From an optimization exercise on the open Yosys and OpenROAD flow, aimed at small area; shortcuts taken in it are not production practice. In this exercise RTL edits were held to simulation tests only and were not proved equivalent to the original. Some runs may be left out. An edit can pass the tests and still lose a function that they never use. Power and IR drop assume default switching activity.

**config.mk**
```make
export PLATFORM = sky130hd
export DESIGN_NAME = CPU
export DESIGN_NICKNAME = CPU
export VERILOG_FILES = /design/flow/design.v
export SDC_FILE = /design/flow/constraint.sdc
export NUM_CORES = 4
export LEC_CHECK = 0
export CAP_MARGIN = 20
export CORE_MARGIN = 2
export CORE_UTILIZATION = 40
export SLEW_MARGIN = 20
```
**constraint.sdc**
```tcl
create_clock -name core_clock -period 18.0 [get_ports {clk}]
set_input_delay 3.6000 -clock core_clock [delete_from_list [all_inputs] [get_ports {clk}]]
set_output_delay 3.6000 -clock core_clock [all_outputs]
set_load 0.01 [all_outputs]
```
**design.v**
```verilog
module AndOrPC_W (
    input wire data,
    input wire PCWriteCond,
    input wire PCWrite,
    output wire AndOrPC_W_out
);
    wire aux;
    assign aux = data & PCWriteCond;
    assign AndOrPC_W_out = aux | PCWrite;
endmodule
module Banco_Reg (
    input  wire        Clk,
    input  wire        Reset,
    input  wire        RegWrite,
    input  wire [4:0]  ReadReg1,
    input  wire [4:0]  ReadReg2,
    input  wire [4:0]  WriteReg,
    input  wire [31:0] WriteData,
    output wire [31:0] ReadData1,
    output wire [31:0] ReadData2
);
    reg [31:0] Reg [0:31];
    integer i;
    assign ReadData1 = Reg[ReadReg1];
    assign ReadData2 = Reg[ReadReg2];
    always @(posedge Clk or posedge Reset) begin
        if (Reset) begin
            for (i = 0; i < 32; i = i + 1)
                Reg[i] <= 32'd0;
        end else if (RegWrite) begin
            Reg[WriteReg] <= WriteData;
        end
    end
endmodule
module Instr_Reg (
    input  wire        Clk,
    input  wire        Reset,
    input  wire        Load_ir,
    input  wire [31:0] Entrada,
    output reg  [5:0]  Instr31_26,
    output reg  [4:0]  Instr25_21,
    output reg  [4:0]  Instr20_16,
    output reg  [15:0] Instr15_0
);
    always @(posedge Clk or posedge Reset) begin
        if (Reset) begin
            Instr31_26 <= 6'd0;
            Instr25_21 <= 5'd0;
            Instr20_16 <= 5'd0;
            Instr15_0  <= 16'd0;
        end else if (Load_ir) begin
            Instr31_26 <= Entrada[31:26];
            Instr25_21 <= Entrada[25:21];
            Instr20_16 <= Entrada[20:16];
            Instr15_0  <= Entrada[15:0];
        end
    end
endmodule
module Mult(
input wire        clk,
input wire        reset,
input wire [31:0] Multiplicando,
input wire [31:0] Multiplicador,
output wire [31:0] LO,
output wire [31:0] HI
);
reg [31:0] Q;
reg [31:0] A;
reg [6:0] contador;
reg [31:0] M;
reg AuxShiftLeftAri;
reg [31:0] regLO;
reg [31:0] regHI;
reg        seletor;
reg QMenos1;
reg [64:0] AQQMenos1;
reg [31:0] auxQ;
reg [31:0] auxM;
reg 		  resetInicial;
reg [31:0] HI_hold;
reg [31:0] LO_hold;
reg [31:0] Q_n;
reg [31:0] A_n;
reg [6:0] contador_n;
reg [31:0] M_n;
reg  AuxShiftLeftAri_n;
reg [31:0] regLO_n;
reg [31:0] regHI_n;
reg  seletor_n;
reg  QMenos1_n;
reg [64:0] AQQMenos1_n;
reg [31:0] auxQ_n;
reg [31:0] auxM_n;
reg  resetInicial_n;
always @(*) begin
    Q_n = Q;
    A_n = A;
    contador_n = contador;
    M_n = M;
    AuxShiftLeftAri_n = AuxShiftLeftAri;
    regLO_n = regLO;
    regHI_n = regHI;
    seletor_n = seletor;
    QMenos1_n = QMenos1;
    AQQMenos1_n = AQQMenos1;
    auxQ_n = auxQ;
    auxM_n = auxM;
    resetInicial_n = resetInicial;
    if (reset==1'b1) begin
        resetInicial_n=1'b1;  
		  auxM_n=Multiplicando;
        auxQ_n=Multiplicador;
		  M_n=Multiplicando;
        Q_n=Multiplicador;
        A_n=32'd0;
        QMenos1_n=1'd0;
        contador_n=7'd32;
        seletor_n=0;
        AQQMenos1_n={A_n,Q_n,QMenos1_n};
        AuxShiftLeftAri_n=1'b0;
        regLO_n=32'b0;
        regHI_n=32'b0;
    end
	 else begin
        if (auxQ_n != Multiplicador || auxM_n != Multiplicando || resetInicial_n== 1'b1 ) begin  
            resetInicial_n=1'b0;
				auxM_n=Multiplicando;
            auxQ_n=Multiplicador;
            M_n=Multiplicando;
            Q_n=Multiplicador;
            A_n=32'd0;
            QMenos1_n=1'd0;
            contador_n=7'd32;
            seletor_n=0;
            AQQMenos1_n={A_n,Q_n,QMenos1_n};
            AuxShiftLeftAri_n=1'b0;
            regLO_n=32'b0;
            regHI_n=32'b0;
            end
        if (Q_n[0]!=QMenos1_n) begin
            if (Q_n[0]==1'b1) begin
                A_n=A_n-M_n;
            end
            else begin
                A_n=A_n+M_n;
            end
        AQQMenos1_n={A_n,Q_n,QMenos1_n}; 
        end
        AuxShiftLeftAri_n=AQQMenos1_n[64];
        AQQMenos1_n=AQQMenos1_n>>1;      
        AQQMenos1_n[64]=AuxShiftLeftAri_n;
        A_n=AQQMenos1_n[64:33];
        Q_n=AQQMenos1_n[32:1];           
        QMenos1_n=AQQMenos1_n[0];
        contador_n=contador_n-7'd1;      
        if (contador_n==7'd0) begin
            regHI_n=A_n;
            regLO_n=Q_n;
				seletor_n=1;
        end
    end
end
always @(posedge clk) begin
    Q <= Q_n;
    A <= A_n;
    contador <= contador_n;
    M <= M_n;
    AuxShiftLeftAri <= AuxShiftLeftAri_n;
    regLO <= regLO_n;
    regHI <= regHI_n;
    seletor <= seletor_n;
    QMenos1 <= QMenos1_n;
    AQQMenos1 <= AQQMenos1_n;
    auxQ <= auxQ_n;
    auxM <= auxM_n;
    resetInicial <= resetInicial_n;
    if (reset == 1'b1) begin
        HI_hold <= 32'd0;
        LO_hold <= 32'd0;
    end else if (seletor_n) begin
        HI_hold <= regHI_n;
        LO_hold <= regLO_n;
    end
end
assign HI = HI_hold;
assign LO = LO_hold;
endmodule
module RegDesloc (
    input  wire        Clk,
    input  wire        Reset,
    input  wire [2:0]  Shift,
    input  wire [4:0]  N,
    input  wire [31:0] Entrada,
    output wire [31:0] Saida
);
    reg [31:0] temp;
    assign Saida = temp;
    always @(posedge Clk or posedge Reset) begin
        if (Reset)
            temp <= 32'd0;
        else begin
            case (Shift)
                3'b001: temp <= Entrada;
                3'b010: temp <= temp << N;
                3'b011: temp <= temp >> N;
                3'b100: temp <= $signed(temp) >>> N;
                3'b101: temp <= (temp >> N) | (temp << (6'd32 - {1'b0, N}));
                3'b110: temp <= (temp << N) | (temp >> (6'd32 - {1'b0, N}));
                default: temp <= temp;
            endcase
        end
    end
endmodule
module Registrador (
    input  wire        Clk,
    input  wire        Reset,
    input  wire        Load,
    input  wire [31:0] Entrada,
    output reg  [31:0] Saida
);
    always @(posedge Clk or posedge Reset) begin
        if (Reset)
            Saida <= 32'd0;
        else if (Load)
            Saida <= Entrada;
    end
endmodule
module ShiftLeft26_28MaisPcIg32 (
    input wire [25:0] data_0,
    input wire [31:0] data_1_PC,
    output wire [31:0] data_out
);
wire data_0ShiftedLeft;
assign data_out={data_1_PC[31:28],data_0,1'b0,1'b0};
endmodule
module UnidadeDeControle (
    input wire clk,
    input wire reset,
    input wire [5:0] funct, 
    input wire divPor0,
    input wire [5:0] OPCode,  
    input wire Flag_Overflow,
    output wire PC_W_OUT,
    output wire Mem_W_OUT,
    output wire MDR_W_OUT,
    output wire RAA_W_OUT,
    output wire IR_W_OUT,
    output wire RB_W_OUT,
    output wire Reg_AB_W_OUT,
    output wire EPC_W_OUT,
    output wire HILO_W_OUT,
    output wire ALU_Out_Reg_W_OUT,
    output wire PCWriteCond_OUT,
    output wire DivOuMultMemToReg_OUT,
    output wire divOrMult_OUT,
    output wire WriteMemSrc_OUT,
    output wire [1:0] ShiftIn_OUT,
    output wire [1:0] ShiftAmt_OUT,
    output wire [1:0] EC_CTRL_OUT,
    output wire [1:0] RegDST_OUT,
    output wire [1:0] CB_OUT,  
    output wire [1:0] IorD_OUT,
    output wire [1:0] ALUSrcA_OUT,
    output wire [2:0] ALUSrcB_OUT,
    output wire [2:0] PCSource_OUT,
    output wire [2:0] MemToReg_OUT,
    output wire [2:0] Shift_OUT,
    output wire BHControl_OUT,
    output wire [2:0] UlaFunct_OUT,
    output wire [1:0] EC_OUT  
);
     reg PC_W;
     reg Mem_W;
     reg MDR_W;
     reg RAA_W;
     reg IR_W;
     reg RB_W;
     reg Reg_AB_W;
     reg EPC_W;
     reg HILO_W;
     reg ALU_Out_Reg_W;
     reg PCWriteCond;
     reg DivOuMultMemToReg;
     reg divOrMult;
     reg WriteMemSrc;
     reg [1:0] ShiftIn;
     reg [1:0] ShiftAmt;
     wire [1:0] EC_CTRL = 2'd0;  
     reg [1:0] RegDST;
     reg [1:0] CB;  
     reg [1:0] IorD;
     reg [1:0] ALUSrcA;
     reg [2:0] ALUSrcB;
     reg [2:0] PCSource;
     reg [2:0] MemToReg;
     reg [2:0] Shift;
     reg BHControl;
     reg [2:0] UlaFunct;
     reg [1:0] EC;  
     assign PC_W_OUT=PC_W;
     assign Mem_W_OUT=Mem_W;
     assign MDR_W_OUT=MDR_W;
     assign RAA_W_OUT=RAA_W ;
     assign IR_W_OUT=IR_W ;
     assign RB_W_OUT=RB_W ;
     assign Reg_AB_W_OUT=Reg_AB_W ;
     assign EPC_W_OUT=EPC_W ;
     assign HILO_W_OUT=HILO_W ;
     assign ALU_Out_Reg_W_OUT=ALU_Out_Reg_W ;
     assign PCWriteCond_OUT=PCWriteCond ;
     assign DivOuMultMemToReg_OUT=DivOuMultMemToReg ;
     assign divOrMult_OUT=divOrMult ;
     assign WriteMemSrc_OUT=WriteMemSrc ;
     assign ShiftIn_OUT=ShiftIn ;
     assign ShiftAmt_OUT=ShiftAmt ;
     assign EC_CTRL_OUT= EC_CTRL;
     assign RegDST_OUT= RegDST;
     assign CB_OUT=CB ;  
     assign IorD_OUT=IorD ;
     assign ALUSrcA_OUT=ALUSrcA ;
     assign ALUSrcB_OUT=ALUSrcB ;
     assign PCSource_OUT=PCSource ;
     assign MemToReg_OUT=MemToReg ;
     assign Shift_OUT=Shift ;
     assign BHControl_OUT=BHControl ;
     assign UlaFunct_OUT=UlaFunct ;
     assign EC_OUT=EC ;  
reg [6:0] estado_atual;
reg [4:0] Counter;
parameter st_reset =          6'd0;
parameter st_Busca =          6'd1;  
parameter st_LoadsAndStores = 6'd2;
parameter st_Loads =          6'd3;
parameter st_LoadByte =       6'd4;
parameter st_LoadHalf =       6'd5; 
parameter st_LoadWord =       6'd6;
parameter st_StoreWord =      6'd7;
parameter st_StoreByte =      6'd9;
parameter st_StoreHalf =      6'd10;
parameter st_LogAri_TipoR =   6'd11;  
parameter st_Overflow =       6'd12;  
parameter st_addImediato =    6'd13;  
parameter st_menorQ =         6'd14;  
parameter st_SLT       =       6'd8;
parameter st_Jump =           6'd15;
parameter st_JAL =            6'd16;
parameter st_Div =            6'd17;
parameter st_DivException =  6'd18;  
parameter st_Mult =           6'd19;  
parameter st_ReadLO =         6'd20;
parameter st_ReadHI =         6'd21;
parameter st_JumpReg =        6'd22;
parameter st_RTE =            6'd23;
parameter st_ShiftsToReg =    6'd37;
parameter st_RT_Left_shamt =  6'd24;
parameter st_RS_Left_RT =     6'd25;
parameter st_RT_RightA_Shamt =6'd26;
parameter st_RS_RightA_RT =   6'd27;
parameter st_RT_Right_Shamt = 6'd28;
parameter st_BEQ =            6'd29;
parameter st_BNE =            6'd30;
parameter st_BGT =            6'd31;
parameter st_BLE =            6'd32;
parameter st_ADDM =           6'd33;  
parameter st_SLLM =           6'd34;  
parameter st_LUI =            6'd35;  
parameter st_ExceptionOP =    6'd36;  
parameter R_ALL=6'd0;
parameter I_ADDI=6'd8;
parameter I_ADDIU=6'd9;
parameter I_BEQ=6'd4;
parameter I_BNE=6'd5;
parameter I_BLE=6'd6;
parameter I_BGT=6'd7;
parameter I_SLLM=6'd1;
parameter I_LB=6'd32;
parameter I_LH=6'd33;
parameter I_LUI=6'd15;
parameter I_LW=6'd35;
parameter I_SB=6'd40;
parameter I_SH=6'd41;
parameter I_SLTI=6'd10;
parameter I_SW=6'd43;
parameter J_J=6'd2;
parameter J_JAL=6'd3;
parameter R_ADD=6'd32;
parameter R_AND=6'd36;
parameter R_DIV=6'd26;
parameter R_MULT=6'd24;
parameter R_JR=6'd8;
parameter R_MFHI=6'd16;
parameter R_MFLO=6'd18;
parameter R_SLL=6'd0;
parameter R_SLLV=6'd4;
parameter R_SLT=6'd42;
parameter R_SRA=6'd3;
parameter R_SRAV=6'd7;
parameter R_SRL=6'd2;
parameter R_SUB=6'd34;
parameter R_BREAK=6'd13;
parameter R_RTE=6'd19;
parameter R_ADDM=6'd5;
reg  PC_W_n;
reg  Mem_W_n;
reg  MDR_W_n;
reg  RAA_W_n;
reg  IR_W_n;
reg  RB_W_n;
reg  Reg_AB_W_n;
reg  EPC_W_n;
reg  HILO_W_n;
reg  ALU_Out_Reg_W_n;
reg  PCWriteCond_n;
reg  DivOuMultMemToReg_n;
reg  divOrMult_n;
reg  WriteMemSrc_n;
reg [1:0] ShiftIn_n;
reg [1:0] ShiftAmt_n;
reg [1:0] RegDST_n;
reg [1:0] CB_n;
reg [1:0] IorD_n;
reg [1:0] ALUSrcA_n;
reg [2:0] ALUSrcB_n;
reg [2:0] PCSource_n;
reg [2:0] MemToReg_n;
reg [2:0] Shift_n;
reg  BHControl_n;
reg [2:0] UlaFunct_n;
reg [1:0] EC_n;
reg [6:0] estado_atual_n;
reg [4:0] Counter_n;
always @(*) begin
    PC_W_n = PC_W;
    Mem_W_n = Mem_W;
    MDR_W_n = MDR_W;
    RAA_W_n = RAA_W;
    IR_W_n = IR_W;
    RB_W_n = RB_W;
    Reg_AB_W_n = Reg_AB_W;
    EPC_W_n = EPC_W;
    HILO_W_n = HILO_W;
    ALU_Out_Reg_W_n = ALU_Out_Reg_W;
    PCWriteCond_n = PCWriteCond;
    DivOuMultMemToReg_n = DivOuMultMemToReg;
    divOrMult_n = divOrMult;
    WriteMemSrc_n = WriteMemSrc;
    ShiftIn_n = ShiftIn;
    ShiftAmt_n = ShiftAmt;
    RegDST_n = RegDST;
    CB_n = CB;
    IorD_n = IorD;
    ALUSrcA_n = ALUSrcA;
    ALUSrcB_n = ALUSrcB;
    PCSource_n = PCSource;
    MemToReg_n = MemToReg;
    Shift_n = Shift;
    BHControl_n = BHControl;
    UlaFunct_n = UlaFunct;
    EC_n = EC;
    estado_atual_n = estado_atual;
    Counter_n = Counter;
    if (reset==1'd1 || estado_atual_n==st_reset) begin
        PC_W_n  =   1'd0;
        Mem_W_n =   1'd0;
        MDR_W_n =   1'd0;
        RAA_W_n =   1'd0;
        IR_W_n =    1'd0;
        RB_W_n =    1'd1;  
        Reg_AB_W_n= 1'd0;
        EPC_W_n=    1'd0;
        HILO_W_n =  1'd0;
        ALU_Out_Reg_W_n=1'd0;
        PCWriteCond_n=1'd0;
        MemToReg_n= 3'd4;
        DivOuMultMemToReg_n = 1'd0;
        divOrMult_n = 1'd0;
        WriteMemSrc_n = 1'd0;
        ShiftIn_n = 2'd0;
        ShiftAmt_n = 2'd0;
        RegDST_n = 2'd2;  
        CB_n = 2'd0;
        IorD_n = 2'd0;
        ALUSrcA_n = 2'd0;
        ALUSrcB_n = 3'd0;
        PCSource_n = 3'd0;
        Shift_n = 3'd0;
        BHControl_n = 1'd0;
        UlaFunct_n = 3'd0;
        EC_n = 2'd0;
        Counter_n=32'd0;
        estado_atual_n =st_Busca;
    end
    else if (estado_atual_n==st_DivException || (divPor0==1'd1 && estado_atual_n==st_Div)) begin
        if (divPor0==1'd1 && estado_atual_n==st_Div) begin 
           Counter_n=1'd0; 
        end
        if (Counter_n==32'd0 || Counter_n==32'd1 || Counter_n==32'd2) begin 
            PC_W_n  =   1'd0;
            Mem_W_n =   1'd0;
            MDR_W_n =   1'd1; 
            RAA_W_n =   1'd0;
            IR_W_n =    1'd0;
            RB_W_n =    1'd0;
            Reg_AB_W_n= 1'd1;
            EPC_W_n=    1'd1;
            HILO_W_n =  1'd0;
            ALU_Out_Reg_W_n=1'd0;
            PCWriteCond_n=1'd0;
            IorD_n =     2'd2;
            EC_n =       2'd2;
            Counter_n=Counter_n+32'd1; 
            estado_atual_n=st_DivException;
        end
        else if (Counter_n==32'd3) begin
            PC_W_n  =   1'd0;
            Mem_W_n =   1'd0;
            MDR_W_n =   1'd0;
            RAA_W_n =   1'd0;
            IR_W_n =    1'd0;
            RB_W_n =    1'd0;
            Reg_AB_W_n= 1'd1;
            EPC_W_n=    1'd0;
            HILO_W_n =  1'd0;
            ALU_Out_Reg_W_n=1'd0;
            PCWriteCond_n=1'd0;
            PCSource_n=3'd5;
            BHControl_n=1'd0;
            Counter_n=32'd0; 
            estado_atual_n=st_Busca;
        end
    end
    else if (estado_atual_n==st_Overflow || (Flag_Overflow==1'd1 && (estado_atual_n==st_LogAri_TipoR || estado_atual_n==st_addImediato))) begin
        if (Flag_Overflow==1'd1 && (estado_atual_n==st_LogAri_TipoR || estado_atual_n==st_addImediato))  begin 
           Counter_n=1'd0; 
        end
        if (Counter_n==32'd0 || Counter_n==32'd1 || Counter_n==32'd2) begin 
            PC_W_n  =   1'd0;
            Mem_W_n =   1'd0;
            MDR_W_n =   1'd1;
            RAA_W_n =   1'd0;
            IR_W_n =    1'd0;
            RB_W_n =    1'd0;
            Reg_AB_W_n= 1'd1;
            EPC_W_n=    1'd1;
            HILO_W_n =  1'd0;
            ALU_Out_Reg_W_n=1'd0;
            PCWriteCond_n=1'd0;
            IorD_n =     2'd2;
            EC_n =       2'd1;
            Counter_n=Counter_n+32'd1; 
            estado_atual_n=st_Overflow;
        end
        else if (Counter_n==32'd3) begin
            PC_W_n  =   1'd0;
            Mem_W_n =   1'd0;
            MDR_W_n =   1'd0;
            RAA_W_n =   1'd0;
            IR_W_n =    1'd0;
            RB_W_n =    1'd0;
            Reg_AB_W_n= 1'd1;
            EPC_W_n=    1'd0;
            HILO_W_n =  1'd0;
            ALU_Out_Reg_W_n=1'd0;
            PCWriteCond_n=1'd0;
            PCSource_n=3'd5;
            BHControl_n=1'd0;
            Counter_n=32'd0; 
            estado_atual_n=st_Busca;
        end
    end
    else begin
        case (estado_atual_n)          
            st_Busca:begin
                if (Counter_n==32'd0 || Counter_n==32'd1 || Counter_n==32'd2) begin 
                    PC_W_n  =   1'd1;  
                    Mem_W_n =   1'd0;
                    MDR_W_n =   1'd1;  
                    RAA_W_n =   1'd0;
                    IR_W_n =    1'd1;  
                    RB_W_n =    1'd0;
                    Reg_AB_W_n= 1'd1;
                    EPC_W_n=    1'd0;
                    HILO_W_n =  1'd0;
                    ALU_Out_Reg_W_n=1'd1; 
                    PCWriteCond_n=1'd0;
                    ALUSrcA_n=2'd0;
                    ALUSrcB_n=3'd1;
                    IorD_n=2'd0;
                    PCSource_n=3'd2;
                    UlaFunct_n=3'd1;  
                    Counter_n= Counter_n+ 32'd1;
                end
                else if (Counter_n==32'd3) begin
                    PC_W_n  =   1'd0; 
                    Mem_W_n =   1'd0;
                    MDR_W_n =   1'd0;
                    RAA_W_n =   1'd0;
                    IR_W_n =    1'd0; 
                    RB_W_n =    1'd0;
                    Reg_AB_W_n= 1'd1;
                    EPC_W_n=    1'd0;
                    HILO_W_n =  1'd0;
                    ALU_Out_Reg_W_n=1'd1;  
                    PCWriteCond_n=1'd0; 
                    ALUSrcA_n=2'd0;
                    ALUSrcB_n=3'd4;
                    IorD_n=2'd0;
                    UlaFunct_n=3'd1;  
                    Counter_n=32'd0;
                    case (OPCode) 
                        R_ALL:begin
                            case (funct)
                                R_ADD :begin
                                    estado_atual_n =st_LogAri_TipoR;
                                end 
                                R_AND :begin
                                    estado_atual_n =st_LogAri_TipoR;
                                end 
                                R_DIV :begin
                                    estado_atual_n =st_Div;
                                end 
                                R_MULT :begin
                                    estado_atual_n =st_Mult;
                                end 
                                R_JR :begin
                                   estado_atual_n =st_JumpReg; 
                                end 
                                R_MFHI :begin
                                    estado_atual_n = st_ReadHI;
                                end 
                                R_MFLO :begin
                                    estado_atual_n = st_ReadLO;
                                end 
                                R_SLL :begin
                                    estado_atual_n = st_RT_Left_shamt; 
                                end 
                                R_SLLV :begin
                                    estado_atual_n = st_RS_Left_RT;
                                end 
                                R_SLT :begin
                                     estado_atual_n = st_SLT;
                                end 
                                R_SRA :begin
                                    estado_atual_n = st_RT_RightA_Shamt;
                                end 
                                R_SRAV :begin
                                    estado_atual_n = st_RS_RightA_RT;
                                end 
                                R_SRL :begin
                                    estado_atual_n = st_RT_Right_Shamt;
                                end 
                                R_SUB :begin
                                    estado_atual_n =st_LogAri_TipoR;
                                end 
                                R_RTE :begin
                                    estado_atual_n= st_RTE;
                                end 
                                R_ADDM :begin
                                    estado_atual_n= st_ADDM;
                                end 
                            endcase
                        end
                        I_ADDI:begin
                            estado_atual_n=st_addImediato;
                        end 
                        I_ADDIU:begin
                            estado_atual_n=st_addImediato;  
                        end
                        I_BEQ :begin
                            estado_atual_n=st_BEQ;
                        end
                        I_BNE :begin
                            estado_atual_n=st_BNE;
                        end
                        I_BLE :begin
                            estado_atual_n=st_BLE;
                        end
                        I_BGT :begin
                            estado_atual_n=st_BGT;
                        end
                        I_SLLM :begin
                            estado_atual_n=st_SLLM;
                        end
                        I_LB :begin
                            estado_atual_n=st_LoadsAndStores;
                        end
                        I_LH :begin
                            estado_atual_n=st_LoadsAndStores;
                        end
                        I_LW :begin
                            estado_atual_n=st_LoadsAndStores;
                        end
                        I_LUI :begin
                            estado_atual_n=st_LUI;
                        end
                        I_SB :begin
                            estado_atual_n=st_LoadsAndStores;
                        end
                        I_SH :begin
                            estado_atual_n=st_LoadsAndStores;
                        end
                        I_SW :begin
                            estado_atual_n=st_LoadsAndStores;
                        end
                        I_SLTI :begin
                            estado_atual_n=st_menorQ;
                        end
                        J_J :begin
                            estado_atual_n=st_Jump;
                        end
                        J_JAL :begin
                            estado_atual_n=st_JAL;
                        end
                        default: begin 
                            estado_atual_n=st_ExceptionOP;
                        end 
                    endcase
                end
            end
            st_LoadsAndStores:begin
                PC_W_n  =   1'd0;
                Mem_W_n =   1'd0;
                MDR_W_n =   1'd0;
                RAA_W_n =   1'd0;
                IR_W_n =    1'd0;
                RB_W_n =    1'd0;
                Reg_AB_W_n= 1'd1;
                EPC_W_n=    1'd0;
                HILO_W_n =  1'd0;
                ALU_Out_Reg_W_n=1'd1;  
                PCWriteCond_n=1'd0;
                ALUSrcA_n=2'd1;
                ALUSrcB_n=3'd2;
                Counter_n=32'd0; 
                UlaFunct_n=3'd1;  
                case (OPCode)  
                    I_LB :begin
                            estado_atual_n=st_Loads;
                    end
                    I_LH :begin
                            estado_atual_n=st_Loads;
                     end
                    I_LW :begin
                            estado_atual_n=st_Loads;
                    end
                    I_SB :begin
                            estado_atual_n=st_Loads;
                    end
                    I_SH :begin
                            estado_atual_n=st_Loads;
                    end
                    I_SW :begin
                            estado_atual_n=st_StoreWord;
                    end 
                endcase
            end
           st_Loads:begin
                if (Counter_n==32'd0 || Counter_n==32'd1|| Counter_n==32'd2) begin 
                PC_W_n  =   1'd0;
                Mem_W_n =   1'd0;
                MDR_W_n =   1'd1;  
                RAA_W_n =   1'd0;
                IR_W_n =    1'd0;
                RB_W_n =    1'd0;
                Reg_AB_W_n= 1'd1;
                EPC_W_n=    1'd0;
                HILO_W_n =  1'd0;
                ALU_Out_Reg_W_n=1'd0;
                PCWriteCond_n=1'd0;
                IorD_n = 2'd1;
                Counter_n= Counter_n +32'd1;
                end
                else begin
                    PC_W_n  =   1'd0;
                    Mem_W_n =   1'd0;
                    MDR_W_n =   1'd0;
                    RAA_W_n =   1'd0;
                    IR_W_n =    1'd0;
                    RB_W_n =    1'd0;
                    Reg_AB_W_n= 1'd1;
                    EPC_W_n=    1'd0;
                    HILO_W_n =  1'd0;
                    ALU_Out_Reg_W_n=1'd0;
                    PCWriteCond_n=1'd0;
                    IorD_n = 2'd1;
                    Counter_n =32'd0;
                    case (OPCode)  
                        I_LB :begin
                            estado_atual_n=st_LoadByte;
                        end
                        I_LH :begin
                            estado_atual_n=st_LoadHalf;
                        end
                        I_LW :begin
                            estado_atual_n=st_LoadWord;
                        end 
                        I_SB :begin
                            estado_atual_n=st_StoreByte;
                        end
                        I_SH :begin
                            estado_atual_n=st_StoreHalf;
                        end
                    endcase
                 end
           end
           st_LoadByte:begin
                PC_W_n  =   1'd0;
                Mem_W_n =   1'd0;
                MDR_W_n =   1'd0;
                RAA_W_n =   1'd0;
                IR_W_n =    1'd0;
                RB_W_n =    1'd1; 
                Reg_AB_W_n= 1'd1;
                EPC_W_n=    1'd0;
                HILO_W_n =  1'd0;
                ALU_Out_Reg_W_n=1'd0;
                PCWriteCond_n=1'd0;
                MemToReg_n=3'd7;
                RegDST_n=2'd3;
                Counter_n=32'd0; 
                BHControl_n=1'd0;
                estado_atual_n=st_Busca;
           end
            st_LoadHalf:begin
                PC_W_n  =   1'd0;
                Mem_W_n =   1'd0;
                MDR_W_n =   1'd0;
                RAA_W_n =   1'd0;
                IR_W_n =    1'd0;
                RB_W_n =    1'd1; 
                Reg_AB_W_n= 1'd1;
                EPC_W_n=    1'd0;
                HILO_W_n =  1'd0;
                ALU_Out_Reg_W_n=1'd0;
                PCWriteCond_n=1'd0;
                MemToReg_n=3'd7;
                RegDST_n=2'd3;
                Counter_n=32'd0; 
                BHControl_n=1'd1;
                estado_atual_n=st_Busca;
           end
           st_LoadWord:begin
                PC_W_n  =   1'd0;
                Mem_W_n =   1'd0;
                MDR_W_n =   1'd0;
                RAA_W_n =   1'd0;
                IR_W_n =    1'd0;
                RB_W_n =    1'd1; 
                Reg_AB_W_n= 1'd1;
                EPC_W_n=    1'd0;
                HILO_W_n =  1'd0;
                ALU_Out_Reg_W_n=1'd0;
                PCWriteCond_n=1'd0;
                MemToReg_n=3'd5;
                RegDST_n=2'd3;
                Counter_n=32'd0; 
                estado_atual_n=st_Busca;
           end
           st_StoreWord:begin
               if (Counter_n==32'd0) begin  
                    PC_W_n  =   1'd0;
                    Mem_W_n =   1'd1; 
                    MDR_W_n =   1'd0;
                    RAA_W_n =   1'd0;
                    IR_W_n =    1'd0;
                    RB_W_n =    1'd0;
                    Reg_AB_W_n= 1'd1;
                    EPC_W_n=    1'd0;
                    HILO_W_n =  1'd0;
                    ALU_Out_Reg_W_n=1'd0;
                    PCWriteCond_n=1'd0;
                    IorD_n = 2'd1;
                    WriteMemSrc_n=1'd1;
                    Counter_n= Counter_n+32'd1; 
               end
               else begin
                    PC_W_n  =   1'd0;
                    Mem_W_n =   1'd1; 
                    MDR_W_n =   1'd0;
                    RAA_W_n =   1'd0;
                    IR_W_n =    1'd0;
                    RB_W_n =    1'd0;
                    Reg_AB_W_n= 1'd1;
                    EPC_W_n=    1'd0;
                    HILO_W_n =  1'd0;
                    ALU_Out_Reg_W_n=1'd0;
                    PCWriteCond_n=1'd0;
                    IorD_n = 2'd1;
                    WriteMemSrc_n=1'd1;
                    Counter_n=32'd0; 
                    estado_atual_n=st_Busca;
               end
           end
           st_StoreByte:begin
                if (Counter_n==32'd0) begin  
                    PC_W_n  =   1'd0;
                    Mem_W_n =   1'd1; 
                    MDR_W_n =   1'd0;
                    RAA_W_n =   1'd0;
                    IR_W_n =    1'd0;
                    RB_W_n =    1'd0;
                    Reg_AB_W_n= 1'd1;
                    EPC_W_n=    1'd0;
                    HILO_W_n =  1'd0;
                    ALU_Out_Reg_W_n=1'd0;
                    PCWriteCond_n=1'd0;
                    IorD_n = 2'd1;
                    WriteMemSrc_n=1'd0;
                    Counter_n=Counter_n+32'd1; 
                    BHControl_n=1'd0;
                    estado_atual_n=st_Busca;
               end
                else begin
                    PC_W_n  =   1'd0;
                    Mem_W_n =   1'd1; 
                    MDR_W_n =   1'd0;
                    RAA_W_n =   1'd0;
                    IR_W_n =    1'd0;
                    RB_W_n =    1'd0;
                    Reg_AB_W_n= 1'd1;
                    EPC_W_n=    1'd0;
                    HILO_W_n =  1'd0;
                    ALU_Out_Reg_W_n=1'd0;
                    PCWriteCond_n=1'd0;
                    IorD_n = 2'd1;
                    WriteMemSrc_n=1'd0;
                    Counter_n=32'd0; 
                    BHControl_n=1'd0;
                    estado_atual_n=st_Busca;
                end
           end
           st_StoreHalf:begin
                if (Counter_n==32'd0) begin  
                    PC_W_n  =   1'd0;
                    Mem_W_n =   1'd1; 
                    MDR_W_n =   1'd0;
                    RAA_W_n =   1'd0;
                    IR_W_n =    1'd0;
                    RB_W_n =    1'd0;
                    Reg_AB_W_n= 1'd1;
                    EPC_W_n=    1'd0;
                    HILO_W_n =  1'd0;
                    ALU_Out_Reg_W_n=1'd0;
                    PCWriteCond_n=1'd0;
                    IorD_n = 2'd1;
                    WriteMemSrc_n=1'd0;
                    Counter_n=Counter_n+32'd1; 
                    BHControl_n=1'd1;
                    estado_atual_n=st_Busca;  
               end
                else begin
                    PC_W_n  =   1'd0;
                    Mem_W_n =   1'd1; 
                    MDR_W_n =   1'd0;
                    RAA_W_n =   1'd0;
                    IR_W_n =    1'd0;
                    RB_W_n =    1'd0;
                    Reg_AB_W_n= 1'd1;
                    EPC_W_n=    1'd0;
                    HILO_W_n =  1'd0;
                    ALU_Out_Reg_W_n=1'd0;
                    PCWriteCond_n=1'd0;
                    IorD_n = 2'd1;
                    WriteMemSrc_n=1'd0;
                    Counter_n=32'd0; 
                    BHControl_n=1'd1;
                    estado_atual_n=st_Busca;
                end
           end
            st_LogAri_TipoR :begin
                if (Counter_n==32'd0) begin
                    PC_W_n  =   1'd0;
                    Mem_W_n =   1'd0;
                    MDR_W_n =   1'd0;
                    RAA_W_n =   1'd0;
                    IR_W_n =    1'd0;
                    RB_W_n =    1'd0;
                    Reg_AB_W_n= 1'd1;
                    EPC_W_n=    1'd0;
                    HILO_W_n =  1'd0;
                    ALU_Out_Reg_W_n=1'd1;
                    PCWriteCond_n=1'd0;
                    ALUSrcA_n=2'd2;
                    ALUSrcB_n=3'd0;
                    case (funct)
                        R_ADD :begin
                           UlaFunct_n=3'd1;  
                        end 
                        R_AND :begin
                            UlaFunct_n=3'd3;  
                        end  
                        R_SUB :begin
                            UlaFunct_n=3'd2;  
                        end
                    endcase
                    if (Flag_Overflow==1'd1 && funct==R_ADD) begin
                        estado_atual_n=st_Overflow;
                    end
                    else begin
                        Counter_n=Counter_n+ 32'd1;
                    end
                end
                else if (Counter_n==32'd1) begin
                    PC_W_n  =   1'd0;
                    Mem_W_n =   1'd0;
                    MDR_W_n =   1'd0;
                    RAA_W_n =   1'd0;
                    IR_W_n =    1'd0;
                    RB_W_n =    1'd1; 
                    Reg_AB_W_n= 1'd1;
                    EPC_W_n=    1'd0;
                    HILO_W_n =  1'd0;
                    ALU_Out_Reg_W_n=1'd0;
                    PCWriteCond_n=1'd0;
                    RegDST_n= 2'd3;
                    MemToReg_n= 4'd6;
                    estado_atual_n=st_Busca;
                    Counter_n=32'd0;
                end
            end
            st_addImediato:begin
                if (Counter_n==32'd0) begin
                    PC_W_n  =   1'd0;
                    Mem_W_n =   1'd0;
                    MDR_W_n =   1'd0;
                    RAA_W_n =   1'd0;
                    IR_W_n =    1'd0;
                    RB_W_n =    1'd0;
                    Reg_AB_W_n= 1'd1;
                    EPC_W_n=    1'd0;
                    HILO_W_n =  1'd0;
                    ALU_Out_Reg_W_n=1'd1; 
                    PCWriteCond_n=1'd0;  
                    ALUSrcA_n=2'd2;
                    ALUSrcB_n=3'd2;
                    UlaFunct_n=3'd1;
                    if (Flag_Overflow==1'd1 && OPCode!= I_ADDIU) begin
                        estado_atual_n=st_Overflow;
                    end
                    else begin
                        Counter_n=Counter_n+ 32'd1;
                    end
                end
                else if (Counter_n==32'd1) begin
                    PC_W_n  =   1'd0;
                    Mem_W_n =   1'd0;
                    MDR_W_n =   1'd0;
                    RAA_W_n =   1'd0;
                    IR_W_n =    1'd0;
                    RB_W_n =    1'd1; 
                    Reg_AB_W_n= 1'd1;
                    EPC_W_n=    1'd0;
                    HILO_W_n =  1'd0;
                    ALU_Out_Reg_W_n=1'd0;
                    PCWriteCond_n=1'd0; 
                    RegDST_n=2'd0;
                    MemToReg_n=4'd6;
                    estado_atual_n=st_Busca;
                    Counter_n=32'd0;
                end
            end
            st_menorQ :begin     
                if (Counter_n==32'd0) begin
                    PC_W_n  =   1'd0;
                    Mem_W_n =   1'd0;
                    MDR_W_n =   1'd0;
                    RAA_W_n =   1'd0;
                    IR_W_n =    1'd0;
                    RB_W_n =    1'd0;
                    Reg_AB_W_n= 1'd1;
                    EPC_W_n=    1'd0;
                    HILO_W_n =  1'd0;
                    ALU_Out_Reg_W_n=1'd0;
                    PCWriteCond_n=1'd0; 
                    ALUSrcA_n=2'd2;
                    ALUSrcB_n=3'd2;
                    UlaFunct_n=3'd7;
                    Counter_n=Counter_n+ 32'd1;
                end
                else if (Counter_n==32'd1) begin
                    PC_W_n  =   1'd0;
                    Mem_W_n =   1'd0;
                    MDR_W_n =   1'd0;
                    RAA_W_n =   1'd0;
                    IR_W_n =    1'd0;
                    RB_W_n =    1'd1;  
                    Reg_AB_W_n= 1'd1;
                    EPC_W_n=    1'd0;
                    HILO_W_n =  1'd0;
                    ALU_Out_Reg_W_n=1'd0; 
                    PCWriteCond_n=1'd0;
                    RegDST_n= 2'd0;
                    MemToReg_n= 4'd1;
                    estado_atual_n=st_Busca;
                    Counter_n=32'd0;
                end
            end
            st_SLT :begin
                if (Counter_n==32'd0) begin
                    PC_W_n  =   1'd0;
                    Mem_W_n =   1'd0;
                    MDR_W_n =   1'd0;
                    RAA_W_n =   1'd0;
                    IR_W_n =    1'd0;
                    RB_W_n =    1'd0;
                    Reg_AB_W_n= 1'd1;
                    EPC_W_n=    1'd0;
                    HILO_W_n =  1'd0;
                    ALU_Out_Reg_W_n=1'd0; 
                    PCWriteCond_n=1'd0;
                    ALUSrcA_n=2'd2;
                    ALUSrcB_n=3'd0;
                    UlaFunct_n=3'd7;
                    Counter_n=Counter_n+ 32'd1;
                end
                else if (Counter_n==32'd1) begin
                    PC_W_n  =   1'd0;
                    Mem_W_n =   1'd0;
                    MDR_W_n =   1'd0;
                    RAA_W_n =   1'd0;
                    IR_W_n =    1'd0;
                    RB_W_n =    1'd1;  
                    Reg_AB_W_n= 1'd1;
                    EPC_W_n=    1'd0;
                    HILO_W_n =  1'd0;
                    ALU_Out_Reg_W_n=1'd0; 
                    PCWriteCond_n=1'd0;
                    RegDST_n= 2'd3;
                    MemToReg_n= 4'd1;
                    estado_atual_n=st_Busca;
                    Counter_n=32'd0;
                end
            end
            st_Jump:begin
                    PC_W_n  =   1'd1;  
                    Mem_W_n =   1'd0;
                    MDR_W_n =   1'd0;
                    RAA_W_n =   1'd0;
                    IR_W_n =    1'd0;
                    RB_W_n =    1'd0; 
                    Reg_AB_W_n= 1'd1;
                    EPC_W_n=    1'd0;
                    HILO_W_n =  1'd0;
                    ALU_Out_Reg_W_n=1'd0;
                    PCWriteCond_n=1'd0; 
                    PCSource_n=3'd0;
                    Counter_n= 32'd0;
                    estado_atual_n=st_Busca;
            end
            st_JAL :begin
                PC_W_n  =   1'd0;
                Mem_W_n =   1'd0;
                MDR_W_n =   1'd0;
                RAA_W_n =   1'd0;
                IR_W_n =    1'd0;
                RB_W_n =    1'd1;  
                Reg_AB_W_n= 1'd1;
                EPC_W_n=    1'd0;
                HILO_W_n =  1'd0;
                ALU_Out_Reg_W_n=1'd0; 
                PCWriteCond_n=1'd0;
                RegDST_n= 2'd1;
                MemToReg_n= 4'd0;
                Counter_n=32'd0;
                estado_atual_n=st_Jump;
            end
            st_Div:begin
            if (Counter_n<32'd32) begin
                    PC_W_n  =   1'd0;
                    Mem_W_n =   1'd0;
                    MDR_W_n =   1'd0;
                    RAA_W_n =   1'd0;
                    IR_W_n =    1'd0;
                    RB_W_n =    1'd0;
                    Reg_AB_W_n= 1'd1;
                    EPC_W_n=    1'd0;
                    HILO_W_n =  1'd0;
                    ALU_Out_Reg_W_n=1'd0;
                    PCWriteCond_n=1'd0;
                    Counter_n = Counter_n+32'd1; 
                end
                else if (Counter_n==32'd32) begin
                    PC_W_n  =   1'd0;
                    Mem_W_n =   1'd0;
                    MDR_W_n =   1'd0;
                    RAA_W_n =   1'd0;
                    IR_W_n =    1'd0;
                    RB_W_n =    1'd0;
                    Reg_AB_W_n= 1'd1;
                    EPC_W_n=    1'd0;
                    HILO_W_n =  1'd1;  
                    ALU_Out_Reg_W_n=1'd0;
                    PCWriteCond_n=1'd0;
                    divOrMult_n=1'd0;
                    estado_atual_n=st_Busca;
                    Counter_n=32'd0;
                end                    
            end
            st_Mult :begin
                if (Counter_n<32'd31) begin
                    PC_W_n  =   1'd0;
                    Mem_W_n =   1'd0;
                    MDR_W_n =   1'd0;
                    RAA_W_n =   1'd0;
                    IR_W_n =    1'd0;
                    RB_W_n =    1'd0;
                    Reg_AB_W_n= 1'd1;
                    EPC_W_n=    1'd0;
                    HILO_W_n =  1'd0;
                    ALU_Out_Reg_W_n=1'd0;
                    PCWriteCond_n=1'd0;
                    Counter_n =Counter_n+32'd1; 
                end
                else if (Counter_n==32'd31) begin
                    PC_W_n  =   1'd0;
                    Mem_W_n =   1'd0;
                    MDR_W_n =   1'd0;
                    RAA_W_n =   1'd0;
                    IR_W_n =    1'd0;
                    RB_W_n =    1'd0;
                    Reg_AB_W_n= 1'd1;
                    EPC_W_n=    1'd0;
                    HILO_W_n =  1'd1;  
                    ALU_Out_Reg_W_n=1'd0;
                    PCWriteCond_n=1'd0;
                    divOrMult_n=1'd1;
                    estado_atual_n=st_Busca;
                    Counter_n=32'd0;
                end
            end
            st_ReadLO :begin
                PC_W_n  =   1'd0;
                Mem_W_n =   1'd0;
                MDR_W_n =   1'd0;
                RAA_W_n =   1'd0;
                IR_W_n =    1'd0;
                RB_W_n =    1'd1;  
                Reg_AB_W_n= 1'd1;
                EPC_W_n=    1'd0;
                HILO_W_n =  1'd0;
                ALU_Out_Reg_W_n=1'd0;
                PCWriteCond_n=1'd0;
                RegDST_n=1'd0;
                MemToReg_n= 4'd3;
                DivOuMultMemToReg_n=   1'd0;
                Counter_n= 32'd0;
                estado_atual_n=st_Busca;
            end
             st_ReadHI :begin
                PC_W_n  =   1'd0;
                Mem_W_n =   1'd0;
                MDR_W_n =   1'd0;
                RAA_W_n =   1'd0;
                IR_W_n =    1'd0;
                RB_W_n =    1'd1;  
                Reg_AB_W_n= 1'd1;
                EPC_W_n=    1'd0;
                HILO_W_n =  1'd0;
                ALU_Out_Reg_W_n=1'd0;
                PCWriteCond_n=1'd0;
                RegDST_n=1'd0;
                MemToReg_n= 4'd3;
                DivOuMultMemToReg_n=   1'd1;
                Counter_n= 32'd0;
                estado_atual_n=st_Busca;
            end
            st_JumpReg :begin
                PC_W_n  =   1'd1;  
                Mem_W_n =   1'd0;
                MDR_W_n =   1'd0;
                RAA_W_n =   1'd0;
                IR_W_n =    1'd0;
                RB_W_n =    1'd0;
                Reg_AB_W_n= 1'd1;
                EPC_W_n=    1'd0;
                HILO_W_n =  1'd0;
                ALU_Out_Reg_W_n=1'd0;
                PCWriteCond_n=1'd0;
                PCSource_n=3'd1;
                Counter_n= 32'd0;
                estado_atual_n=st_Busca;
            end
            st_RTE :begin
                PC_W_n  =   1'd1;  
                Mem_W_n =   1'd0;
                MDR_W_n =   1'd0;
                RAA_W_n =   1'd0;
                IR_W_n =    1'd0;
                RB_W_n =    1'd0;
                Reg_AB_W_n= 1'd1;
                EPC_W_n=    1'd0;
                HILO_W_n =  1'd0;
                ALU_Out_Reg_W_n=1'd0;
                PCWriteCond_n=1'd0;
                PCSource_n=3'd3;
                Counter_n= 32'd0;
                estado_atual_n=st_Busca;
            end
            st_RT_Left_shamt :begin
                PC_W_n  =   1'd0; 
                Mem_W_n =   1'd0;
                MDR_W_n =   1'd0;
                RAA_W_n =   1'd0;
                IR_W_n =    1'd0;
                RB_W_n =    1'd0;
                Reg_AB_W_n= 1'd1;
                EPC_W_n=    1'd0;
                HILO_W_n =  1'd0;
                ALU_Out_Reg_W_n=1'd0;
                PCWriteCond_n=1'd0;
                ShiftIn_n=2'd1;
                ShiftAmt_n=2'd1;
                Shift_n=3'd2;
                estado_atual_n=st_ShiftsToReg;
                Counter_n=32'd0;
            end
            st_RS_Left_RT :begin
                PC_W_n  =   1'd0; 
                Mem_W_n =   1'd0;
                MDR_W_n =   1'd0;
                RAA_W_n =   1'd0;
                IR_W_n =    1'd0;
                RB_W_n =    1'd0;
                Reg_AB_W_n= 1'd1;
                EPC_W_n=    1'd0;
                HILO_W_n =  1'd0;
                ALU_Out_Reg_W_n=1'd0;
                PCWriteCond_n=1'd0;
                ShiftIn_n=2'd0;
                ShiftAmt_n=2'd0;
                Shift_n=3'd2;
                estado_atual_n=st_ShiftsToReg;
                Counter_n=32'd0;
            end
            st_RT_RightA_Shamt :begin
                PC_W_n  =   1'd0; 
                Mem_W_n =   1'd0;
                MDR_W_n =   1'd0;
                RAA_W_n =   1'd0;
                IR_W_n =    1'd0;
                RB_W_n =    1'd0;
                Reg_AB_W_n= 1'd1;
                EPC_W_n=    1'd0;
                HILO_W_n =  1'd0;
                ALU_Out_Reg_W_n=1'd0;
                PCWriteCond_n=1'd0;
                ShiftIn_n=2'd1;
                ShiftAmt_n=2'd1;
                Shift_n=3'd4;
                estado_atual_n=st_ShiftsToReg;
                Counter_n=32'd0;
            end
            st_RS_RightA_RT :begin
                PC_W_n  =   1'd0; 
                Mem_W_n =   1'd0;
                MDR_W_n =   1'd0;
                RAA_W_n =   1'd0;
                IR_W_n =    1'd0;
                RB_W_n =    1'd0;
                Reg_AB_W_n= 1'd1;
                EPC_W_n=    1'd0;
                HILO_W_n =  1'd0;
                ALU_Out_Reg_W_n=1'd0;
                PCWriteCond_n=1'd0;
                ShiftIn_n=2'd0;
                ShiftAmt_n=2'd0;
                Shift_n=3'd4;
                estado_atual_n=st_ShiftsToReg;
                Counter_n=32'd0;
            end
            st_RT_Right_Shamt :begin
                PC_W_n  =   1'd0; 
                Mem_W_n =   1'd0;
                MDR_W_n =   1'd0;
                RAA_W_n =   1'd0;
                IR_W_n =    1'd0;
                RB_W_n =    1'd0;
                Reg_AB_W_n= 1'd1;
                EPC_W_n=    1'd0;
                HILO_W_n =  1'd0;
                ALU_Out_Reg_W_n=1'd0;
                PCWriteCond_n=1'd0;
                ShiftIn_n=2'd1;
                ShiftAmt_n=2'd1;
                Shift_n=3'd3;
                estado_atual_n=st_ShiftsToReg;
                Counter_n=32'd0;
            end
            st_ShiftsToReg :begin
                PC_W_n  =   1'd0; 
                Mem_W_n =   1'd0;
                MDR_W_n =   1'd0;
                RAA_W_n =   1'd0;
                IR_W_n =    1'd0;
                RB_W_n =    1'd1;  
                Reg_AB_W_n= 1'd1;
                EPC_W_n=    1'd0;
                HILO_W_n =  1'd0;
                ALU_Out_Reg_W_n=1'd0;
                PCWriteCond_n=1'd0;
                RegDST_n=2'd3;
                MemToReg_n= 4'd2;
                estado_atual_n=st_Busca;
                Counter_n=32'd0;
            end
            st_BEQ :begin
                PC_W_n  =   1'd0; 
                Mem_W_n =   1'd0;
                MDR_W_n =   1'd0;
                RAA_W_n =   1'd0;
                IR_W_n =    1'd0;
                RB_W_n =    1'd0; 
                Reg_AB_W_n= 1'd1;
                EPC_W_n=    1'd0;
                HILO_W_n =  1'd0;
                ALU_Out_Reg_W_n=1'd0;  
                PCWriteCond_n=1'd1;  
                ALUSrcA_n=2'd2;
                ALUSrcB_n=3'd0;
                UlaFunct_n=3'd7;  
                PCSource_n=3'd4;
                CB_n=2'd0;
                estado_atual_n=st_Busca;
                Counter_n=32'd0;
            end
            st_BNE: begin
                PC_W_n  =   1'd0; 
                Mem_W_n =   1'd0;
                MDR_W_n =   1'd0;
                RAA_W_n =   1'd0;
                IR_W_n =    1'd0;
                RB_W_n =    1'd0; 
                Reg_AB_W_n= 1'd1;
                EPC_W_n=    1'd0;
                HILO_W_n =  1'd0;
                ALU_Out_Reg_W_n=1'd0;  
                PCWriteCond_n=1'd1;  
                ALUSrcA_n=2'd2;
                ALUSrcB_n=3'd0;
                UlaFunct_n=3'd7;  
                PCSource_n=3'd4;
                CB_n=2'd1;
                estado_atual_n=st_Busca;
                Counter_n=32'd0;
            end
            st_BGT: begin
                PC_W_n  =   1'd0; 
                Mem_W_n =   1'd0;
                MDR_W_n =   1'd0;
                RAA_W_n =   1'd0;
                IR_W_n =    1'd0;
                RB_W_n =    1'd0; 
                Reg_AB_W_n= 1'd1;
                EPC_W_n=    1'd0;
                HILO_W_n =  1'd0;
                ALU_Out_Reg_W_n=1'd0;  
                PCWriteCond_n=1'd1;  
                ALUSrcA_n=2'd2;
                ALUSrcB_n=3'd0;
                UlaFunct_n=3'd7;  
                PCSource_n=3'd4;
                CB_n=2'd2;
                estado_atual_n=st_Busca;
                Counter_n=32'd0;
            end
            st_BLE: begin
                PC_W_n  =   1'd0; 
                Mem_W_n =   1'd0;
                MDR_W_n =   1'd0;
                RAA_W_n =   1'd0;
                IR_W_n =    1'd0;
                RB_W_n =    1'd0; 
                Reg_AB_W_n= 1'd1;
                EPC_W_n=    1'd0;
                HILO_W_n =  1'd0;
                ALU_Out_Reg_W_n=1'd0;  
                PCWriteCond_n=1'd1;  
                ALUSrcA_n=2'd2;
                ALUSrcB_n=3'd0;
                UlaFunct_n=3'd7;  
                PCSource_n=3'd4;
                CB_n=2'd3;
                estado_atual_n=st_Busca;
                Counter_n=32'd0;
            end
            st_ADDM :begin
                if (Counter_n==32'd0 || Counter_n==32'd1 || Counter_n==32'd2) begin 
                    PC_W_n  =   1'd0; 
                    Mem_W_n =   1'd0;
                    MDR_W_n =   1'd0;  
                    RAA_W_n =   1'd1;  
                    IR_W_n =    1'd0;
                    RB_W_n =    1'd0; 
                    Reg_AB_W_n= 1'd1;
                    EPC_W_n=    1'd0;
                    HILO_W_n =  1'd0;
                    ALU_Out_Reg_W_n=1'd0;
                    PCWriteCond_n=1'd0;
                    Counter_n=Counter_n+32'd1;
                end
                else if (Counter_n==32'd3 || Counter_n==32'd4 || Counter_n==32'd5) begin 
                    PC_W_n  =   1'd0; 
                    Mem_W_n =   1'd0;
                    MDR_W_n =   1'd1;  
                    RAA_W_n =   1'd0;  
                    IR_W_n =    1'd0;
                    RB_W_n =    1'd0; 
                    Reg_AB_W_n= 1'd1;
                    EPC_W_n=    1'd0;
                    HILO_W_n =  1'd0;
                    ALU_Out_Reg_W_n=1'd1;
                    PCWriteCond_n=1'd0;
                    ALUSrcA_n=2'd1;
                    ALUSrcB_n=3'd3;
                    UlaFunct_n=3'd1;  
                    Counter_n=Counter_n+32'd1;
                end
                else begin
                    PC_W_n  =   1'd0; 
                    Mem_W_n =   1'd0;
                    MDR_W_n =   1'd0; 
                    RAA_W_n =   1'd0; 
                    IR_W_n =    1'd0;
                    RB_W_n =    1'd1;  
                    Reg_AB_W_n= 1'd1;
                    EPC_W_n=    1'd0;
                    HILO_W_n =  1'd0;
                    ALU_Out_Reg_W_n=1'd0;
                    PCWriteCond_n=1'd0;
                    RegDST_n=2'd3;
                    MemToReg_n= 4'd6;
                    Counter_n=32'd0;
                    estado_atual_n=st_Busca;
                end
            end
            st_SLLM :begin
                if (Counter_n==32'd0) begin
                    PC_W_n  =   1'd0; 
                    Mem_W_n =   1'd0;
                    MDR_W_n =   1'd0; 
                    RAA_W_n =   1'd0; 
                    IR_W_n =    1'd0;
                    RB_W_n =    1'd0; 
                    Reg_AB_W_n= 1'd1;
                    EPC_W_n=    1'd0;
                    HILO_W_n =  1'd0;
                    ALU_Out_Reg_W_n=1'd1;  
                    PCWriteCond_n=1'd0;
                    ALUSrcA_n=2'd2;
                    ALUSrcB_n=3'd2;
                    UlaFunct_n=3'd1;  
                    Counter_n=Counter_n+32'd1;
                end
                else if (Counter_n==32'd1 || Counter_n==32'd2 || Counter_n==32'd3) begin  
                    PC_W_n  =   1'd0; 
                    Mem_W_n =   1'd0;
                    MDR_W_n =   1'd1;  
                    RAA_W_n =   1'd0; 
                    IR_W_n =    1'd0;
                    RB_W_n =    1'd0; 
                    Reg_AB_W_n= 1'd1;
                    EPC_W_n=    1'd0;
                    HILO_W_n =  1'd0;
                    ALU_Out_Reg_W_n=1'd0;
                    PCWriteCond_n=1'd0;
                    IorD_n= 2'd1;
                    Counter_n=Counter_n+32'd1;
                end
                else if (Counter_n==32'd4) begin 
                    PC_W_n  =   1'd0; 
                    Mem_W_n =   1'd0;
                    MDR_W_n =   1'd0; 
                    RAA_W_n =   1'd0; 
                    IR_W_n =    1'd0;
                    RB_W_n =    1'd0; 
                    Reg_AB_W_n= 1'd1;
                    EPC_W_n=    1'd0;
                    HILO_W_n =  1'd0;
                    ALU_Out_Reg_W_n=1'd0;
                    PCWriteCond_n=1'd0;
                    ShiftIn_n=2'd1;
                    ShiftAmt_n=2'd2;
                    Shift_n=3'd2;
                    Counter_n=Counter_n+32'd1;
                end
                else if (Counter_n==32'd5) begin 
                    PC_W_n  =   1'd0; 
                    Mem_W_n =   1'd0;
                    MDR_W_n =   1'd0; 
                    RAA_W_n =   1'd0; 
                    IR_W_n =    1'd0;
                    RB_W_n =    1'd1;  
                    Reg_AB_W_n= 1'd1;
                    EPC_W_n=    1'd0;
                    HILO_W_n =  1'd0;
                    ALU_Out_Reg_W_n=1'd0;
                    PCWriteCond_n=1'd0;
                    RegDST_n=2'd0;
                    MemToReg_n= 4'd2;
                    Counter_n=32'd0;
                    estado_atual_n=st_Busca;
                end
            end
            st_LUI :begin
                if (Counter_n==32'd0) begin
                    PC_W_n  =   1'd0; 
                    Mem_W_n =   1'd0;
                    MDR_W_n =   1'd0; 
                    RAA_W_n =   1'd0; 
                    IR_W_n =    1'd0;
                    RB_W_n =    1'd0;
                    Reg_AB_W_n= 1'd1;
                    EPC_W_n=    1'd0;
                    HILO_W_n =  1'd0;
                    ALU_Out_Reg_W_n=1'd0;
                    PCWriteCond_n=1'd0;
                    ShiftIn_n=2'd2;
                    ShiftAmt_n=2'd3;
                    Shift_n=3'd2;
                    Counter_n=Counter_n+32'd1;
                end
                else if (Counter_n==32'd1) begin
                    PC_W_n  =   1'd0; 
                    Mem_W_n =   1'd0;
                    MDR_W_n =   1'd0; 
                    RAA_W_n =   1'd0; 
                    IR_W_n =    1'd0;
                    RB_W_n =    1'd1;  
                    Reg_AB_W_n= 1'd1;
                    EPC_W_n=    1'd0;
                    HILO_W_n =  1'd0;
                    ALU_Out_Reg_W_n=1'd0;
                    PCWriteCond_n=1'd0;
                    RegDST_n= 2'd0;
                    MemToReg_n= 4'd2;
                    Counter_n=32'd0;
                    estado_atual_n=st_Busca;
                end
            end
            st_ExceptionOP: begin
                if (Counter_n==32'd0 || Counter_n==32'd1 || Counter_n==32'd2) begin 
                    PC_W_n  =   1'd0;
                    Mem_W_n =   1'd0;
                    MDR_W_n =   1'd1; 
                    RAA_W_n =   1'd0;
                    IR_W_n =    1'd0;
                    RB_W_n =    1'd0;
                    Reg_AB_W_n= 1'd1;
                    EPC_W_n=    1'd1; 
                    HILO_W_n =  1'd0;
                    ALU_Out_Reg_W_n=1'd0;
                    PCWriteCond_n=1'd0;
                    IorD_n =     2'd2;
                    EC_n =       2'd0;
                    Counter_n=Counter_n+32'd1; 
                end
                else if (Counter_n==32'd3) begin
                    PC_W_n  =   1'd0;
                    Mem_W_n =   1'd0;
                    MDR_W_n =   1'd0;
                    RAA_W_n =   1'd0;
                    IR_W_n =    1'd0;
                    RB_W_n =    1'd0;
                    Reg_AB_W_n= 1'd1;
                    EPC_W_n=    1'd0;
                    HILO_W_n =  1'd0;
                    ALU_Out_Reg_W_n=1'd0;
                    PCWriteCond_n=1'd0;
                    PCSource_n=3'd5;
                    BHControl_n=1'd0;
                    Counter_n=32'd0; 
                    estado_atual_n=st_Busca;
                end
            end
        endcase
    end
end
always @(posedge clk) begin
    PC_W <= PC_W_n;
    Mem_W <= Mem_W_n;
    MDR_W <= MDR_W_n;
    RAA_W <= RAA_W_n;
    IR_W <= IR_W_n;
    RB_W <= RB_W_n;
    Reg_AB_W <= Reg_AB_W_n;
    EPC_W <= EPC_W_n;
    HILO_W <= HILO_W_n;
    ALU_Out_Reg_W <= ALU_Out_Reg_W_n;
    PCWriteCond <= PCWriteCond_n;
    DivOuMultMemToReg <= DivOuMultMemToReg_n;
    divOrMult <= divOrMult_n;
    WriteMemSrc <= WriteMemSrc_n;
    ShiftIn <= ShiftIn_n;
    ShiftAmt <= ShiftAmt_n;
    RegDST <= RegDST_n;
    CB <= CB_n;
    IorD <= IorD_n;
    ALUSrcA <= ALUSrcA_n;
    ALUSrcB <= ALUSrcB_n;
    PCSource <= PCSource_n;
    MemToReg <= MemToReg_n;
    Shift <= Shift_n;
    BHControl <= BHControl_n;
    UlaFunct <= UlaFunct_n;
    EC <= EC_n;
    estado_atual <= estado_atual_n;
    Counter <= Counter_n;
end
endmodule
module div(input wire[31:0] Input_A,
            input wire [31:0] Input_B,
            input wire reset,
            input wire clk,
            output wire [31:0] LO,
            output wire [31:0] HI,
            output wire exception
			);
  reg[63:0] resto;
  reg[6:0] counter;
  reg[63:0] divisor;
  reg[31:0] quociente;
  reg seletor;
  wire [31:0] auxException = Input_B;
  reg seletorException;
  reg [31:0] auxLO;
  reg [31:0] auxHI;
  reg[63:0] resto_n;
  reg[6:0] counter_n;
  reg[63:0] divisor_n;
  reg[31:0] quociente_n;
  reg seletor_n;
  reg seletorException_n;
always @(*)
begin
  resto_n = resto;
  counter_n = counter;
  divisor_n = divisor;
  quociente_n = quociente;
  seletor_n = seletor;
  seletorException_n = seletorException;
  if(reset == 1'b1)begin
    resto_n = 64'd0;
    counter_n = 32'd0;
    divisor_n = 64'd0;
    quociente_n = 32'd0;
    seletor_n = 1'b0;
	  seletorException_n = 1'b0;
    end
    if(counter_n == 0)begin
      divisor_n[63:32] = Input_B;
      counter_n = counter_n + 1'b1;
    end
    if(auxException == 32'd0)begin
      seletorException_n = 1;
      counter_n = 6'd33;
    end
    else if(counter_n <= 6'd33) begin
      resto_n = divisor_n - resto_n;
      if(resto_n >= 0)begin
      quociente_n = quociente_n << 1;
      quociente_n[0] = 1'b1;
      end
      else begin
        resto_n = divisor_n + resto_n;
        quociente_n = quociente_n << 1;
        quociente_n[0] = 1'b0;
      end
    divisor_n = divisor_n >> 1; 
    counter_n = counter_n + 1;
      if(counter_n == 6'd33)begin
        seletor_n = 1;
      end
    end
  end
always @(posedge clk)
begin
  resto <= resto_n;
  counter <= counter_n;
  divisor <= divisor_n;
  quociente <= quociente_n;
  seletor <= seletor_n;
  seletorException <= seletorException_n;
end
assign HI = seletor ? resto[31:0]:0;
assign LO = seletor ? quociente:0;
assign exception = seletorException ? 1:0;
endmodule
module exception_handler (pc_data, ec_control, new_pc, old_pc);
    input wire [1:0] ec_control;
    input wire [31:0] pc_data;
    output wire [31:0] new_pc;
    output wire [31:0] old_pc;
    assign old_pc = pc_data;
    assign new_pc = ec_control[1] ? (32'd255): (ec_control[0] ? (32'd254):(32'd253) );
endmodule 
module load_half_byte (
    input wire   selector,
    input wire [31:0] data_1,
    output wire [31:0] data_out
);
    wire [31:0] byte_;
    wire [31:0] half_;
    assign byte_={24'd0,data_1[7:0]};
    assign half_={16'd0,data_1[15:0]};
    assign data_out = (selector) ? half_ : byte_;
endmodule
module muxDivMult(
    input wire controlDivMult,
    input wire [31:0] LO,
    input wire [31:0] HI,
    output wire [31:0] Data_out
);
    assign Data_out = controlDivMult ? (LO):(HI);
endmodule
module mux_ALUSrca (
    input wire [1:0]    selector,
    input wire [31:0]  data_0,
    input wire [31:0]   data_1,
    input wire [31:0]   data_2,
    output wire [31:0] Data_out  
);
    wire [31:0] A1;
    wire [31:0] A2;
    assign A1 = (selector[0]) ? data_1 : data_0;
    assign A2 = (selector[0]) ? 32'd16 : data_2;
    assign Data_out = (selector[1]) ? A2 : A1;
endmodule
module mux_CB (
    input wire [1:0] selector,
    input wire  data_0,  
    input wire  data_1, 
    input wire  data_2,
    input wire  data_3,  
    output wire  data_out
);
    assign A1 = (selector[0]) ? data_1 : data_0;  
    assign A2 = (selector[0]) ? data_3 : data_2;  
    assign data_out = (selector[1]) ? A2 : A1;  
endmodule
module mux_IorD(Data_0, Data_1, Data_2, Data_out, seletor);
input wire [31:0] Data_0;
input wire [31:0] Data_1;
input wire [31:0] Data_2;
output wire [31:0] Data_out;
input wire [1:0] seletor;
wire [31:0] AUX;
assign AUX = (seletor[0]) ? Data_0 : Data_1;
assign Data_out = (seletor[1]) ?  Data_2 : AUX;
endmodule
module mux_PCSource (selector, data_3, data_5, data_1, data_2, data_4, data_0, data_out);
    input wire [2:0] selector;
    input wire [31:0] data_0; 
    input wire [31:0] data_1; 
    input wire [31:0] data_2;
    input wire [31:0] data_3; 
    input wire [31:0] data_4; 
    input wire [31:0] data_5; 
    output wire [31:0] data_out;
	wire [31:0] temp1;
	assign temp1 = (selector[0]) ? (data_5) : (data_4);
	wire [31:0] temp2;
	assign temp2 = selector[1] ? (selector[0] ? (data_3) : (data_2)) : (selector[0] ? (data_1) : (data_0)); 
	assign data_out = (selector[2]) ? (temp1) : (temp2);
endmodule
module mux_RegDst(selector, data_3, data_0, data_out);
    input wire [1:0] selector;
    input wire [4:0] data_0;
    input wire [4:0] data_3;
    output wire [4:0] data_out;
	assign data_out = selector[1] ? ( selector[0] ? (data_3) : (5'd29) ) : ( selector[0] ? (5'd31) : (data_0) ); 
endmodule
module mux_alu_src_b (selector, data_3, data_2, data_4, data_0, data_out);
    input wire [2:0] selector;
    input wire [31:0] data_0;
    input wire [31:0] data_2;
    input wire [31:0] data_3;
    input wire [31:0] data_4;
    output wire [31:0] data_out;
	wire [31:0] temp;
	assign temp = selector[1] ? ( selector[0] ? (data_3) : (data_2) ) : ( selector[0] ? (32'd4) : (data_0) ); 
	assign data_out = (selector[2]) ? (data_4) : (temp);
endmodule
module mux_div_mult_Hi (
    input wire selector,
    input wire [31:0] data_0,
    input wire [31:0] data_1,
    output wire [31:0] Data_out
);
    assign Data_out = (selector) ? data_1 : data_0;
endmodule
module mux_div_mult_Lo (
    input wire selector,
    input wire [31:0] data_0,
    input wire [31:0] data_1,
    output wire [31:0] Data_out
);
    assign Data_out = (selector) ? data_1 : data_0;
endmodule
module mux_memToReg(
    input wire [2:0] seletor,
    input wire [31:0] Data_0, 
    input wire Data_1,  
    input wire [31:0] Data_2,  
    input wire [31:0] Data_3,  
    input wire [31:0] Data_5,  
    input wire [31:0]Data_6,  
    input wire [31:0] Data_7,  
    output wire [31:0] Data_out
    );
    assign Data_out = seletor[2] ? (seletor[1] ? (seletor[0] ? (Data_7):(Data_6)): seletor[0] ? (Data_5):(9'd227)) :
    (seletor[1] ? (seletor[0] ? (Data_3):(Data_2)):(seletor[0] ? (Data_1):(Data_0)));
    endmodule
module mux_shiftAmt (
    input wire [1:0] selector,
    input wire [31:0] data_0,  
    input wire [15:0] data_1,  
    input wire [31:0] data_2,  
    output wire [4:0] data_out
);
    wire [31:0] A1;
    wire [31:0] A2;
    assign A1 = (selector[0]) ? data_1[10:6] : data_0[4:0];
    assign A2 = (selector[0]) ? 5'd16 : data_2[4:0];  
    assign data_out = (selector[1]) ? A2 : A1;
endmodule
module mux_shiftIn (
    input wire [1:0] selector,
    input wire [31:0] data_0,
    input wire [31:0] data_1,
    input wire [31:0] data_2,
    output wire [31:0] data_out
);
    wire [31:0] A1;
    wire [31:0] A2;
    assign A1 = (selector[0]) ? data_1 : data_0;
    assign data_out = (selector[1]) ? data_2 : A1;
endmodule
module mux_writememorysrc (
    input wire    selector,   
    input wire    [31:0] data_0,    
    input wire    [31:0] data_1, 
    output wire   [31:0] Data_out
);
    assign Data_out = (selector) ? data_1 : data_0;
endmodule
module shiftLeft32(input wire [31:0] Data_in, 
                    output wire [31:0] Data_out
                    );
    assign Data_out = Data_in << 2;
endmodule
module sign_extend (data, data_extend);
    input wire [15:0] data;
    output wire [31:0] data_extend;
	assign data_extend = {{16{data[15]}},data};
endmodule
module storer_half_byte (
    input wire   selector,
    input wire [31:0] data_1,
    input wire [31:0] data_2,
    output wire [31:0] data_out
);
    wire [31:0] byte_;
    wire [31:0] half_;
    assign byte_={data_1[31:8],data_2[7:0]};
    assign half_={data_1[31:16],data_2[15:0]};
    assign data_out = (selector) ? half_ : byte_;
endmodule
module ula32 (
    input  wire [31:0] A,
    input  wire [31:0] B,
    input  wire [2:0]  Seletor,
    output wire [31:0] S,
    output wire        Overflow,
    output wire        Negativo,
    output wire        z,
    output wire        Igual,
    output wire        Maior,
    output wire        Menor
);
    reg  [31:0] s_temp;
    reg  [31:0] novo_B;
    wire [31:0] soma_temp;
    wire [32:0] carry;
    wire        igual_temp;
    wire        overflow_temp;
    always @(*) begin
        case (Seletor)
            3'b001:  novo_B = B;
            3'b100:  novo_B = 32'd1;
            default: novo_B = ~B;
        endcase
    end
    assign carry[0] = Seletor[1];
    genvar k;
    generate
        for (k = 0; k < 32; k = k + 1) begin : g_add
            assign soma_temp[k] = A[k] ^ novo_B[k] ^ carry[k];
            assign carry[k+1]   = (carry[k] & (A[k] | novo_B[k])) | (A[k] & novo_B[k]);
        end
    endgenerate
    always @(*) begin
        case (Seletor)
            3'b000:  s_temp = A;
            3'b001:  s_temp = soma_temp;
            3'b010:  s_temp = soma_temp;
            3'b011:  s_temp = A & B;
            3'b110:  s_temp = A ^ B;
            3'b101:  s_temp = ~A;
            3'b100:  s_temp = soma_temp;
            default: s_temp = 32'd0;
        endcase
    end
    assign S             = s_temp;
    assign Negativo      = s_temp[31];
    assign z             = (s_temp == 32'd0);
    assign overflow_temp = carry[32] ^ carry[31];
    assign Overflow      = overflow_temp;
    assign igual_temp    = (soma_temp == 32'd0) ? ~overflow_temp : 1'b0;
    assign Igual         = igual_temp;
    assign Maior         = ((~soma_temp[31] & ~overflow_temp) | (overflow_temp & ~A[31])) & ~igual_temp;
    assign Menor         = (soma_temp[31] & ~overflow_temp) | (overflow_temp & A[31]);
endmodule
module CPU (
    input wire clk,
    input wire reset,
    output wire [31:0] mem_addr,
    output wire [31:0] mem_wdata,
    output wire        mem_we,
    input  wire [31:0] mem_rdata
);
    wire PC_W;
    wire Mem_W;
    wire MDR_W;
    wire RAA_W;
    wire IR_W;
    wire RB_W;
    wire Reg_AB_W;
    wire ALU_Out_Reg_W;
    wire DivOuMultMemToReg;
    wire WriteMemSrc;
    wire PCWriteCond;
    wire EPC_W;
    wire HILO_W;
    wire divOrMult;
    wire [1:0] ShiftIn;
    wire [1:0] ShiftAmt;
    wire BHControl;
    wire [1:0] EC_CTRL;
    wire [1:0] regDST;
    wire [1:0] CB;
    wire [1:0] IorD;
    wire [1:0] ALUSrcA;
    wire [2:0] ALUSrcB;
    wire [2:0] PCSource;
    wire [2:0] memToReg;
    wire [2:0] ALUControl;
    wire [2:0] Shift;
    wire Flag_Overflow;
    wire Flag_Negativo;
    wire Flag_Zero;
    wire Flag_Igual;
    wire not_Flag_Igual;
    wire [4:0] Instr25_21;
    wire [4:0] Instr20_16;
    wire [4:0] MuxRegDst_Out;
    wire [5:0] Instr31_26;
    wire [31:0] PC_In;
    wire [31:0] PC_Out;
    wire [31:0] MuxIorD_Out;
    wire [31:0] MuxWriteMemSrc_Out;
    wire [31:0] Mem_Out;
    wire [31:0] MDR_Out;
    wire [31:0] RAA_Out;
    wire [15:0] Instr15_0;
    wire [31:0] MuxMemToReg_Out;
    wire [31:0] RegReadData1A;
    wire [31:0] RegReadData2B;
    wire [31:0] MuxALUSrcA_Out;
    wire [31:0] MuxALUSrcB_Out;
    wire [31:0] ALU_Out_Fio;
    assign not_Flag_Igual = ~Flag_Igual;
    wire Flag_Maior;
    wire not_Flag_Maior;
    assign not_Flag_Maior = ~Flag_Maior;
    wire Flag_Menor;
    wire mux_branch_out;
    wire divPor0;
    wire AndOrPC_W_out;
    wire [31:0] Reg_A_Out;
    wire [31:0] Reg_B_Out;
    wire [31:0] LOMult;
    wire [31:0] HIMult;
    wire [31:0] MuxDivMultHI_Out;
    wire [31:0] HI_Out;
    wire [31:0] MuxDivMultLO_Out;
    wire [31:0] LO_Out;
    wire [31:0] signExtend_out;
    wire [31:0] shiftLeft32_out;
    wire [31:0] mux_shiftIn_Out;
    wire [4:0] mux_shiftAmt_Out;
    wire [31:0] RegDesloc_Out;
    wire [31:0] EPC_Out;
    wire [31:0] address_routine;
    wire [31:0] address_atual_pc;
    wire [25:0] AuxiliarDesvioIncond;
    assign AuxiliarDesvioIncond={Instr15_0,Instr20_16,Instr25_21};
    wire [31:0] ShiftLeft26_28MaisPcIg32_out;
    wire [31:0] storer_half_byte_Out;
    wire [31:0] load_half_byte_Out;
    wire [31:0] div_OutLO;
    wire [31:0] div_OutHI;
    wire [31:0] ALU_Out_Reg_Out;
    wire [31:0] mux_PCSource_out;
    wire [31:0] MUX_memoryToReg_out;
    wire [31:0] mux_div_mult_out;
    wire [1:0] EC_CTRL_fazNada;
    Registrador PC(
        clk,
        reset,
        AndOrPC_W_out,
        PC_In,
        PC_Out
    );
    assign mem_addr  = MuxIorD_Out;
    assign mem_wdata = MuxWriteMemSrc_Out;
    assign mem_we    = Mem_W;
    assign Mem_Out   = mem_rdata;
    Registrador MDR(   
        clk,
        reset,
        MDR_W,
        Mem_Out,
        MDR_Out
    );
    Registrador RAA(   
        clk,
        reset,
        RAA_W,
        Mem_Out,
        RAA_Out
    );
    Instr_Reg IR(
        clk,
        reset,
        IR_W,
        Mem_Out,
        Instr31_26,  
        Instr25_21,  
        Instr20_16,  
        Instr15_0    
    );
    Banco_Reg BancoDeReg(
        clk,
        reset,
        RB_W,
        Instr25_21,
        Instr20_16,
        MuxRegDst_Out,
        MuxMemToReg_Out,
        RegReadData1A,
        RegReadData2B
    );
    Registrador Reg_A(
        clk,
        reset,
        Reg_AB_W,
        RegReadData1A,
        Reg_A_Out
    );
    Registrador Reg_B(
        clk,
        reset,
        Reg_AB_W,
        RegReadData2B,
        Reg_B_Out
    );
    ula32 ULA(
        MuxALUSrcA_Out,
        MuxALUSrcB_Out,
        ALUControl,
        ALU_Out_Fio,
        Flag_Overflow,
        Flag_Negativo,
        Flag_Zero,
        Flag_Igual,
        Flag_Maior,
        Flag_Menor
    );
    Registrador ALU_Out_Reg(
        clk,
        reset,
        ALU_Out_Reg_W,
        ALU_Out_Fio,
        ALU_Out_Reg_Out
    );
    mux_RegDst MUX_reg_DST(  
        regDST,
        Instr20_16,
        Instr15_0[15:11],
        MuxRegDst_Out
    ); 
    Mult Multiplicador(
        clk,
        reset,
        Reg_A_Out,
        Reg_B_Out,
        LOMult,
        HIMult
    );
    Registrador HI(
        clk,
        reset,
        HILO_W,
        MuxDivMultHI_Out,
        HI_Out
    );
    Registrador LO(
        clk,
        reset,
        HILO_W,
        MuxDivMultLO_Out,
        LO_Out
    );
    sign_extend signExtend(
        Instr15_0,
        signExtend_out
    );
    shiftLeft32 shift_left_2(
        signExtend_out, 
        shiftLeft32_out
    );
    mux_shiftIn MuxShiftIn(
        ShiftIn,
        Reg_A_Out,
        Reg_B_Out,
        signExtend_out,  
        mux_shiftIn_Out
    );
    mux_shiftAmt MuxShiftAmt(
        ShiftAmt,
        Reg_B_Out,
        Instr15_0,
        MDR_Out,
        mux_shiftAmt_Out
    );
    RegDesloc RegDeDeslocamento(
        clk,
        reset,
        Shift,  
        mux_shiftAmt_Out,  
        mux_shiftIn_Out,
        RegDesloc_Out
    );
    exception_handler tratador_exception(
        .ec_control(EC_CTRL),
        .pc_data(PC_Out),
        .new_pc(address_routine),
        .old_pc(address_atual_pc)
    );
    Registrador EPC(
        clk,
        reset,
        EPC_W,
        address_atual_pc,
        EPC_Out
    );
    ShiftLeft26_28MaisPcIg32 ShiftLeft26Para28MaisPcIg32(
        AuxiliarDesvioIncond,
        PC_Out,
        ShiftLeft26_28MaisPcIg32_out
    );
    mux_CB MUX_branch (
        CB,
        Flag_Igual, 
        not_Flag_Igual, 
        Flag_Maior,
        not_Flag_Maior,  
        mux_branch_out
    );
    AndOrPC_W PCWriteAndCond(
        mux_branch_out,
        PCWriteCond,
        PC_W,
        AndOrPC_W_out
    );
    mux_alu_src_b MUX_aluSrc_B(
        .selector(ALUSrcB),
        .data_0(Reg_B_Out),
        .data_2(signExtend_out),
        .data_3(MDR_Out),
        .data_4(shiftLeft32_out),
        .data_out(MuxALUSrcB_Out)
    );
    storer_half_byte storeByteHalf(
        BHControl,
        MDR_Out,
        Reg_B_Out,
        storer_half_byte_Out
    );
    load_half_byte LoadByteHalf(
        BHControl,
        MDR_Out,
        load_half_byte_Out
    );
    div divisor(
        Reg_A_Out,
        Reg_B_Out,
        reset,
        clk,
        div_OutLO,
        div_OutHI,
        divPor0
    );
   mux_div_mult_Hi muxDivMultHi(
       divOrMult,
       div_OutHI,
       HIMult,
       MuxDivMultHI_Out
   );
    mux_div_mult_Lo muxDivMultLo(
       divOrMult,
       div_OutLO,
       LOMult,
       MuxDivMultLO_Out
   );
    mux_IorD MuxIOrD(
      ALU_Out_Reg_Out,
      PC_Out,
      address_routine, 
      MuxIorD_Out,
      IorD
    );
    mux_writememorysrc MuxWriteMem(
      WriteMemSrc,
      storer_half_byte_Out,
      Reg_B_Out,
      MuxWriteMemSrc_Out
    );
    mux_ALUSrca MuxALUSrcA(
        ALUSrcA,
        PC_Out,
        RAA_Out,
        Reg_A_Out,
        MuxALUSrcA_Out
    );
    mux_PCSource MUX_PCSrc(
        .selector(PCSource),
        .data_0(ShiftLeft26_28MaisPcIg32_out),
        .data_1(Reg_A_Out),
        .data_2(ALU_Out_Fio),
        .data_3(EPC_Out),
        .data_4(ALU_Out_Reg_Out),
        .data_5(load_half_byte_Out),
        .data_out(mux_PCSource_out)
    );
    assign PC_In = mux_PCSource_out;
    muxDivMult MUX_div_mult(
        DivOuMultMemToReg,
        LO_Out,
        HI_Out,
        mux_div_mult_out
    );
    mux_memToReg MUX_memoryToReg(
        memToReg,
        PC_Out, 
        Flag_Menor, 
        RegDesloc_Out, 
        mux_div_mult_out,
        MDR_Out, 
        ALU_Out_Reg_Out, 
        load_half_byte_Out,
		  MuxMemToReg_Out
    );
    UnidadeDeControle ctrl_unit(
        clk,
        reset,
        Instr15_0[5:0],
        divPor0,
        Instr31_26, 
        Flag_Overflow,
        PC_W,
        Mem_W,
        MDR_W,
        RAA_W,
        IR_W,
        RB_W,
        Reg_AB_W,
        EPC_W,
        HILO_W,
        ALU_Out_Reg_W,
        PCWriteCond,
        DivOuMultMemToReg,
        divOrMult,
        WriteMemSrc,
        ShiftIn,
        ShiftAmt,
        EC_CTRL_fazNada,
        regDST,
        CB, 
        IorD,
        ALUSrcA,
        ALUSrcB,
        PCSource,
        memToReg,
        Shift,
        BHControl,
        ALUControl,
        EC_CTRL 
    );
endmodule
```
**run.sh**
```bash
#!/bin/bash
# synth_recipe.tcl (not shown) runs the flow's synth.tcl, then flattens the netlist and writes it again
# the make line also repeats each setting of config.mk as NAME=value (left out here)
make -C /OpenROAD-flow-scripts/flow DESIGN_CONFIG=/design/flow/config.mk WORK_HOME=/design/flow/orfs CLKGATE_MAP_FILE= SYNTH_SCRIPT=/design/flow/synth_recipe.tcl finish
```
run_1/layer_met3.png
Drawn at 1.5 px/um.
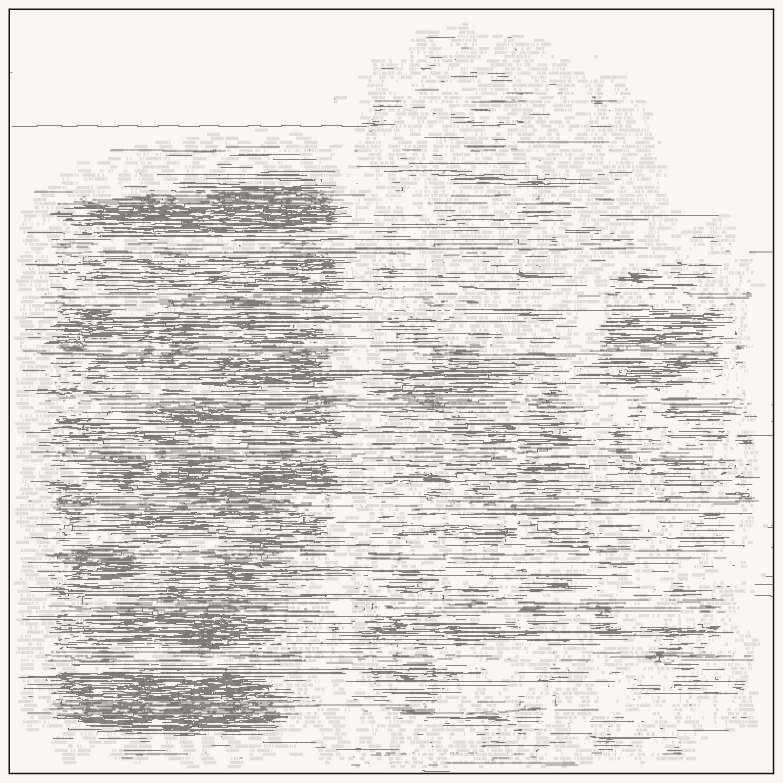
nets with wire on the layer: 1488
wire length on this layer: 70.6 mm
longest straight run: 203 um
Vias: 101k
global-route track usage on met3: 0.149
drt total wl: 531000 um

run_1/layer_met4.png
Drawn at 1 px/um.
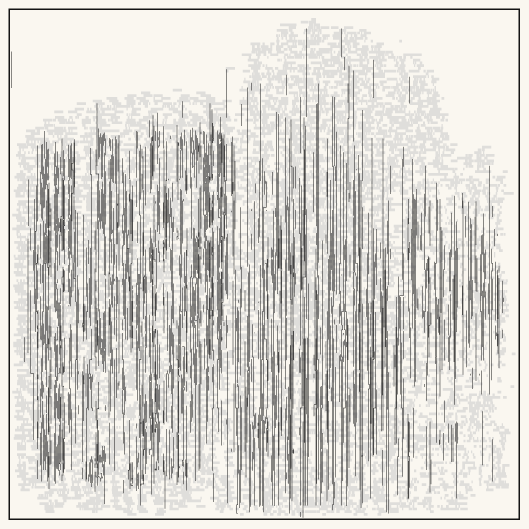
nets with wire on the layer: 560
wire length on this layer: 55.9 mm
share of all routed wire: 11%
longest straight run: 229 um
main direction: vertical

run_1/layer_met1.png
Drawn at 1 px/um.
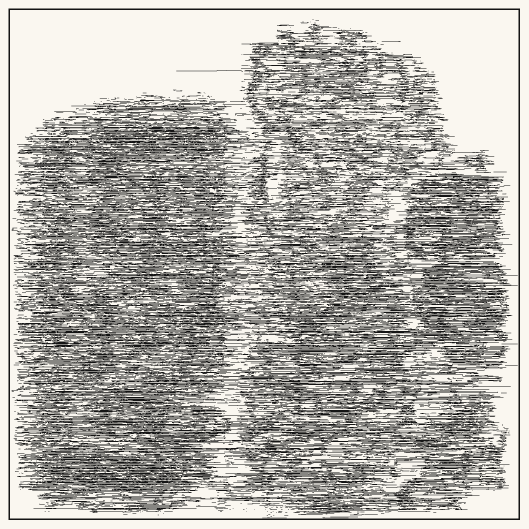
wire length on this layer: 189 mm
longest straight run: 117 um
nets with wire on the layer: 10873
M1 GR Usage: 0.479

-- run 1: worst max-delay path, delay by kind of cell (launching register included) --
kind	cells	cell delay [ns]
adders and majority gates	32	13.64
and+or+nand+nor	4	1.11
buffers and inverters	9	0.97
muxes	2	0.53
DFF	1	0.34
AOI/OAI and AO/OA	2	0.34
xor gates and xnor gates	1	0.26
-- run 1: synthesized netlist by cell type, types with 160 or more instances --
| cell type | count | share of area |
|---|---|---|
| a221oi_1 | 537 | 0.046 |
| o21ai_0 | 1470 | 0.072 |
| dfxtp_1 | 426 | 0.084 |
| dfrtp_1 | 1376 | 0.34 |
| nand2_1 | 2063 | 0.076 |
| a22o_1 | 455 | 0.039 |
| nor2_1 | 655 | 0.024 |
| mux2_2 | 222 | 0.025 |
| mux2i_1 | 582 | 0.057 |
| a21oi_1 | 519 | 0.026 |
| clkbuf_1 | 943 | 0.035 |
| nand4_1 | 160 | 0.0098 |
-- run 1: power groups by stage --
stage	Combinational, mW	Sequential (mW)	Clock (mW)
6_report	10.6	6.10	4.47
2_1_floorplan	6.18	5.58	0
4_1_cts	10.0	6.05	4.48
3_5_place_dp	10.0	6.12	0
3_3_place_gp	9.95	6.09	0
5_1_grt	10.9	6.17	4.65
==> results.toml, run 1 <==
[critical_path]
startpoint = "ctrl_unit.UlaFunct[1]"
cp_max_fo = 14
criticalPathCategory = "reg2reg"
endpoint = "PC.Saida[12]"
worstSetupEndpointType = "flip-flop"
worstPathRequired_ns = 18.72

[finish]
largest_register_ffs = 1024
largest-register = "BancoDeReg.Reg"
multi_input_area_um2 = 53300
register_area_um2 = 44900
drive_gt1_frac = 0.108
num-nonclk-buffers = 514
largest_class = "multi-input combinational cells"
areaGrowthSynthToFinish_pct = 12.4
fill_cells = 24700
final_common_cell = "nand2_1"
nNetsFinal = 11400
n_clock_buffer = 276
fin_area_um2 = 114000

[yosys]
synth_edf_count = 64
async_flop_share = 0.737
synth-adder-area-share = 0.0203
synthMuxAreaShare = 0.0855
synth_compound_area_frac = 0.246
ys_ff_latch = 1866
synthSimpleGateAreaFrac = 0.148
syn_area_um2 = 102000
synth_top_family_by_area = "compound AO/OA/AOI/OAI gates"
synthXorXnorAreaFrac = 0.0131

[clock_tree]
hold_buffers = 0
cts_resized = 0
clkLatencyLatePin_ns = 0.91
clockBufferDepth = 3
post_cts_buffers = 0

[placement]
port_buffers = 98
place.gp.congestion = 1.04

[power_and_ir_drop]
power_density_nw_per_um2 = 185
clkPwrFrac = 0.211
seqPwrFrac = 0.288
p_int_mw = 10.9

[sta]
timing.fmax_mhz = 57.4
rsz0062_at_grt = "no"
finalCritPeriodShare = 0.967
fin_skew_ns = 0.0984

[floorplanning]
fp.dieH_um = 509
dieArea_um2 = 259000
start_util = 0.401
taps = 3366
die_x_um = 509

[hold_path]
worstHoldPathType = "reg2reg"

[job]
drv_cap = 0

[routing]
wl_met2_um = 215000

[global_route]
grt_overflow = 0

[status]
status = "complete, no violations"
==> inputs of run 2 (changes only) <==
--- a/design.v
+++ b/design.v
@@ -2029,382 +2029,167 @@
     input  wire [31:0] mem_rdata
 );
-    wire PC_W;
-    wire Mem_W;
-    wire MDR_W;
-    wire RAA_W;
-    wire IR_W;
-    wire RB_W;
-    wire Reg_AB_W;
-    wire ALU_Out_Reg_W;
-    wire DivOuMultMemToReg;
-    wire WriteMemSrc;
-    wire PCWriteCond;
-    wire EPC_W;
-    wire HILO_W;
-    wire divOrMult;
-    wire [1:0] ShiftIn;
-    wire [1:0] ShiftAmt;
+    wire PC_W, Mem_W, MDR_W, RAA_W, IR_W, RB_W, Reg_AB_W, EPC_W, HILO_W;
+    wire ALU_Out_Reg_W, PCWriteCond, DivOuMultMemToReg, divOrMult, WriteMemSrc;
+    wire [1:0] ShiftIn, ShiftAmt, EC_CTRL_fazNada, regDST, CB, IorD, ALUSrcA, EC_CTRL;
+    wire [2:0] ALUSrcB, PCSource, memToReg, Shift, ALUControl;
     wire BHControl;
-    wire [1:0] EC_CTRL;
-    wire [1:0] regDST;
-    wire [1:0] CB;
-    wire [1:0] IorD;
-    wire [1:0] ALUSrcA;
-    wire [2:0] ALUSrcB;
-    wire [2:0] PCSource;
-    wire [2:0] memToReg;
-    wire [2:0] ALUControl;
-    wire [2:0] Shift;
     wire Flag_Overflow;
-    wire Flag_Negativo;
-    wire Flag_Zero;
-    wire Flag_Igual;
-    wire not_Flag_Igual;
-    wire [4:0] Instr25_21;
-    wire [4:0] Instr20_16;
-    wire [4:0] MuxRegDst_Out;
-    wire [5:0] Instr31_26;
-    wire [31:0] PC_In;
-    wire [31:0] PC_Out;
-    wire [31:0] MuxIorD_Out;
-    wire [31:0] MuxWriteMemSrc_Out;
-    wire [31:0] Mem_Out;
-    wire [31:0] MDR_Out;
-    wire [31:0] RAA_Out;
-    wire [15:0] Instr15_0;
-    wire [31:0] MuxMemToReg_Out;
-    wire [31:0] RegReadData1A;
-    wire [31:0] RegReadData2B;
-    wire [31:0] MuxALUSrcA_Out;
-    wire [31:0] MuxALUSrcB_Out;
-    wire [31:0] ALU_Out_Fio;
-    assign not_Flag_Igual = ~Flag_Igual;
-    wire Flag_Maior;
-    wire not_Flag_Maior;
-    assign not_Flag_Maior = ~Flag_Maior;
-    wire Flag_Menor;
-    wire mux_branch_out;
-    wire divPor0;
-    wire AndOrPC_W_out;
-    wire [31:0] Reg_A_Out;
-    wire [31:0] Reg_B_Out;
-    wire [31:0] LOMult;
-    wire [31:0] HIMult;
-    wire [31:0] MuxDivMultHI_Out;
-    wire [31:0] HI_Out;
-    wire [31:0] MuxDivMultLO_Out;
-    wire [31:0] LO_Out;
-    wire [31:0] signExtend_out;
-    wire [31:0] shiftLeft32_out;
-    wire [31:0] mux_shiftIn_Out;
-    wire [4:0] mux_shiftAmt_Out;
-    wire [31:0] RegDesloc_Out;
-    wire [31:0] EPC_Out;
-    wire [31:0] address_routine;
-    wire [31:0] address_atual_pc;
-    wire [25:0] AuxiliarDesvioIncond;
-    assign AuxiliarDesvioIncond={Instr15_0,Instr20_16,Instr25_21};
-    wire [31:0] ShiftLeft26_28MaisPcIg32_out;
-    wire [31:0] storer_half_byte_Out;
-    wire [31:0] load_half_byte_Out;
-    wire [31:0] div_OutLO;
-    wire [31:0] div_OutHI;
-    wire [31:0] ALU_Out_Reg_Out;
-    wire [31:0] mux_PCSource_out;
-    wire [31:0] MUX_memoryToReg_out;
-    wire [31:0] mux_div_mult_out;
-    wire [1:0] EC_CTRL_fazNada;
-    Registrador PC(
-        clk,
-        reset,
-        AndOrPC_W_out,
-        PC_In,
-        PC_Out
-    );
-    assign mem_addr  = MuxIorD_Out;
-    assign mem_wdata = MuxWriteMemSrc_Out;
+    reg [31:0] PC, MDR, RAA, IR, A, B, ALUOut, HI, LO, EPC;
+    wire [5:0]  opcode = IR[31:26];
+    wire [4:0]  rs     = IR[25:21];
+    wire [4:0]  rt     = IR[20:16];
+    wire [4:0]  rd     = IR[15:11];
+    wire [15:0] imm    = IR[15:0];
+    wire [31:0] sext   = {{16{imm[15]}}, imm};
+    reg  [1023:0] rf;
+    reg  [31:0]   rf_v;
+    reg  [4:0]    wa;
+    reg  [31:0]   wd;
+    wire [31:0]   rd1, rd2;
+    always @(*) begin
+        case (regDST)
+            2'd0: wa = rd;
+            2'd1: wa = 5'd31;
+            2'd2: wa = 5'd29;
+            default: wa = rt;
+        endcase
+    end
+    genvar g;
+    generate
+        for (g = 0; g < 32; g = g + 1) begin : g_rf
+            wire we_g = RB_W && (wa == g);
+            always @(posedge clk) begin
+                if (we_g)
+                    rf[g*32 +: 32] <= wd;
+            end
+            always @(posedge clk or posedge reset) begin
+                if (reset)
+                    rf_v[g] <= 1'b0;
+                else if (we_g)
+                    rf_v[g] <= 1'b1;
+            end
+        end
+    endgenerate
+    reg [31:0] rd1_r, rd2_r;
+    integer i;
+    always @(*) begin
+        rd1_r = 32'd0;
+        rd2_r = 32'd0;
+        for (i = 0; i < 32; i = i + 1) begin
+            rd1_r = rd1_r | (rf[i*32 +: 32] & {32{rf_v[i] && (rs == i)}});
+            rd2_r = rd2_r | (rf[i*32 +: 32] & {32{rf_v[i] && (rt == i)}});
+        end
+    end
+    assign rd1 = rd1_r;
+    assign rd2 = rd2_r;
+    wire [31:0] srcA = ALUSrcA[1] ? (ALUSrcA[0] ? 32'd16 : A) : (ALUSrcA[0] ? RAA : PC);
+    reg  [31:0] srcB;
+    always @(*) begin
+        case (ALUSrcB)
+            3'd0: srcB = B;
+            3'd1: srcB = 32'd4;
+            3'd2: srcB = sext;
+            3'd3: srcB = MDR;
+            default: srcB = {sext[29:0], 2'b00};
+        endcase
+    end
+    wire [31:0] nB   = (ALUControl == 3'd1) ? srcB : ~srcB;
+    wire        cin  = ALUControl[1];
+    wire [32:0] sum  = {1'b0, srcA} + {1'b0, nB} + {32'd0, cin};
+    wire        c31  = sum[31] ^ srcA[31] ^ nB[31];
+    wire        ovf  = sum[32] ^ c31;
+    wire [31:0] soma = sum[31:0];
+    wire [31:0] alu  = (ALUControl == 3'd3) ? (srcA & srcB) :
+                       (ALUControl == 3'd7) ? 32'd0 : soma;
+    wire Igual = (soma == 32'd0) & ~ovf;
+    wire Maior = ((~soma[31] & ~ovf) | (ovf & ~srcA[31])) & ~Igual;
+    wire Menor = (soma[31] & ~ovf) | (ovf & srcA[31]);
+    assign Flag_Overflow = ovf;
+    reg [31:0] mA, mQ;
+    reg        mQm1;
+    reg [6:0]  mCnt;
+    reg        mInit, mChg;
+    reg [31:0] HIh, LOh;
+    wire        restart = mInit | mChg;
+    wire [31:0] a0  = restart ? 32'd0 : mA;
+    wire [31:0] q0  = restart ? B : mQ;
+    wire        qm0 = restart ? 1'b0 : mQm1;
+    wire [6:0]  c0  = restart ? 7'd32 : mCnt;
+    wire [31:0] a1  = (q0[0] == qm0) ? a0 : (q0[0] ? a0 - A : a0 + A);
+    wire [31:0] a2  = {a1[31], a1[31:1]};
+    wire [31:0] q2  = {a1[0], q0[31:1]};
+    wire [6:0]  c1  = c0 - 7'd1;
+    always @(posedge clk) begin
+        mA   <= a2;
+        mQ   <= q2;
+        mQm1 <= q0[0];
+        mCnt <= c1;
+        mChg <= (rd1 != A) | (rd2 != B);
+        if (reset) begin
+            mInit <= 1'b1;
+            HIh   <= 32'd0;
+            LOh   <= 32'd0;
+        end else begin
+            mInit <= 1'b0;
+            if (c1 == 7'd0) begin
+                HIh <= a2;
+                LOh <= q2;
+            end
+        end
+    end
+    wire cond = CB[1] ? (CB[0] ? ~Maior : Maior) : (CB[0] ? ~Igual : Igual);
+    wire [31:0] ldbh = BHControl ? {16'd0, MDR[15:0]} : {24'd0, MDR[7:0]};
+    reg  [31:0] pc_in;
+    always @(*) begin
+        case (PCSource)
+            3'd0: pc_in = {PC[31:28], imm, rt, rs, 2'b00};
+            3'd1: pc_in = A;
+            3'd2: pc_in = alu;
+            3'd3: pc_in = EPC;
+            3'd4, 3'd6: pc_in = ALUOut;
+            default: pc_in = ldbh;
+        endcase
+    end
+    wire pc_ld = PC_W | (PCWriteCond & cond);
+    always @(*) begin
+        case (memToReg)
+            3'd0: wd = PC;
+            3'd1: wd = {31'd0, Menor};
+            3'd2: wd = 32'd0;
+            3'd3: wd = DivOuMultMemToReg ? LO : HI;
+            3'd4: wd = 32'd227;
+            3'd5: wd = MDR;
+            3'd6: wd = ALUOut;
+            default: wd = ldbh;
+        endcase
+    end
+    always @(posedge clk or posedge reset) begin
+        if (reset) begin
+            PC <= 32'd0; MDR <= 32'd0; RAA <= 32'd0; IR <= 32'd0;
+            A <= 32'd0; B <= 32'd0; ALUOut <= 32'd0;
+            HI <= 32'd0; LO <= 32'd0; EPC <= 32'd0;
+        end else begin
+            if (pc_ld) PC <= pc_in;
+            if (MDR_W) MDR <= mem_rdata;
+            if (RAA_W) RAA <= mem_rdata;
+            if (IR_W)  IR  <= mem_rdata;
+            A <= rd1;
+            B <= rd2;
+            if (ALU_Out_Reg_W) ALUOut <= alu;
+            if (HILO_W) begin HI <= HIh; LO <= LOh; end
+            if (EPC_W) EPC <= PC;
+        end
+    end
+    wire [31:0] routine = EC_CTRL[1] ? 32'd255 : (EC_CTRL[0] ? 32'd254 : 32'd253);
+    assign mem_addr  = IorD[1] ? routine : (IorD[0] ? ALUOut : PC);
+    assign mem_wdata = WriteMemSrc ? B :
+                       (BHControl ? {MDR[31:16], B[15:0]} : {MDR[31:8], B[7:0]});
     assign mem_we    = Mem_W;
-    assign Mem_Out   = mem_rdata;
-    Registrador MDR(   
-        clk,
-        reset,
-        MDR_W,
-        Mem_Out,
-        MDR_Out
-    );
-    Registrador RAA(   
-        clk,
-        reset,
-        RAA_W,
-        Mem_Out,
-        RAA_Out
-    );
-    Instr_Reg IR(
-        clk,
-        reset,
-        IR_W,
-        Mem_Out,
-        Instr31_26,  
-        Instr25_21,  
-        Instr20_16,  
-        Instr15_0    
-    );
-    Banco_Reg BancoDeReg(
-        clk,
-        reset,
-        RB_W,
-        Instr25_21,
-        Instr20_16,
-        MuxRegDst_Out,
-        MuxMemToReg_Out,
-        RegReadData1A,
-        RegReadData2B
-    );
-    Registrador Reg_A(
-        clk,
-        reset,
-        Reg_AB_W,
-        RegReadData1A,
-        Reg_A_Out
-    );
-    Registrador Reg_B(
-        clk,
-        reset,
-        Reg_AB_W,
-        RegReadData2B,
-        Reg_B_Out
-    );
-    ula32 ULA(
-        MuxALUSrcA_Out,
-        MuxALUSrcB_Out,
-        ALUControl,
-        ALU_Out_Fio,
-        Flag_Overflow,
-        Flag_Negativo,
-        Flag_Zero,
-        Flag_Igual,
-        Flag_Maior,
-        Flag_Menor
-    );
-    Registrador ALU_Out_Reg(
-        clk,
-        reset,
-        ALU_Out_Reg_W,
-        ALU_Out_Fio,
-        ALU_Out_Reg_Out
-    );
-    mux_RegDst MUX_reg_DST(  
-        regDST,
-        Instr20_16,
-        Instr15_0[15:11],
-        MuxRegDst_Out
-    ); 
-    Mult Multiplicador(
-        clk,
-        reset,
-        Reg_A_Out,
-        Reg_B_Out,
-        LOMult,
-        HIMult
-    );
-    Registrador HI(
-        clk,
-        reset,
-        HILO_W,
-        MuxDivMultHI_Out,
-        HI_Out
-    );
-    Registrador LO(
-        clk,
-        reset,
-        HILO_W,
-        MuxDivMultLO_Out,
-        LO_Out
-    );
-    sign_extend signExtend(
-        Instr15_0,
-        signExtend_out
-    );
-    shiftLeft32 shift_left_2(
-        signExtend_out, 
-        shiftLeft32_out
-    );
-    mux_shiftIn MuxShiftIn(
-        ShiftIn,
-        Reg_A_Out,
-        Reg_B_Out,
-        signExtend_out,  
-        mux_shiftIn_Out
-    );
-    mux_shiftAmt MuxShiftAmt(
-        ShiftAmt,
-        Reg_B_Out,
-        Instr15_0,
-        MDR_Out,
-        mux_shiftAmt_Out
-    );
-    RegDesloc RegDeDeslocamento(
-        clk,
-        reset,
-        Shift,  
-        mux_shiftAmt_Out,  
-        mux_shiftIn_Out,
-        RegDesloc_Out
-    );
-    exception_handler tratador_exception(
-        .ec_control(EC_CTRL),
-        .pc_data(PC_Out),
-        .new_pc(address_routine),
-        .old_pc(address_atual_pc)
-    );
-    Registrador EPC(
-        clk,
-        reset,
-        EPC_W,
-        address_atual_pc,
-        EPC_Out
-    );
-    ShiftLeft26_28MaisPcIg32 ShiftLeft26Para28MaisPcIg32(
-        AuxiliarDesvioIncond,
-        PC_Out,
-        ShiftLeft26_28MaisPcIg32_out
-    );
-    mux_CB MUX_branch (
-        CB,
-        Flag_Igual, 
-        not_Flag_Igual, 
-        Flag_Maior,
-        not_Flag_Maior,  
-        mux_branch_out
-    );
-    AndOrPC_W PCWriteAndCond(
-        mux_branch_out,
-        PCWriteCond,
-        PC_W,
-        AndOrPC_W_out
-    );
-    mux_alu_src_b MUX_aluSrc_B(
-        .selector(ALUSrcB),
-        .data_0(Reg_B_Out),
-        .data_2(signExtend_out),
-        .data_3(MDR_Out),
-        .data_4(shiftLeft32_out),
-        .data_out(MuxALUSrcB_Out)
-    );
-    storer_half_byte storeByteHalf(
-        BHControl,
-        MDR_Out,
-        Reg_B_Out,
-        storer_half_byte_Out
-    );
-    load_half_byte LoadByteHalf(
-        BHControl,
-        MDR_Out,
-        load_half_byte_Out
-    );
-    div divisor(
-        Reg_A_Out,
-        Reg_B_Out,
-        reset,
-        clk,
-        div_OutLO,
-        div_OutHI,
-        divPor0
-    );
-   mux_div_mult_Hi muxDivMultHi(
-       divOrMult,
-       div_OutHI,
-       HIMult,
-       MuxDivMultHI_Out
-   );
-    mux_div_mult_Lo muxDivMultLo(
-       divOrMult,
-       div_OutLO,
-       LOMult,
-       MuxDivMultLO_Out
-   );
-    mux_IorD MuxIOrD(
-      ALU_Out_Reg_Out,
-      PC_Out,
-      address_routine, 
-      MuxIorD_Out,
-      IorD
-    );
-    mux_writememorysrc MuxWriteMem(
-      WriteMemSrc,
-      storer_half_byte_Out,
-      Reg_B_Out,
-      MuxWriteMemSrc_Out
-    );
-    mux_ALUSrca MuxALUSrcA(
-        ALUSrcA,
-        PC_Out,
-        RAA_Out,
-        Reg_A_Out,
-        MuxALUSrcA_Out
-    );
-    mux_PCSource MUX_PCSrc(
-        .selector(PCSource),
-        .data_0(ShiftLeft26_28MaisPcIg32_out),
-        .data_1(Reg_A_Out),
-        .data_2(ALU_Out_Fio),
-        .data_3(EPC_Out),
-        .data_4(ALU_Out_Reg_Out),
-        .data_5(load_half_byte_Out),
-        .data_out(mux_PCSource_out)
-    );
-    assign PC_In = mux_PCSource_out;
-    muxDivMult MUX_div_mult(
-        DivOuMultMemToReg,
-        LO_Out,
-        HI_Out,
-        mux_div_mult_out
-    );
-    mux_memToReg MUX_memoryToReg(
-        memToReg,
-        PC_Out, 
-        Flag_Menor, 
-        RegDesloc_Out, 
-        mux_div_mult_out,
-        MDR_Out, 
-        ALU_Out_Reg_Out, 
-        load_half_byte_Out,
-		  MuxMemToReg_Out
-    );
     UnidadeDeControle ctrl_unit(
-        clk,
-        reset,
-        Instr15_0[5:0],
-        divPor0,
-        Instr31_26, 
-        Flag_Overflow,
-        PC_W,
-        Mem_W,
-        MDR_W,
-        RAA_W,
-        IR_W,
-        RB_W,
-        Reg_AB_W,
-        EPC_W,
-        HILO_W,
-        ALU_Out_Reg_W,
-        PCWriteCond,
-        DivOuMultMemToReg,
-        divOrMult,
-        WriteMemSrc,
-        ShiftIn,
-        ShiftAmt,
-        EC_CTRL_fazNada,
-        regDST,
-        CB, 
-        IorD,
-        ALUSrcA,
-        ALUSrcB,
-        PCSource,
-        memToReg,
-        Shift,
-        BHControl,
-        ALUControl,
-        EC_CTRL 
+        clk, reset, imm[5:0], 1'b1, opcode, Flag_Overflow,
+        PC_W, Mem_W, MDR_W, RAA_W, IR_W, RB_W, Reg_AB_W, EPC_W, HILO_W,
+        ALU_Out_Reg_W, PCWriteCond, DivOuMultMemToReg, divOrMult, WriteMemSrc,
+        ShiftIn, ShiftAmt, EC_CTRL_fazNada, regDST, CB, IorD, ALUSrcA, ALUSrcB,
+        PCSource, memToReg, Shift, BHControl, ALUControl, EC_CTRL
     );
 endmodule
run_2/layer_met3.png
Drawn at 1.5 px/um.
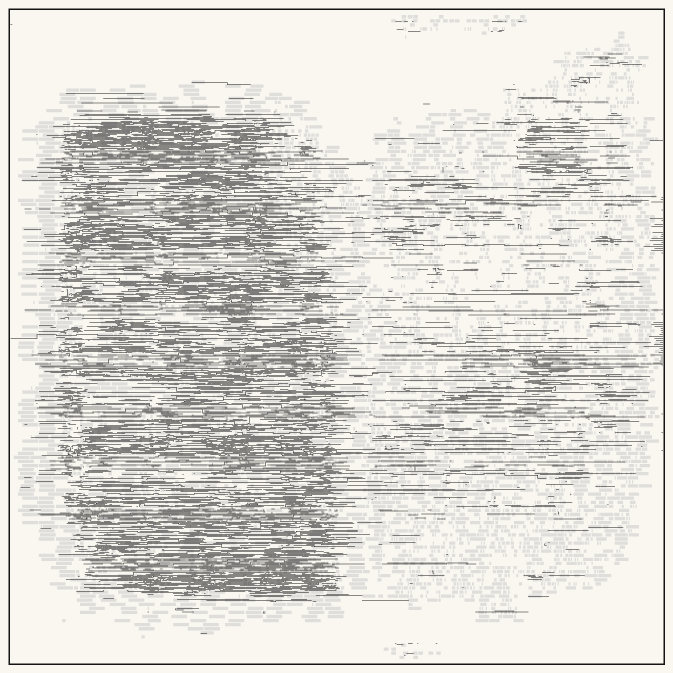
drt total wl: 363000 um
global-route track usage on met3: 0.165
Vias: 64.5k

==> results.toml, run 2 <==
[finish]
n_clock_buffer = 195
areaGrowthSynthToFinish_pct = 13.5
largest-register = "rf"
drive_gt1_frac = 0.156
multi_input_area_um2 = 29600
final_common_cell = "edfxtp_1"
largest_register_ffs = 1024
largest_class = "sequential cells"

[power_and_ir_drop]
seq_power_mw = 5.92
powerComb_mw = 7.78
p_int_mw = 9.50
seqPwrFrac = 0.343
maxPowerGroup = "combinational logic"
p_clk_mw = 3.57

[clock_tree]
clkLatencyLatePin_ns = 0.85
clockBufferDepth = 3
post_cts_buffers = 0
cts_resized = 0

[yosys]
async_flop_share = 0.225
synth-adder-area-share = 0.0144
synth_edf_count = 1024
synthTopCellsByArea = "edfxtp_1, dfrtp_1, a22oi_1, dfxtp_1, mux2_2"
synth_top_area_frac = 0.413
netlist.top_cell.by_area = "edfxtp_1"
syn_area_um2 = 74500
synthSimpleGateAreaFrac = 0.103
synth_most_common_cell = "edfxtp_1"
synthXorXnorAreaFrac = 0.0213
synthMuxAreaShare = 0.0663

[floorplanning]
die_x_um = 436
dieArea_um2 = 190000

[critical_path]
cp_max_fo = 35
worstSetupEndpointType = "flip-flop"
criticalPathCategory = "reg2reg"
crit_family = "compound AO/OA/AOI/OAI gates"

[routing]
wl_met2_um = 149000

[sta]
finalCritPeriodShare = 0.425
timing.fmax_mhz = 131
rsz0062_at_grt = "no"

[status]
status = "complete, no violations"

[placement]
port_buffers = 98
run_2/layer_met4.png
Drawn at 1 px/um.
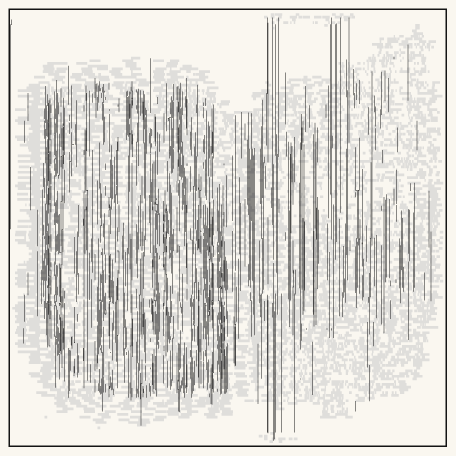

[run 2: cell types whose count changed after synthesis, sizes merged, moves of 433 or more]
cell    change
edfxtp    +960
o21ai    -1325
clkbuf    -490
mux2i     -433
a22oi     +667
dfrtp    -1025
nand2    -1684
[run 2: path summary, 6_finish.rpt]
kind                       depth (start not counted)                         to                  from
max                                               24  ctrl_unit.estado_atual[3]  ctrl_unit.ALUSrcA[0]
min                                                1                    mCnt[0]               mCnt[0]
max reg2reg                                       24  ctrl_unit.estado_atual[3]  ctrl_unit.ALUSrcA[0]
min reg2reg                                        1                    mCnt[0]               mCnt[0]
max in group asynchronous                          4                      IR[1]                 reset
min in group asynchronous                          2                     HI[18]                 reset
[run 2: layer usage]
layer,vias to the layer above,global-route usage
li1,24700,-
met5,-,0.00781
met4,32,0.263
met2,6526,0.529
met1,31300,0.439
met3,1881,0.165
[run 2: metrics by stage]
stage          hold slack [ns]  cell area (um2)
2_1_floorplan            0.404            74500
3_3_place_gp             0.413            78900
3_5_place_dp             0.429            78900
4_1_cts                  0.444            84500
5_1_grt                  0.470            84500
6_report                 0.438            84600
## Run 3: large edit since run 2, in outline
design.v: 2195 -> 603 lines; modules unchanged: 0
  CPU: edited, 173 -> 488 lines
  rf_dec: new, 12 lines
  rf_andor: new, 16 lines
  rf_bit: new, 16 lines
  aoi222: new, 6 lines
  alu32: new, 21 lines
  booth_step: new, 28 lines
  ripple_add: new, 16 lines
  removed: AndOrPC_W, Banco_Reg, Instr_Reg, Mult, RegDesloc, Registrador, ShiftLeft26_28MaisPcIg32, UnidadeDeControle, div, exception_handler, load_half_byte, muxDivMult, mux_ALUSrca, mux_CB, mux_IorD, mux_PCSource, mux_RegDst, mux_alu_src_b, mux_div_mult_Hi, mux_div_mult_Lo, mux_memToReg, mux_shiftAmt, mux_shiftIn, mux_writememorysrc, shiftLeft32, sign_extend, storer_half_byte, ula32
==> module aoi222 as of run 3 <==
module aoi222 (
    input  wire a0, b0, a1, b1, a2, b2,
    output wire y
);
    assign y = ~((a0 & b0) | (a1 & b1) | (a2 & b2));
endmodule
==> module ripple_add as of run 3 <==
module ripple_add #(parameter W = 32) (
    input  wire [W-1:0] a,
    input  wire [W-1:0] b,
    input  wire         cin,
    output wire [W-1:0] s,
    output wire [W:0]   c
);
    assign c[0] = cin;
    genvar k;
    generate
        for (k = 0; k < W; k = k + 1) begin : g_bit
            assign s[k]   = a[k] ^ b[k] ^ c[k];
            assign c[k+1] = (a[k] & b[k]) | (c[k] & (a[k] | b[k]));
        end
    endgenerate
endmodule
==> module booth_step as of run 3 <==
module booth_step (
    input  wire        restart,
    input  wire [31:0] mA,
    input  wire [31:0] mQ,
    input  wire        mQm1,
    input  wire [6:0]  mCnt,
    input  wire [31:0] M,
    input  wire [31:0] Q,
    output wire [31:0] a2,
    output wire [31:0] q2,
    output wire        q0b,
    output wire [6:0]  c1
);
    wire [31:0] a0  = restart ? 32'd0 : mA;
    wire [31:0] q0  = restart ? Q : mQ;
    wire        qm0 = restart ? 1'b0 : mQm1;
    wire [6:0]  c0  = restart ? 7'd32 : mCnt;
    wire        en  = q0[0] ^ qm0;
    wire        sb  = q0[0];
    wire [31:0] ad  = {32{en}} & (M ^ {32{sb}});
    wire [31:0] a1;
    wire [32:0] ac;
    ripple_add #(32) u_add (.a(a0), .b(ad), .cin(en & sb), .s(a1), .c(ac));
    assign a2  = {a1[31], a1[31:1]};
    assign q2  = {a1[0], q0[31:1]};
    assign q0b = q0[0];
    assign c1  = c0 - 7'd1;
endmodule
==> module alu32 as of run 3 <==
module alu32 (
    input  wire [31:0] a,
    input  wire [31:0] b,
    input  wire        sub,
    input  wire        and_op,
    output wire [31:0] y,
    output wire        ovf,
    output wire        igual,
    output wire        maior,
    output wire        menor
);
    wire [31:0] nb = sub ? ~b : b;
    wire [31:0] soma;
    wire [32:0] c;
    ripple_add #(32) u_add (.a(a), .b(nb), .cin(sub), .s(soma), .c(c));
    assign ovf   = c[32] ^ c[31];
    assign y     = and_op ? (a & b) : soma;
    assign igual = (soma == 32'd0) & ~ovf;
    assign maior = ((~soma[31] & ~ovf) | (ovf & ~a[31])) & ~igual;
    assign menor = (soma[31] & ~ovf) | (ovf & a[31]);
endmodule
==> module rf_bit as of run 3 <==
module rf_bit (
    input  wire [31:0] d,
    input  wire [31:0] sel,
    output wire        y
);
    wire [10:0] n;
    genvar k;
    generate
        for (k = 0; k < 10; k = k + 1) begin : g_grp
            aoi222 u_grp (.a0(d[3*k]), .b0(sel[3*k]), .a1(d[3*k+1]), .b1(sel[3*k+1]),
                          .a2(d[3*k+2]), .b2(sel[3*k+2]), .y(n[k]));
        end
    endgenerate
    assign n[10] = ~((d[30] & sel[30]) | (d[31] & sel[31]));
    assign y = ~&n;
endmodule
==> module rf_andor as of run 3 <==
module rf_andor (
    input  wire [1023:0] rf,
    input  wire [31:0]   sel,
    output wire [31:0]   q
);
    genvar b, j;
    generate
        for (b = 0; b < 32; b = b + 1) begin : g_bit
            wire [31:0] col;
            for (j = 0; j < 32; j = j + 1) begin : g_col
                assign col[j] = rf[j*32 + b];
            end
            rf_bit u_bit (.d(col), .sel(sel), .y(q[b]));
        end
    endgenerate
endmodule
==> module rf_dec as of run 3 <==
module rf_dec (
    input  wire [4:0]  idx,
    input  wire [31:0] v,
    output wire [31:0] sel
);
    genvar g;
    generate
        for (g = 0; g < 32; g = g + 1) begin : g_sel
            assign sel[g] = v[g] & (idx == g);
        end
    endgenerate
endmodule
--- a/config.mk
+++ b/config.mk
@@ -6,6 +6,11 @@
 export NUM_CORES = 4
 export LEC_CHECK = 0
-export CAP_MARGIN = 20
+export CAP_MARGIN = 5
 export CORE_MARGIN = 2
-export CORE_UTILIZATION = 40
-export SLEW_MARGIN = 20
+export CORE_UTILIZATION = 50
+export CTS_BUF_LIST = sky130_fd_sc_hd__clkbuf_16
+export CTS_CLUSTER_DIAMETER = 60
+export CTS_CLUSTER_SIZE = 24
+export PLACE_DENSITY = 0.65
+export SLEW_MARGIN = 5
+export SYNTH_HIERARCHICAL = 1
run_3/layer_met3.png
Drawn at 2 px/um.
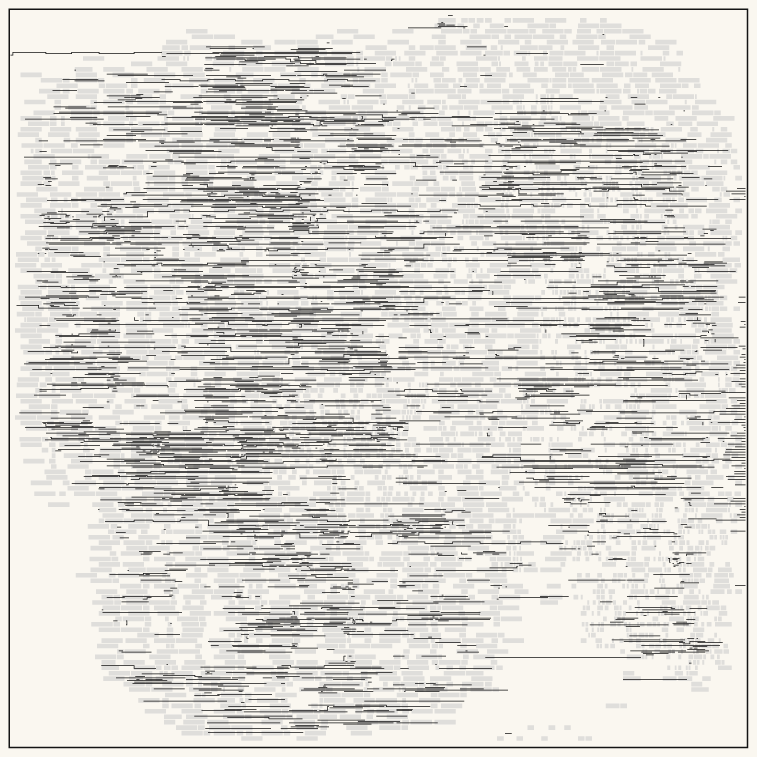
wire length on this layer: 34.6 mm
main direction: horizontal
nets with wire on the layer: 924
share of all routed wire: 14%
longest straight run: 186 um
global-route track usage on met3: 0.0979
drt total wl: 251000 um

==> results.toml, run 3 <==
[status]
status = "complete, no violations"

[clock_tree]
post_cts_buffers = 0
clkLatencyLatePin_ns = 0.80
cts_resized = 0
clockBufferDepth = 3

[finish]
areaGrowthSynthToFinish_pct = 12.5
largest_register_ffs = 1024
drive_gt1_frac = 0.132
fin_area_um2 = 74700

[yosys]
syn_area_um2 = 66400

[sta]
hold-worst-slack_ns = 0.411
rsz0062_at_grt = "no"
timing.fmax_mhz = 57.9

[hold_path]
min_from = "LOh[22]"
holdPathEnd = "LO[22]"
hold_depth = 0

[global_route]
grt_util_met1 = 0.469
grt_busiest_layer = "met2"
grt_util_met2 = 0.533

[power_and_ir_drop]
seq_power_mw = 5.01
p_int_mw = 7.39
maxPowerGroup = "registers"
p_clk_mw = 2.92
seqPwrFrac = 0.418
powerComb_mw = 4.06
p_sw_mw = 4.61

[floorplanning]
die_x_um = 368
dieArea_um2 = 136000

[critical_path]
crit_family = "adder cells"
cp_max_fo = 56
criticalPathCategory = "reg2reg"
reg2reg_depth = 45
worstSetupEndpointType = "flip-flop"
rr_startpoint = "SrcB[1]"

[placement]
postPlaceCellArea_um2 = 70400
run_3/layer_met4.png
Drawn at 1 px/um.
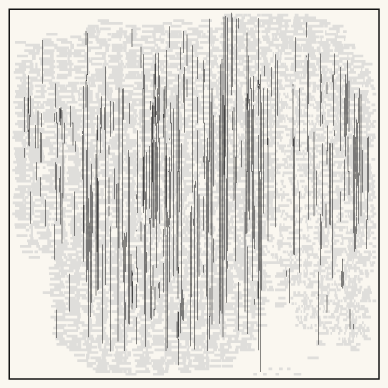
wire length on this layer: 19600 um
main direction: vertical
nets with wire on the layer: 203
Vias: 48.4k

[run 3: changes by cell type in the layout (fill, tap and decap cells not counted), sizes merged, moves of 103 or more]
cell	delta
a22oi	-817
mux2	-231
nand2	-166
dfrtp	-274
a221oi	-103
a222oi	+642
edfxtp	+288
[run 3: routing by layer]
metal	share of wire	routed length (um)
met1	0.35	87300
met2	0.43	109000
met3	0.14	34600
met4	0.078	19600
met5	0.00043	109
[run 3: layout make-up]
type	instances	area share
multi-input cells	2651	0.280
inverters	64	0.00323
diodes	2	0.0000670
clock buffers	120	0.0402
repair buffers	263	0.0297
well taps	1755	0.0294
clock inverters	104	0.0175
flip-flops and latches	1561	0.600
[run 3: how the worst max path moves through the flow]
| stage | startpoint | end | slack, ns | depth (start not counted) |
|---|---|---|---|---|
| 2_1_floorplan | SrcB[1] | PC[31] | 1.96 | 49 |
| 3_5_place_dp | SrcB[1] | PC[31] | 0.98 | 45 |
| 6_report | SrcB[1] | PC[16] | 0.74 | 45 |
| 3_3_place_gp | SrcB[1] | PC[31] | 1.10 | 45 |
| 4_1_cts | SrcB[1] | PC[31] | 0.94 | 45 |
| 5_1_grt | SrcB[1] | PC[31] | 0.27 | 45 |
==> inputs of run 4 (changes only) <==
==> flow/run.sh (new file) <==
#!/bin/bash
# Own layout flow: the standard ORFS flow (standard.sh, unchanged
# synthesis, floorplan, power grid and routing) with two changes:
#  - the clock tree is built without dummy balancing loads,
#  - port buffers use buf_1,

# make's full output goes to flow_make.log; each ORFS step writes its own
# log under orfs/logs/.
set -euo pipefail
bash standard.sh \
  "CTS_ARGS=-sink_clustering_enable -sink_clustering_size 24 -sink_clustering_max_diameter 60 -repair_clock_nets -dont_use_dummy_load -buf_list {sky130_fd_sc_hd__clkbuf_16}" \
  "BUFFER_PORTS_ARGS=-buffer_cell sky130_fd_sc_hd__buf_1" \
  finish > flow_make.log 2>&1
==> standard.sh (new file) <==
#!/bin/bash
# synth_recipe.tcl (not shown) runs the flow's synth.tcl, then flattens the netlist and writes it again
# the make line also repeats each setting of config.mk as NAME=value (left out here)
make -C /OpenROAD-flow-scripts/flow DESIGN_CONFIG=/design/flow/config.mk WORK_HOME=/design/flow/orfs CLKGATE_MAP_FILE= SYNTH_SCRIPT=/design/flow/synth_recipe.tcl "${@:-finish}"
removed: run.sh
run_4/layer_met1.png
Drawn at 1.5 px/um.
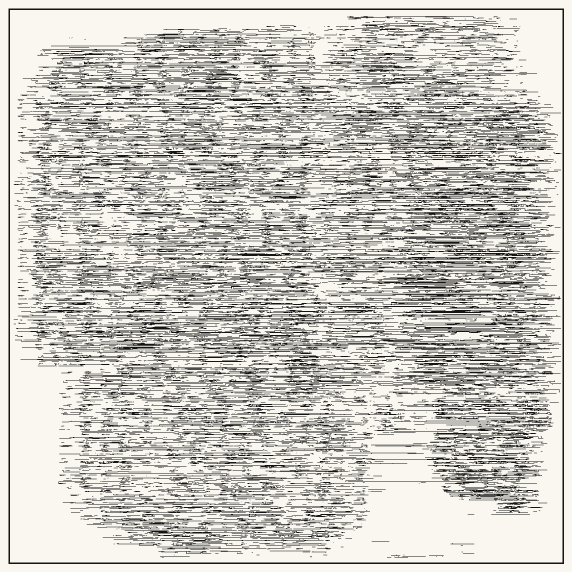
main direction: horizontal
longest straight run: 147 um
M1 GR Usage: 0.481
drt total wl: 252000 um
Vias: 48.1k

==> results.toml, run 4 <==
[power_and_ir_drop]
powerComb_mw = 4.04
maxPowerGroup = "registers"
seq_power_mw = 5.01
p_clk_mw = 2.34
p_int_mw = 7.01

[finish]
final_common_cell = "edfxtp_1"
sh_seq_area = 0.615
clk_share = 0.0409
n_clock_buffer = 119
num-nonclk-buffers = 266
largest_class = "sequential cells"
buffer_area_frac = 0.0224
inverters = 64
drive_gt1_frac = 0.116
areaGrowthSynthToFinish_pct = 9.63
multi_input_area_share = 0.288
num-multi-input-gates = 2651

[clock_tree]
cts_tree = "built"
clockBufferDepth = 3
cts_resized = 0
clkLatencyLatePin_ns = 0.82

[hold_path]
min_from = "LOh[7]"
hold_depth = 0

[critical_path]
reg2reg_depth = 44
cp_max_fo = 16
criticalPathCategory = "reg2reg"
worstSetupEndpointType = "flip-flop"
crit_family = "adder cells"

[sta]
rsz0062_at_grt = "no"
timing.fmax_mhz = 58.5

[global_route]
grt_util_met2 = 0.536
grt_busiest_layer = "met2"

[yosys]
syn_area_um2 = 66400

[floorplanning]
die_x_um = 368
fp.dieH_um = 368
taps = 1755
dieArea_um2 = 136000

[status]
status = "complete, no violations"
run_4/layer_met3.png
Drawn at 2 px/um.
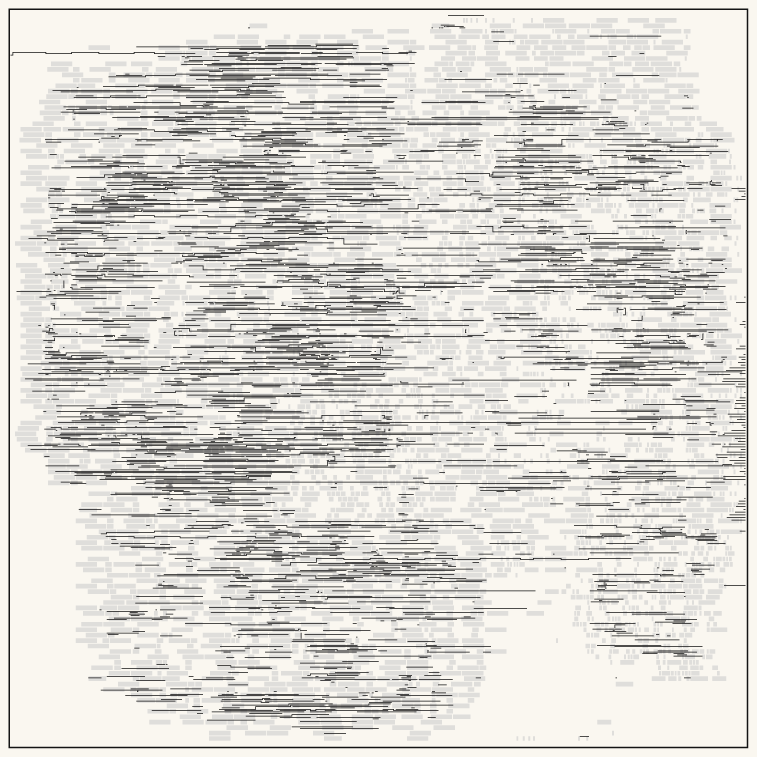
global-route track usage on met3: 0.0905

[run 4: how the worst max path moves through the flow]
| stage | start | to | slack [ns] | cells after the start |
|---|---|---|---|---|
| 2_1_floorplan | SrcB[1] | PC[31] | 1.96 | 49 |
| 3_3_place_gp | SrcB[1] | PC[31] | 1.30 | 44 |
| 3_5_place_dp | SrcB[1] | PC[31] | 1.24 | 44 |
| 4_1_cts | SrcB[1] | PC[31] | 1.19 | 44 |
| 5_1_grt | SrcB[1] | PC[31] | 0.61 | 44 |
| 6_report | SrcB[1] | PC[31] | 0.90 | 44 |
[run 4: stage by stage]
| stage | util | setup WS (ns) | cell area (um2) |
|---|---|---|---|
| 2_1_floorplan | - | 1.96 | 66400 |
| 3_3_place_gp | 0.530 | 1.30 | 69800 |
| 3_5_place_dp | 0.530 | 1.24 | 69800 |
| 4_1_cts | 0.553 | 1.19 | 72700 |
| 5_1_grt | 0.553 | 0.611 | 72700 |
| 6_report | 0.553 | 0.899 | 72800 |
[run 4: layer usage]
metal  vias up  part of all wire  routed length [um]
met4        10             0.074               18600
met5         -           0.00023                  57
li1      19400                 -                   -
met2      4130              0.44              110000
met3       626              0.14               34900
met1     24000              0.35               88300
==> inputs of run 5 (changes only) <==
==> flow/run.sh (replaced) <==
#!/bin/bash
# Own layout flow: the standard ORFS flow (standard.sh, unchanged
# synthesis, floorplan, power grid and routing) with two changes:
#  - the clock tree is built without dummy balancing loads,
#  - port buffers use buf_1.
# make's full output goes to flow_make.log; each ORFS step writes its own
# log under orfs/logs/.
set -euo pipefail
bash standard.sh \
  "CTS_ARGS=-sink_clustering_enable -sink_clustering_size 12 -sink_clustering_max_diameter 50 -repair_clock_nets -dont_use_dummy_load -buf_list {sky130_fd_sc_hd__clkbuf_8}" \
  "BUFFER_PORTS_ARGS=-buffer_cell sky130_fd_sc_hd__buf_1" \
  finish > flow_make.log 2>&1
--- a/config.mk
+++ b/config.mk
@@ -9,7 +9,7 @@
 export CORE_MARGIN = 2
 export CORE_UTILIZATION = 50
-export CTS_BUF_LIST = sky130_fd_sc_hd__clkbuf_16
-export CTS_CLUSTER_DIAMETER = 60
-export CTS_CLUSTER_SIZE = 24
+export CTS_BUF_LIST = sky130_fd_sc_hd__clkbuf_8
+export CTS_CLUSTER_DIAMETER = 50
+export CTS_CLUSTER_SIZE = 12
 export PLACE_DENSITY = 0.65
 export SLEW_MARGIN = 5
run_5/layer_met2.png
Drawn at 1 px/um.
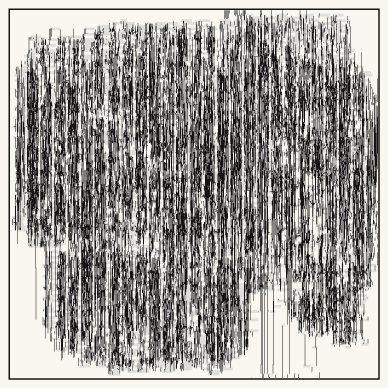
share of all routed wire: 44%
nets with wire on the layer: 4259
main direction: vertical
longest straight run: 208 um
drt total wl: 252000 um
Vias: 48.5k
GRT met2 Usage: 0.538

==> results.toml, run 5 <==
[status]
status = "complete, no violations"

[sta]
setup_viol = 0
rsz0062_at_grt = "no"
timing.fmax_mhz = 58.8
hold_viol = 0

[global_route]
grt_max_degree = 67

[floorplanning]
dieArea_um2 = 136000
die_x_um = 368
fp.dieH_um = 368

[clock_tree]
cts_tree = "built"
cts_resized = 0
clockBufferDepth = 3
clkTransAtPathRegs_ns = 0.08

[critical_path]
crit_family = "adder cells"
startpoint = "SrcB[0]"
cp_max_fo = 16
criticalPathCategory = "reg2reg"
worstSetupEndpointType = "flip-flop"
slowest_delay_ns = 0.64

[power_and_ir_drop]
seq_power_mw = 5.01
leakage_nw = 24.3
maxPowerGroup = "registers"
powerComb_mw = 4.03
p_int_mw = 6.69
p_clk_mw = 2.02

[routing]
drt_iter0_drc = 11400
viasPerCell = 7.48
drc = 0

[finish]
areaGrowthSynthToFinish_pct = 8.66
fin_area_um2 = 72100
drive_gt1_frac = 0.125

[placement]
place.gp.congestion = 0.976
postPlaceCellArea_um2 = 69800

[yosys]
syn_area_um2 = 66400
synth_nets = 4556
run_5/layer_met3.png
Drawn at 2 px/um.
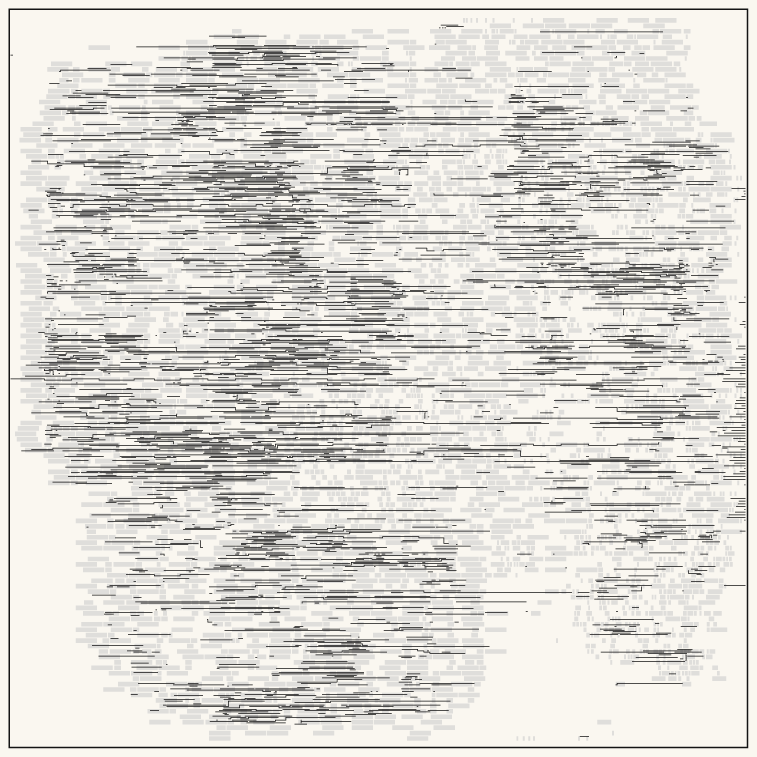
share of all routed wire: 14%
nets with wire on the layer: 938
wire length on this layer: 34.2 mm
main direction: horizontal
global-route track usage on met3: 0.0950

-- run 5: path summary, 6_finish.rpt --
check	endpoint	slack [ns]	depth (start not counted)
min in group asynchronous	PC[10]	3.06	3
max in group asynchronous	rf_v[31]	13.68	4
worst min-delay path	HI[0]	0.40	0
worst max-delay path	PC[31]	0.99	44
worst max register to register	PC[31]	0.99	44
worst min register to register	HI[0]	0.40	0
-- run 5: through the flow --
step | utilization | hold slack (ns) | setup WS (ns)
final | 0.548 | 0.399 | 0.994
after detailed placement | 0.530 | 0.405 | 1.24
after floorplan | - | 0.400 | 1.96
after global placement | 0.530 | 0.401 | 1.30
after CTS | 0.548 | 0.389 | 1.20
after global routing | 0.548 | 0.399 | 0.625
-- run 5: layer usage --
layer	vias to the layer above	share of wire	GRT usage
li1	19400	-	-
met3	675	0.14	0.0950
met5	-	0.00063	0
met1	24100	0.35	0.478
met4	12	0.073	0.230
met2	4228	0.44	0.538
-- run 5: area by class of cell --
cell class,instances,area share
Inverter,64,0.00335
Clock buffer,169,0.0323
Antenna cell,10,0.000347
Sequential cell,1561,0.621
Timing Repair Buffer,266,0.0226
Multi-Input combinational cell,2651,0.290
Tap cell,1755,0.0304
==> inputs of run 6 (changes only) <==
--- a/design.v
+++ b/design.v
@@ -520,5 +520,5 @@
     output wire        y
 );
-    wire [10:0] n;
+    wire [9:0] n;
     genvar k;
     generate
@@ -528,6 +528,27 @@
         end
     endgenerate
-    assign n[10] = ~((d[30] & sel[30]) | (d[31] & sel[31]));
-    assign y = ~&n;
+    wire [2:0] m;
+    nand4g    u_m0 (.a(n[0]), .b(n[1]), .c(n[2]), .d(n[3]), .y(m[0]));
+    nand4g    u_m1 (.a(n[4]), .b(n[5]), .c(n[6]), .d(n[7]), .y(m[1]));
+    nand2aoi  u_m2 (.a(n[8]), .b(n[9]), .c0(d[30]), .d0(sel[30]), .c1(d[31]), .d1(sel[31]), .y(m[2]));
+    or3g      u_or (.a(m[0]), .b(m[1]), .c(m[2]), .y(y));
+endmodule
+module nand4g (
+    input  wire a, b, c, d,
+    output wire y
+);
+    assign y = ~(a & b & c & d);
+endmodule
+module nand2aoi (
+    input  wire a, b, c0, d0, c1, d1,
+    output wire y
+);
+    assign y = ~(a & b) | (c0 & d0) | (c1 & d1);
+endmodule
+module or3g (
+    input  wire a, b, c,
+    output wire y
+);
+    assign y = a | b | c;
 endmodule
 module aoi222 (
run_6/layer_met2.png
Drawn at 1 px/um.
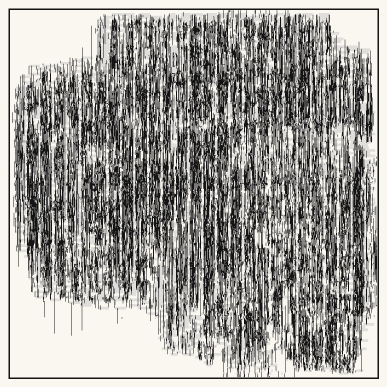
wire length on this layer: 109 mm
nets with wire on the layer: 4321
main direction: vertical
share of all routed wire: 43%
GRT met2 Usage: 0.528
drt total wl: 255000 um

==> results.toml, run 6 <==
[sta]
setup_viol = 0
timing.fmax_mhz = 59.2
rsz0062_at_grt = "no"
hold_viol = 0

[critical_path]
cp_max_fo = 32
reg2reg_depth = 47
r2r_end = "PC[11]"
criticalPathCategory = "reg2reg"
endpoint = "PC[11]"
startpoint = "SrcB[1]"
worstSetupEndpointType = "flip-flop"
slowest_delay_ns = 0.57

[yosys]
synth_nets = 4556
syn_area_um2 = 66000

[routing]
drc = 0

[power_and_ir_drop]
powerComb_mw = 3.87
p_int_mw = 6.54
p_clk_mw = 2.00
maxPowerGroup = "registers"
seq_power_mw = 5.02

[hold_path]
hold_depth = 0
holdPathEnd = "LO[13]"

[finish]
drive_gt1_frac = 0.111
areaGrowthSynthToFinish_pct = 8.77
postLayoutCoreUtil = 0.547
fin_area_um2 = 71800

[floorplanning]
die_x_um = 367
dieArea_um2 = 135000
fp.dieH_um = 367

[placement]
post-place-ws_ns = 1.41

[status]
status = "complete, no violations"
run_6/layer_met4.png
Drawn at 1 px/um.
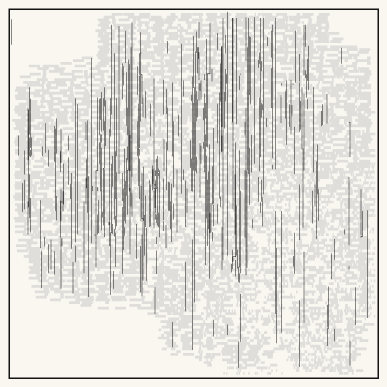
main direction: vertical
nets with wire on the layer: 237
longest straight run: 243 um
wire length on this layer: 15900 um
share of all routed wire: 6.3%
Vias: 49.2k

[run 6: per-stage QoR]
step | power (mW) | hold WS (ns)
2_1_floorplan | 6.95 | 0.400
3_3_place_gp | 8.70 | 0.401
3_5_place_dp | 8.72 | 0.405
4_1_cts | 10.7 | 0.386
5_1_grt | 11.1 | 0.385
6_report | 10.9 | 0.386
[run 6: area by class of cell]
type	instances	area, um2	area share
Timing Repair Buffer	277	1710	0.0238
Inverter	64	243	0.00338
Multi-Input combinational cell	2651	20600	0.287
Sequential cell	1561	44800	0.623
Antenna cell	6	15.0	0.000209
Clock buffer	167	2300	0.0320
Tap cell	1755	2200	0.0306
[run 6: layer usage]
| layer | global-route usage | part of all wire |
|---|---|---|
| met5 | 0 | 0.00020 |
| met3 | 0.130 | 0.16 |
| met2 | 0.528 | 0.43 |
| met4 | 0.201 | 0.063 |
| met1 | 0.484 | 0.35 |

## re-timing with driven ports
No port has a modelled driver above. Below, the same layouts with a new extraction and two added sets of constraints.
Step 1, drivers: a clkbuf_16 drives clk and a buf_2 each remaining input, both assumed.
Step 2 also shifts input and output timing later by t, the mid clock arrival at the registers, as if the neighbouring blocks saw the same clock.
Three values: ideal ports, drivers, drivers and shift; two values: the first two.
run	t (ns)	slack for setup (ns)	latest minus earliest clock arrival (ns)
run 1	0.957	0.585 / 0.585 / 0.585	0.099 / 0.099
run 2	0.911	10.352 / 10.352 / 10.352	0.054 / 0.054
run 3	0.855	0.741 / 0.741 / 0.741	0.065 / 0.065
run 4	0.844	0.899 / 0.899 / 0.899	0.106 / 0.106
run 5	0.980	0.994 / 0.994 / 0.994	0.133 / 0.133
run 6	0.966	1.109 / 1.109 / 1.109	0.117 / 0.117
After both steps every run listed still meets setup and hold.
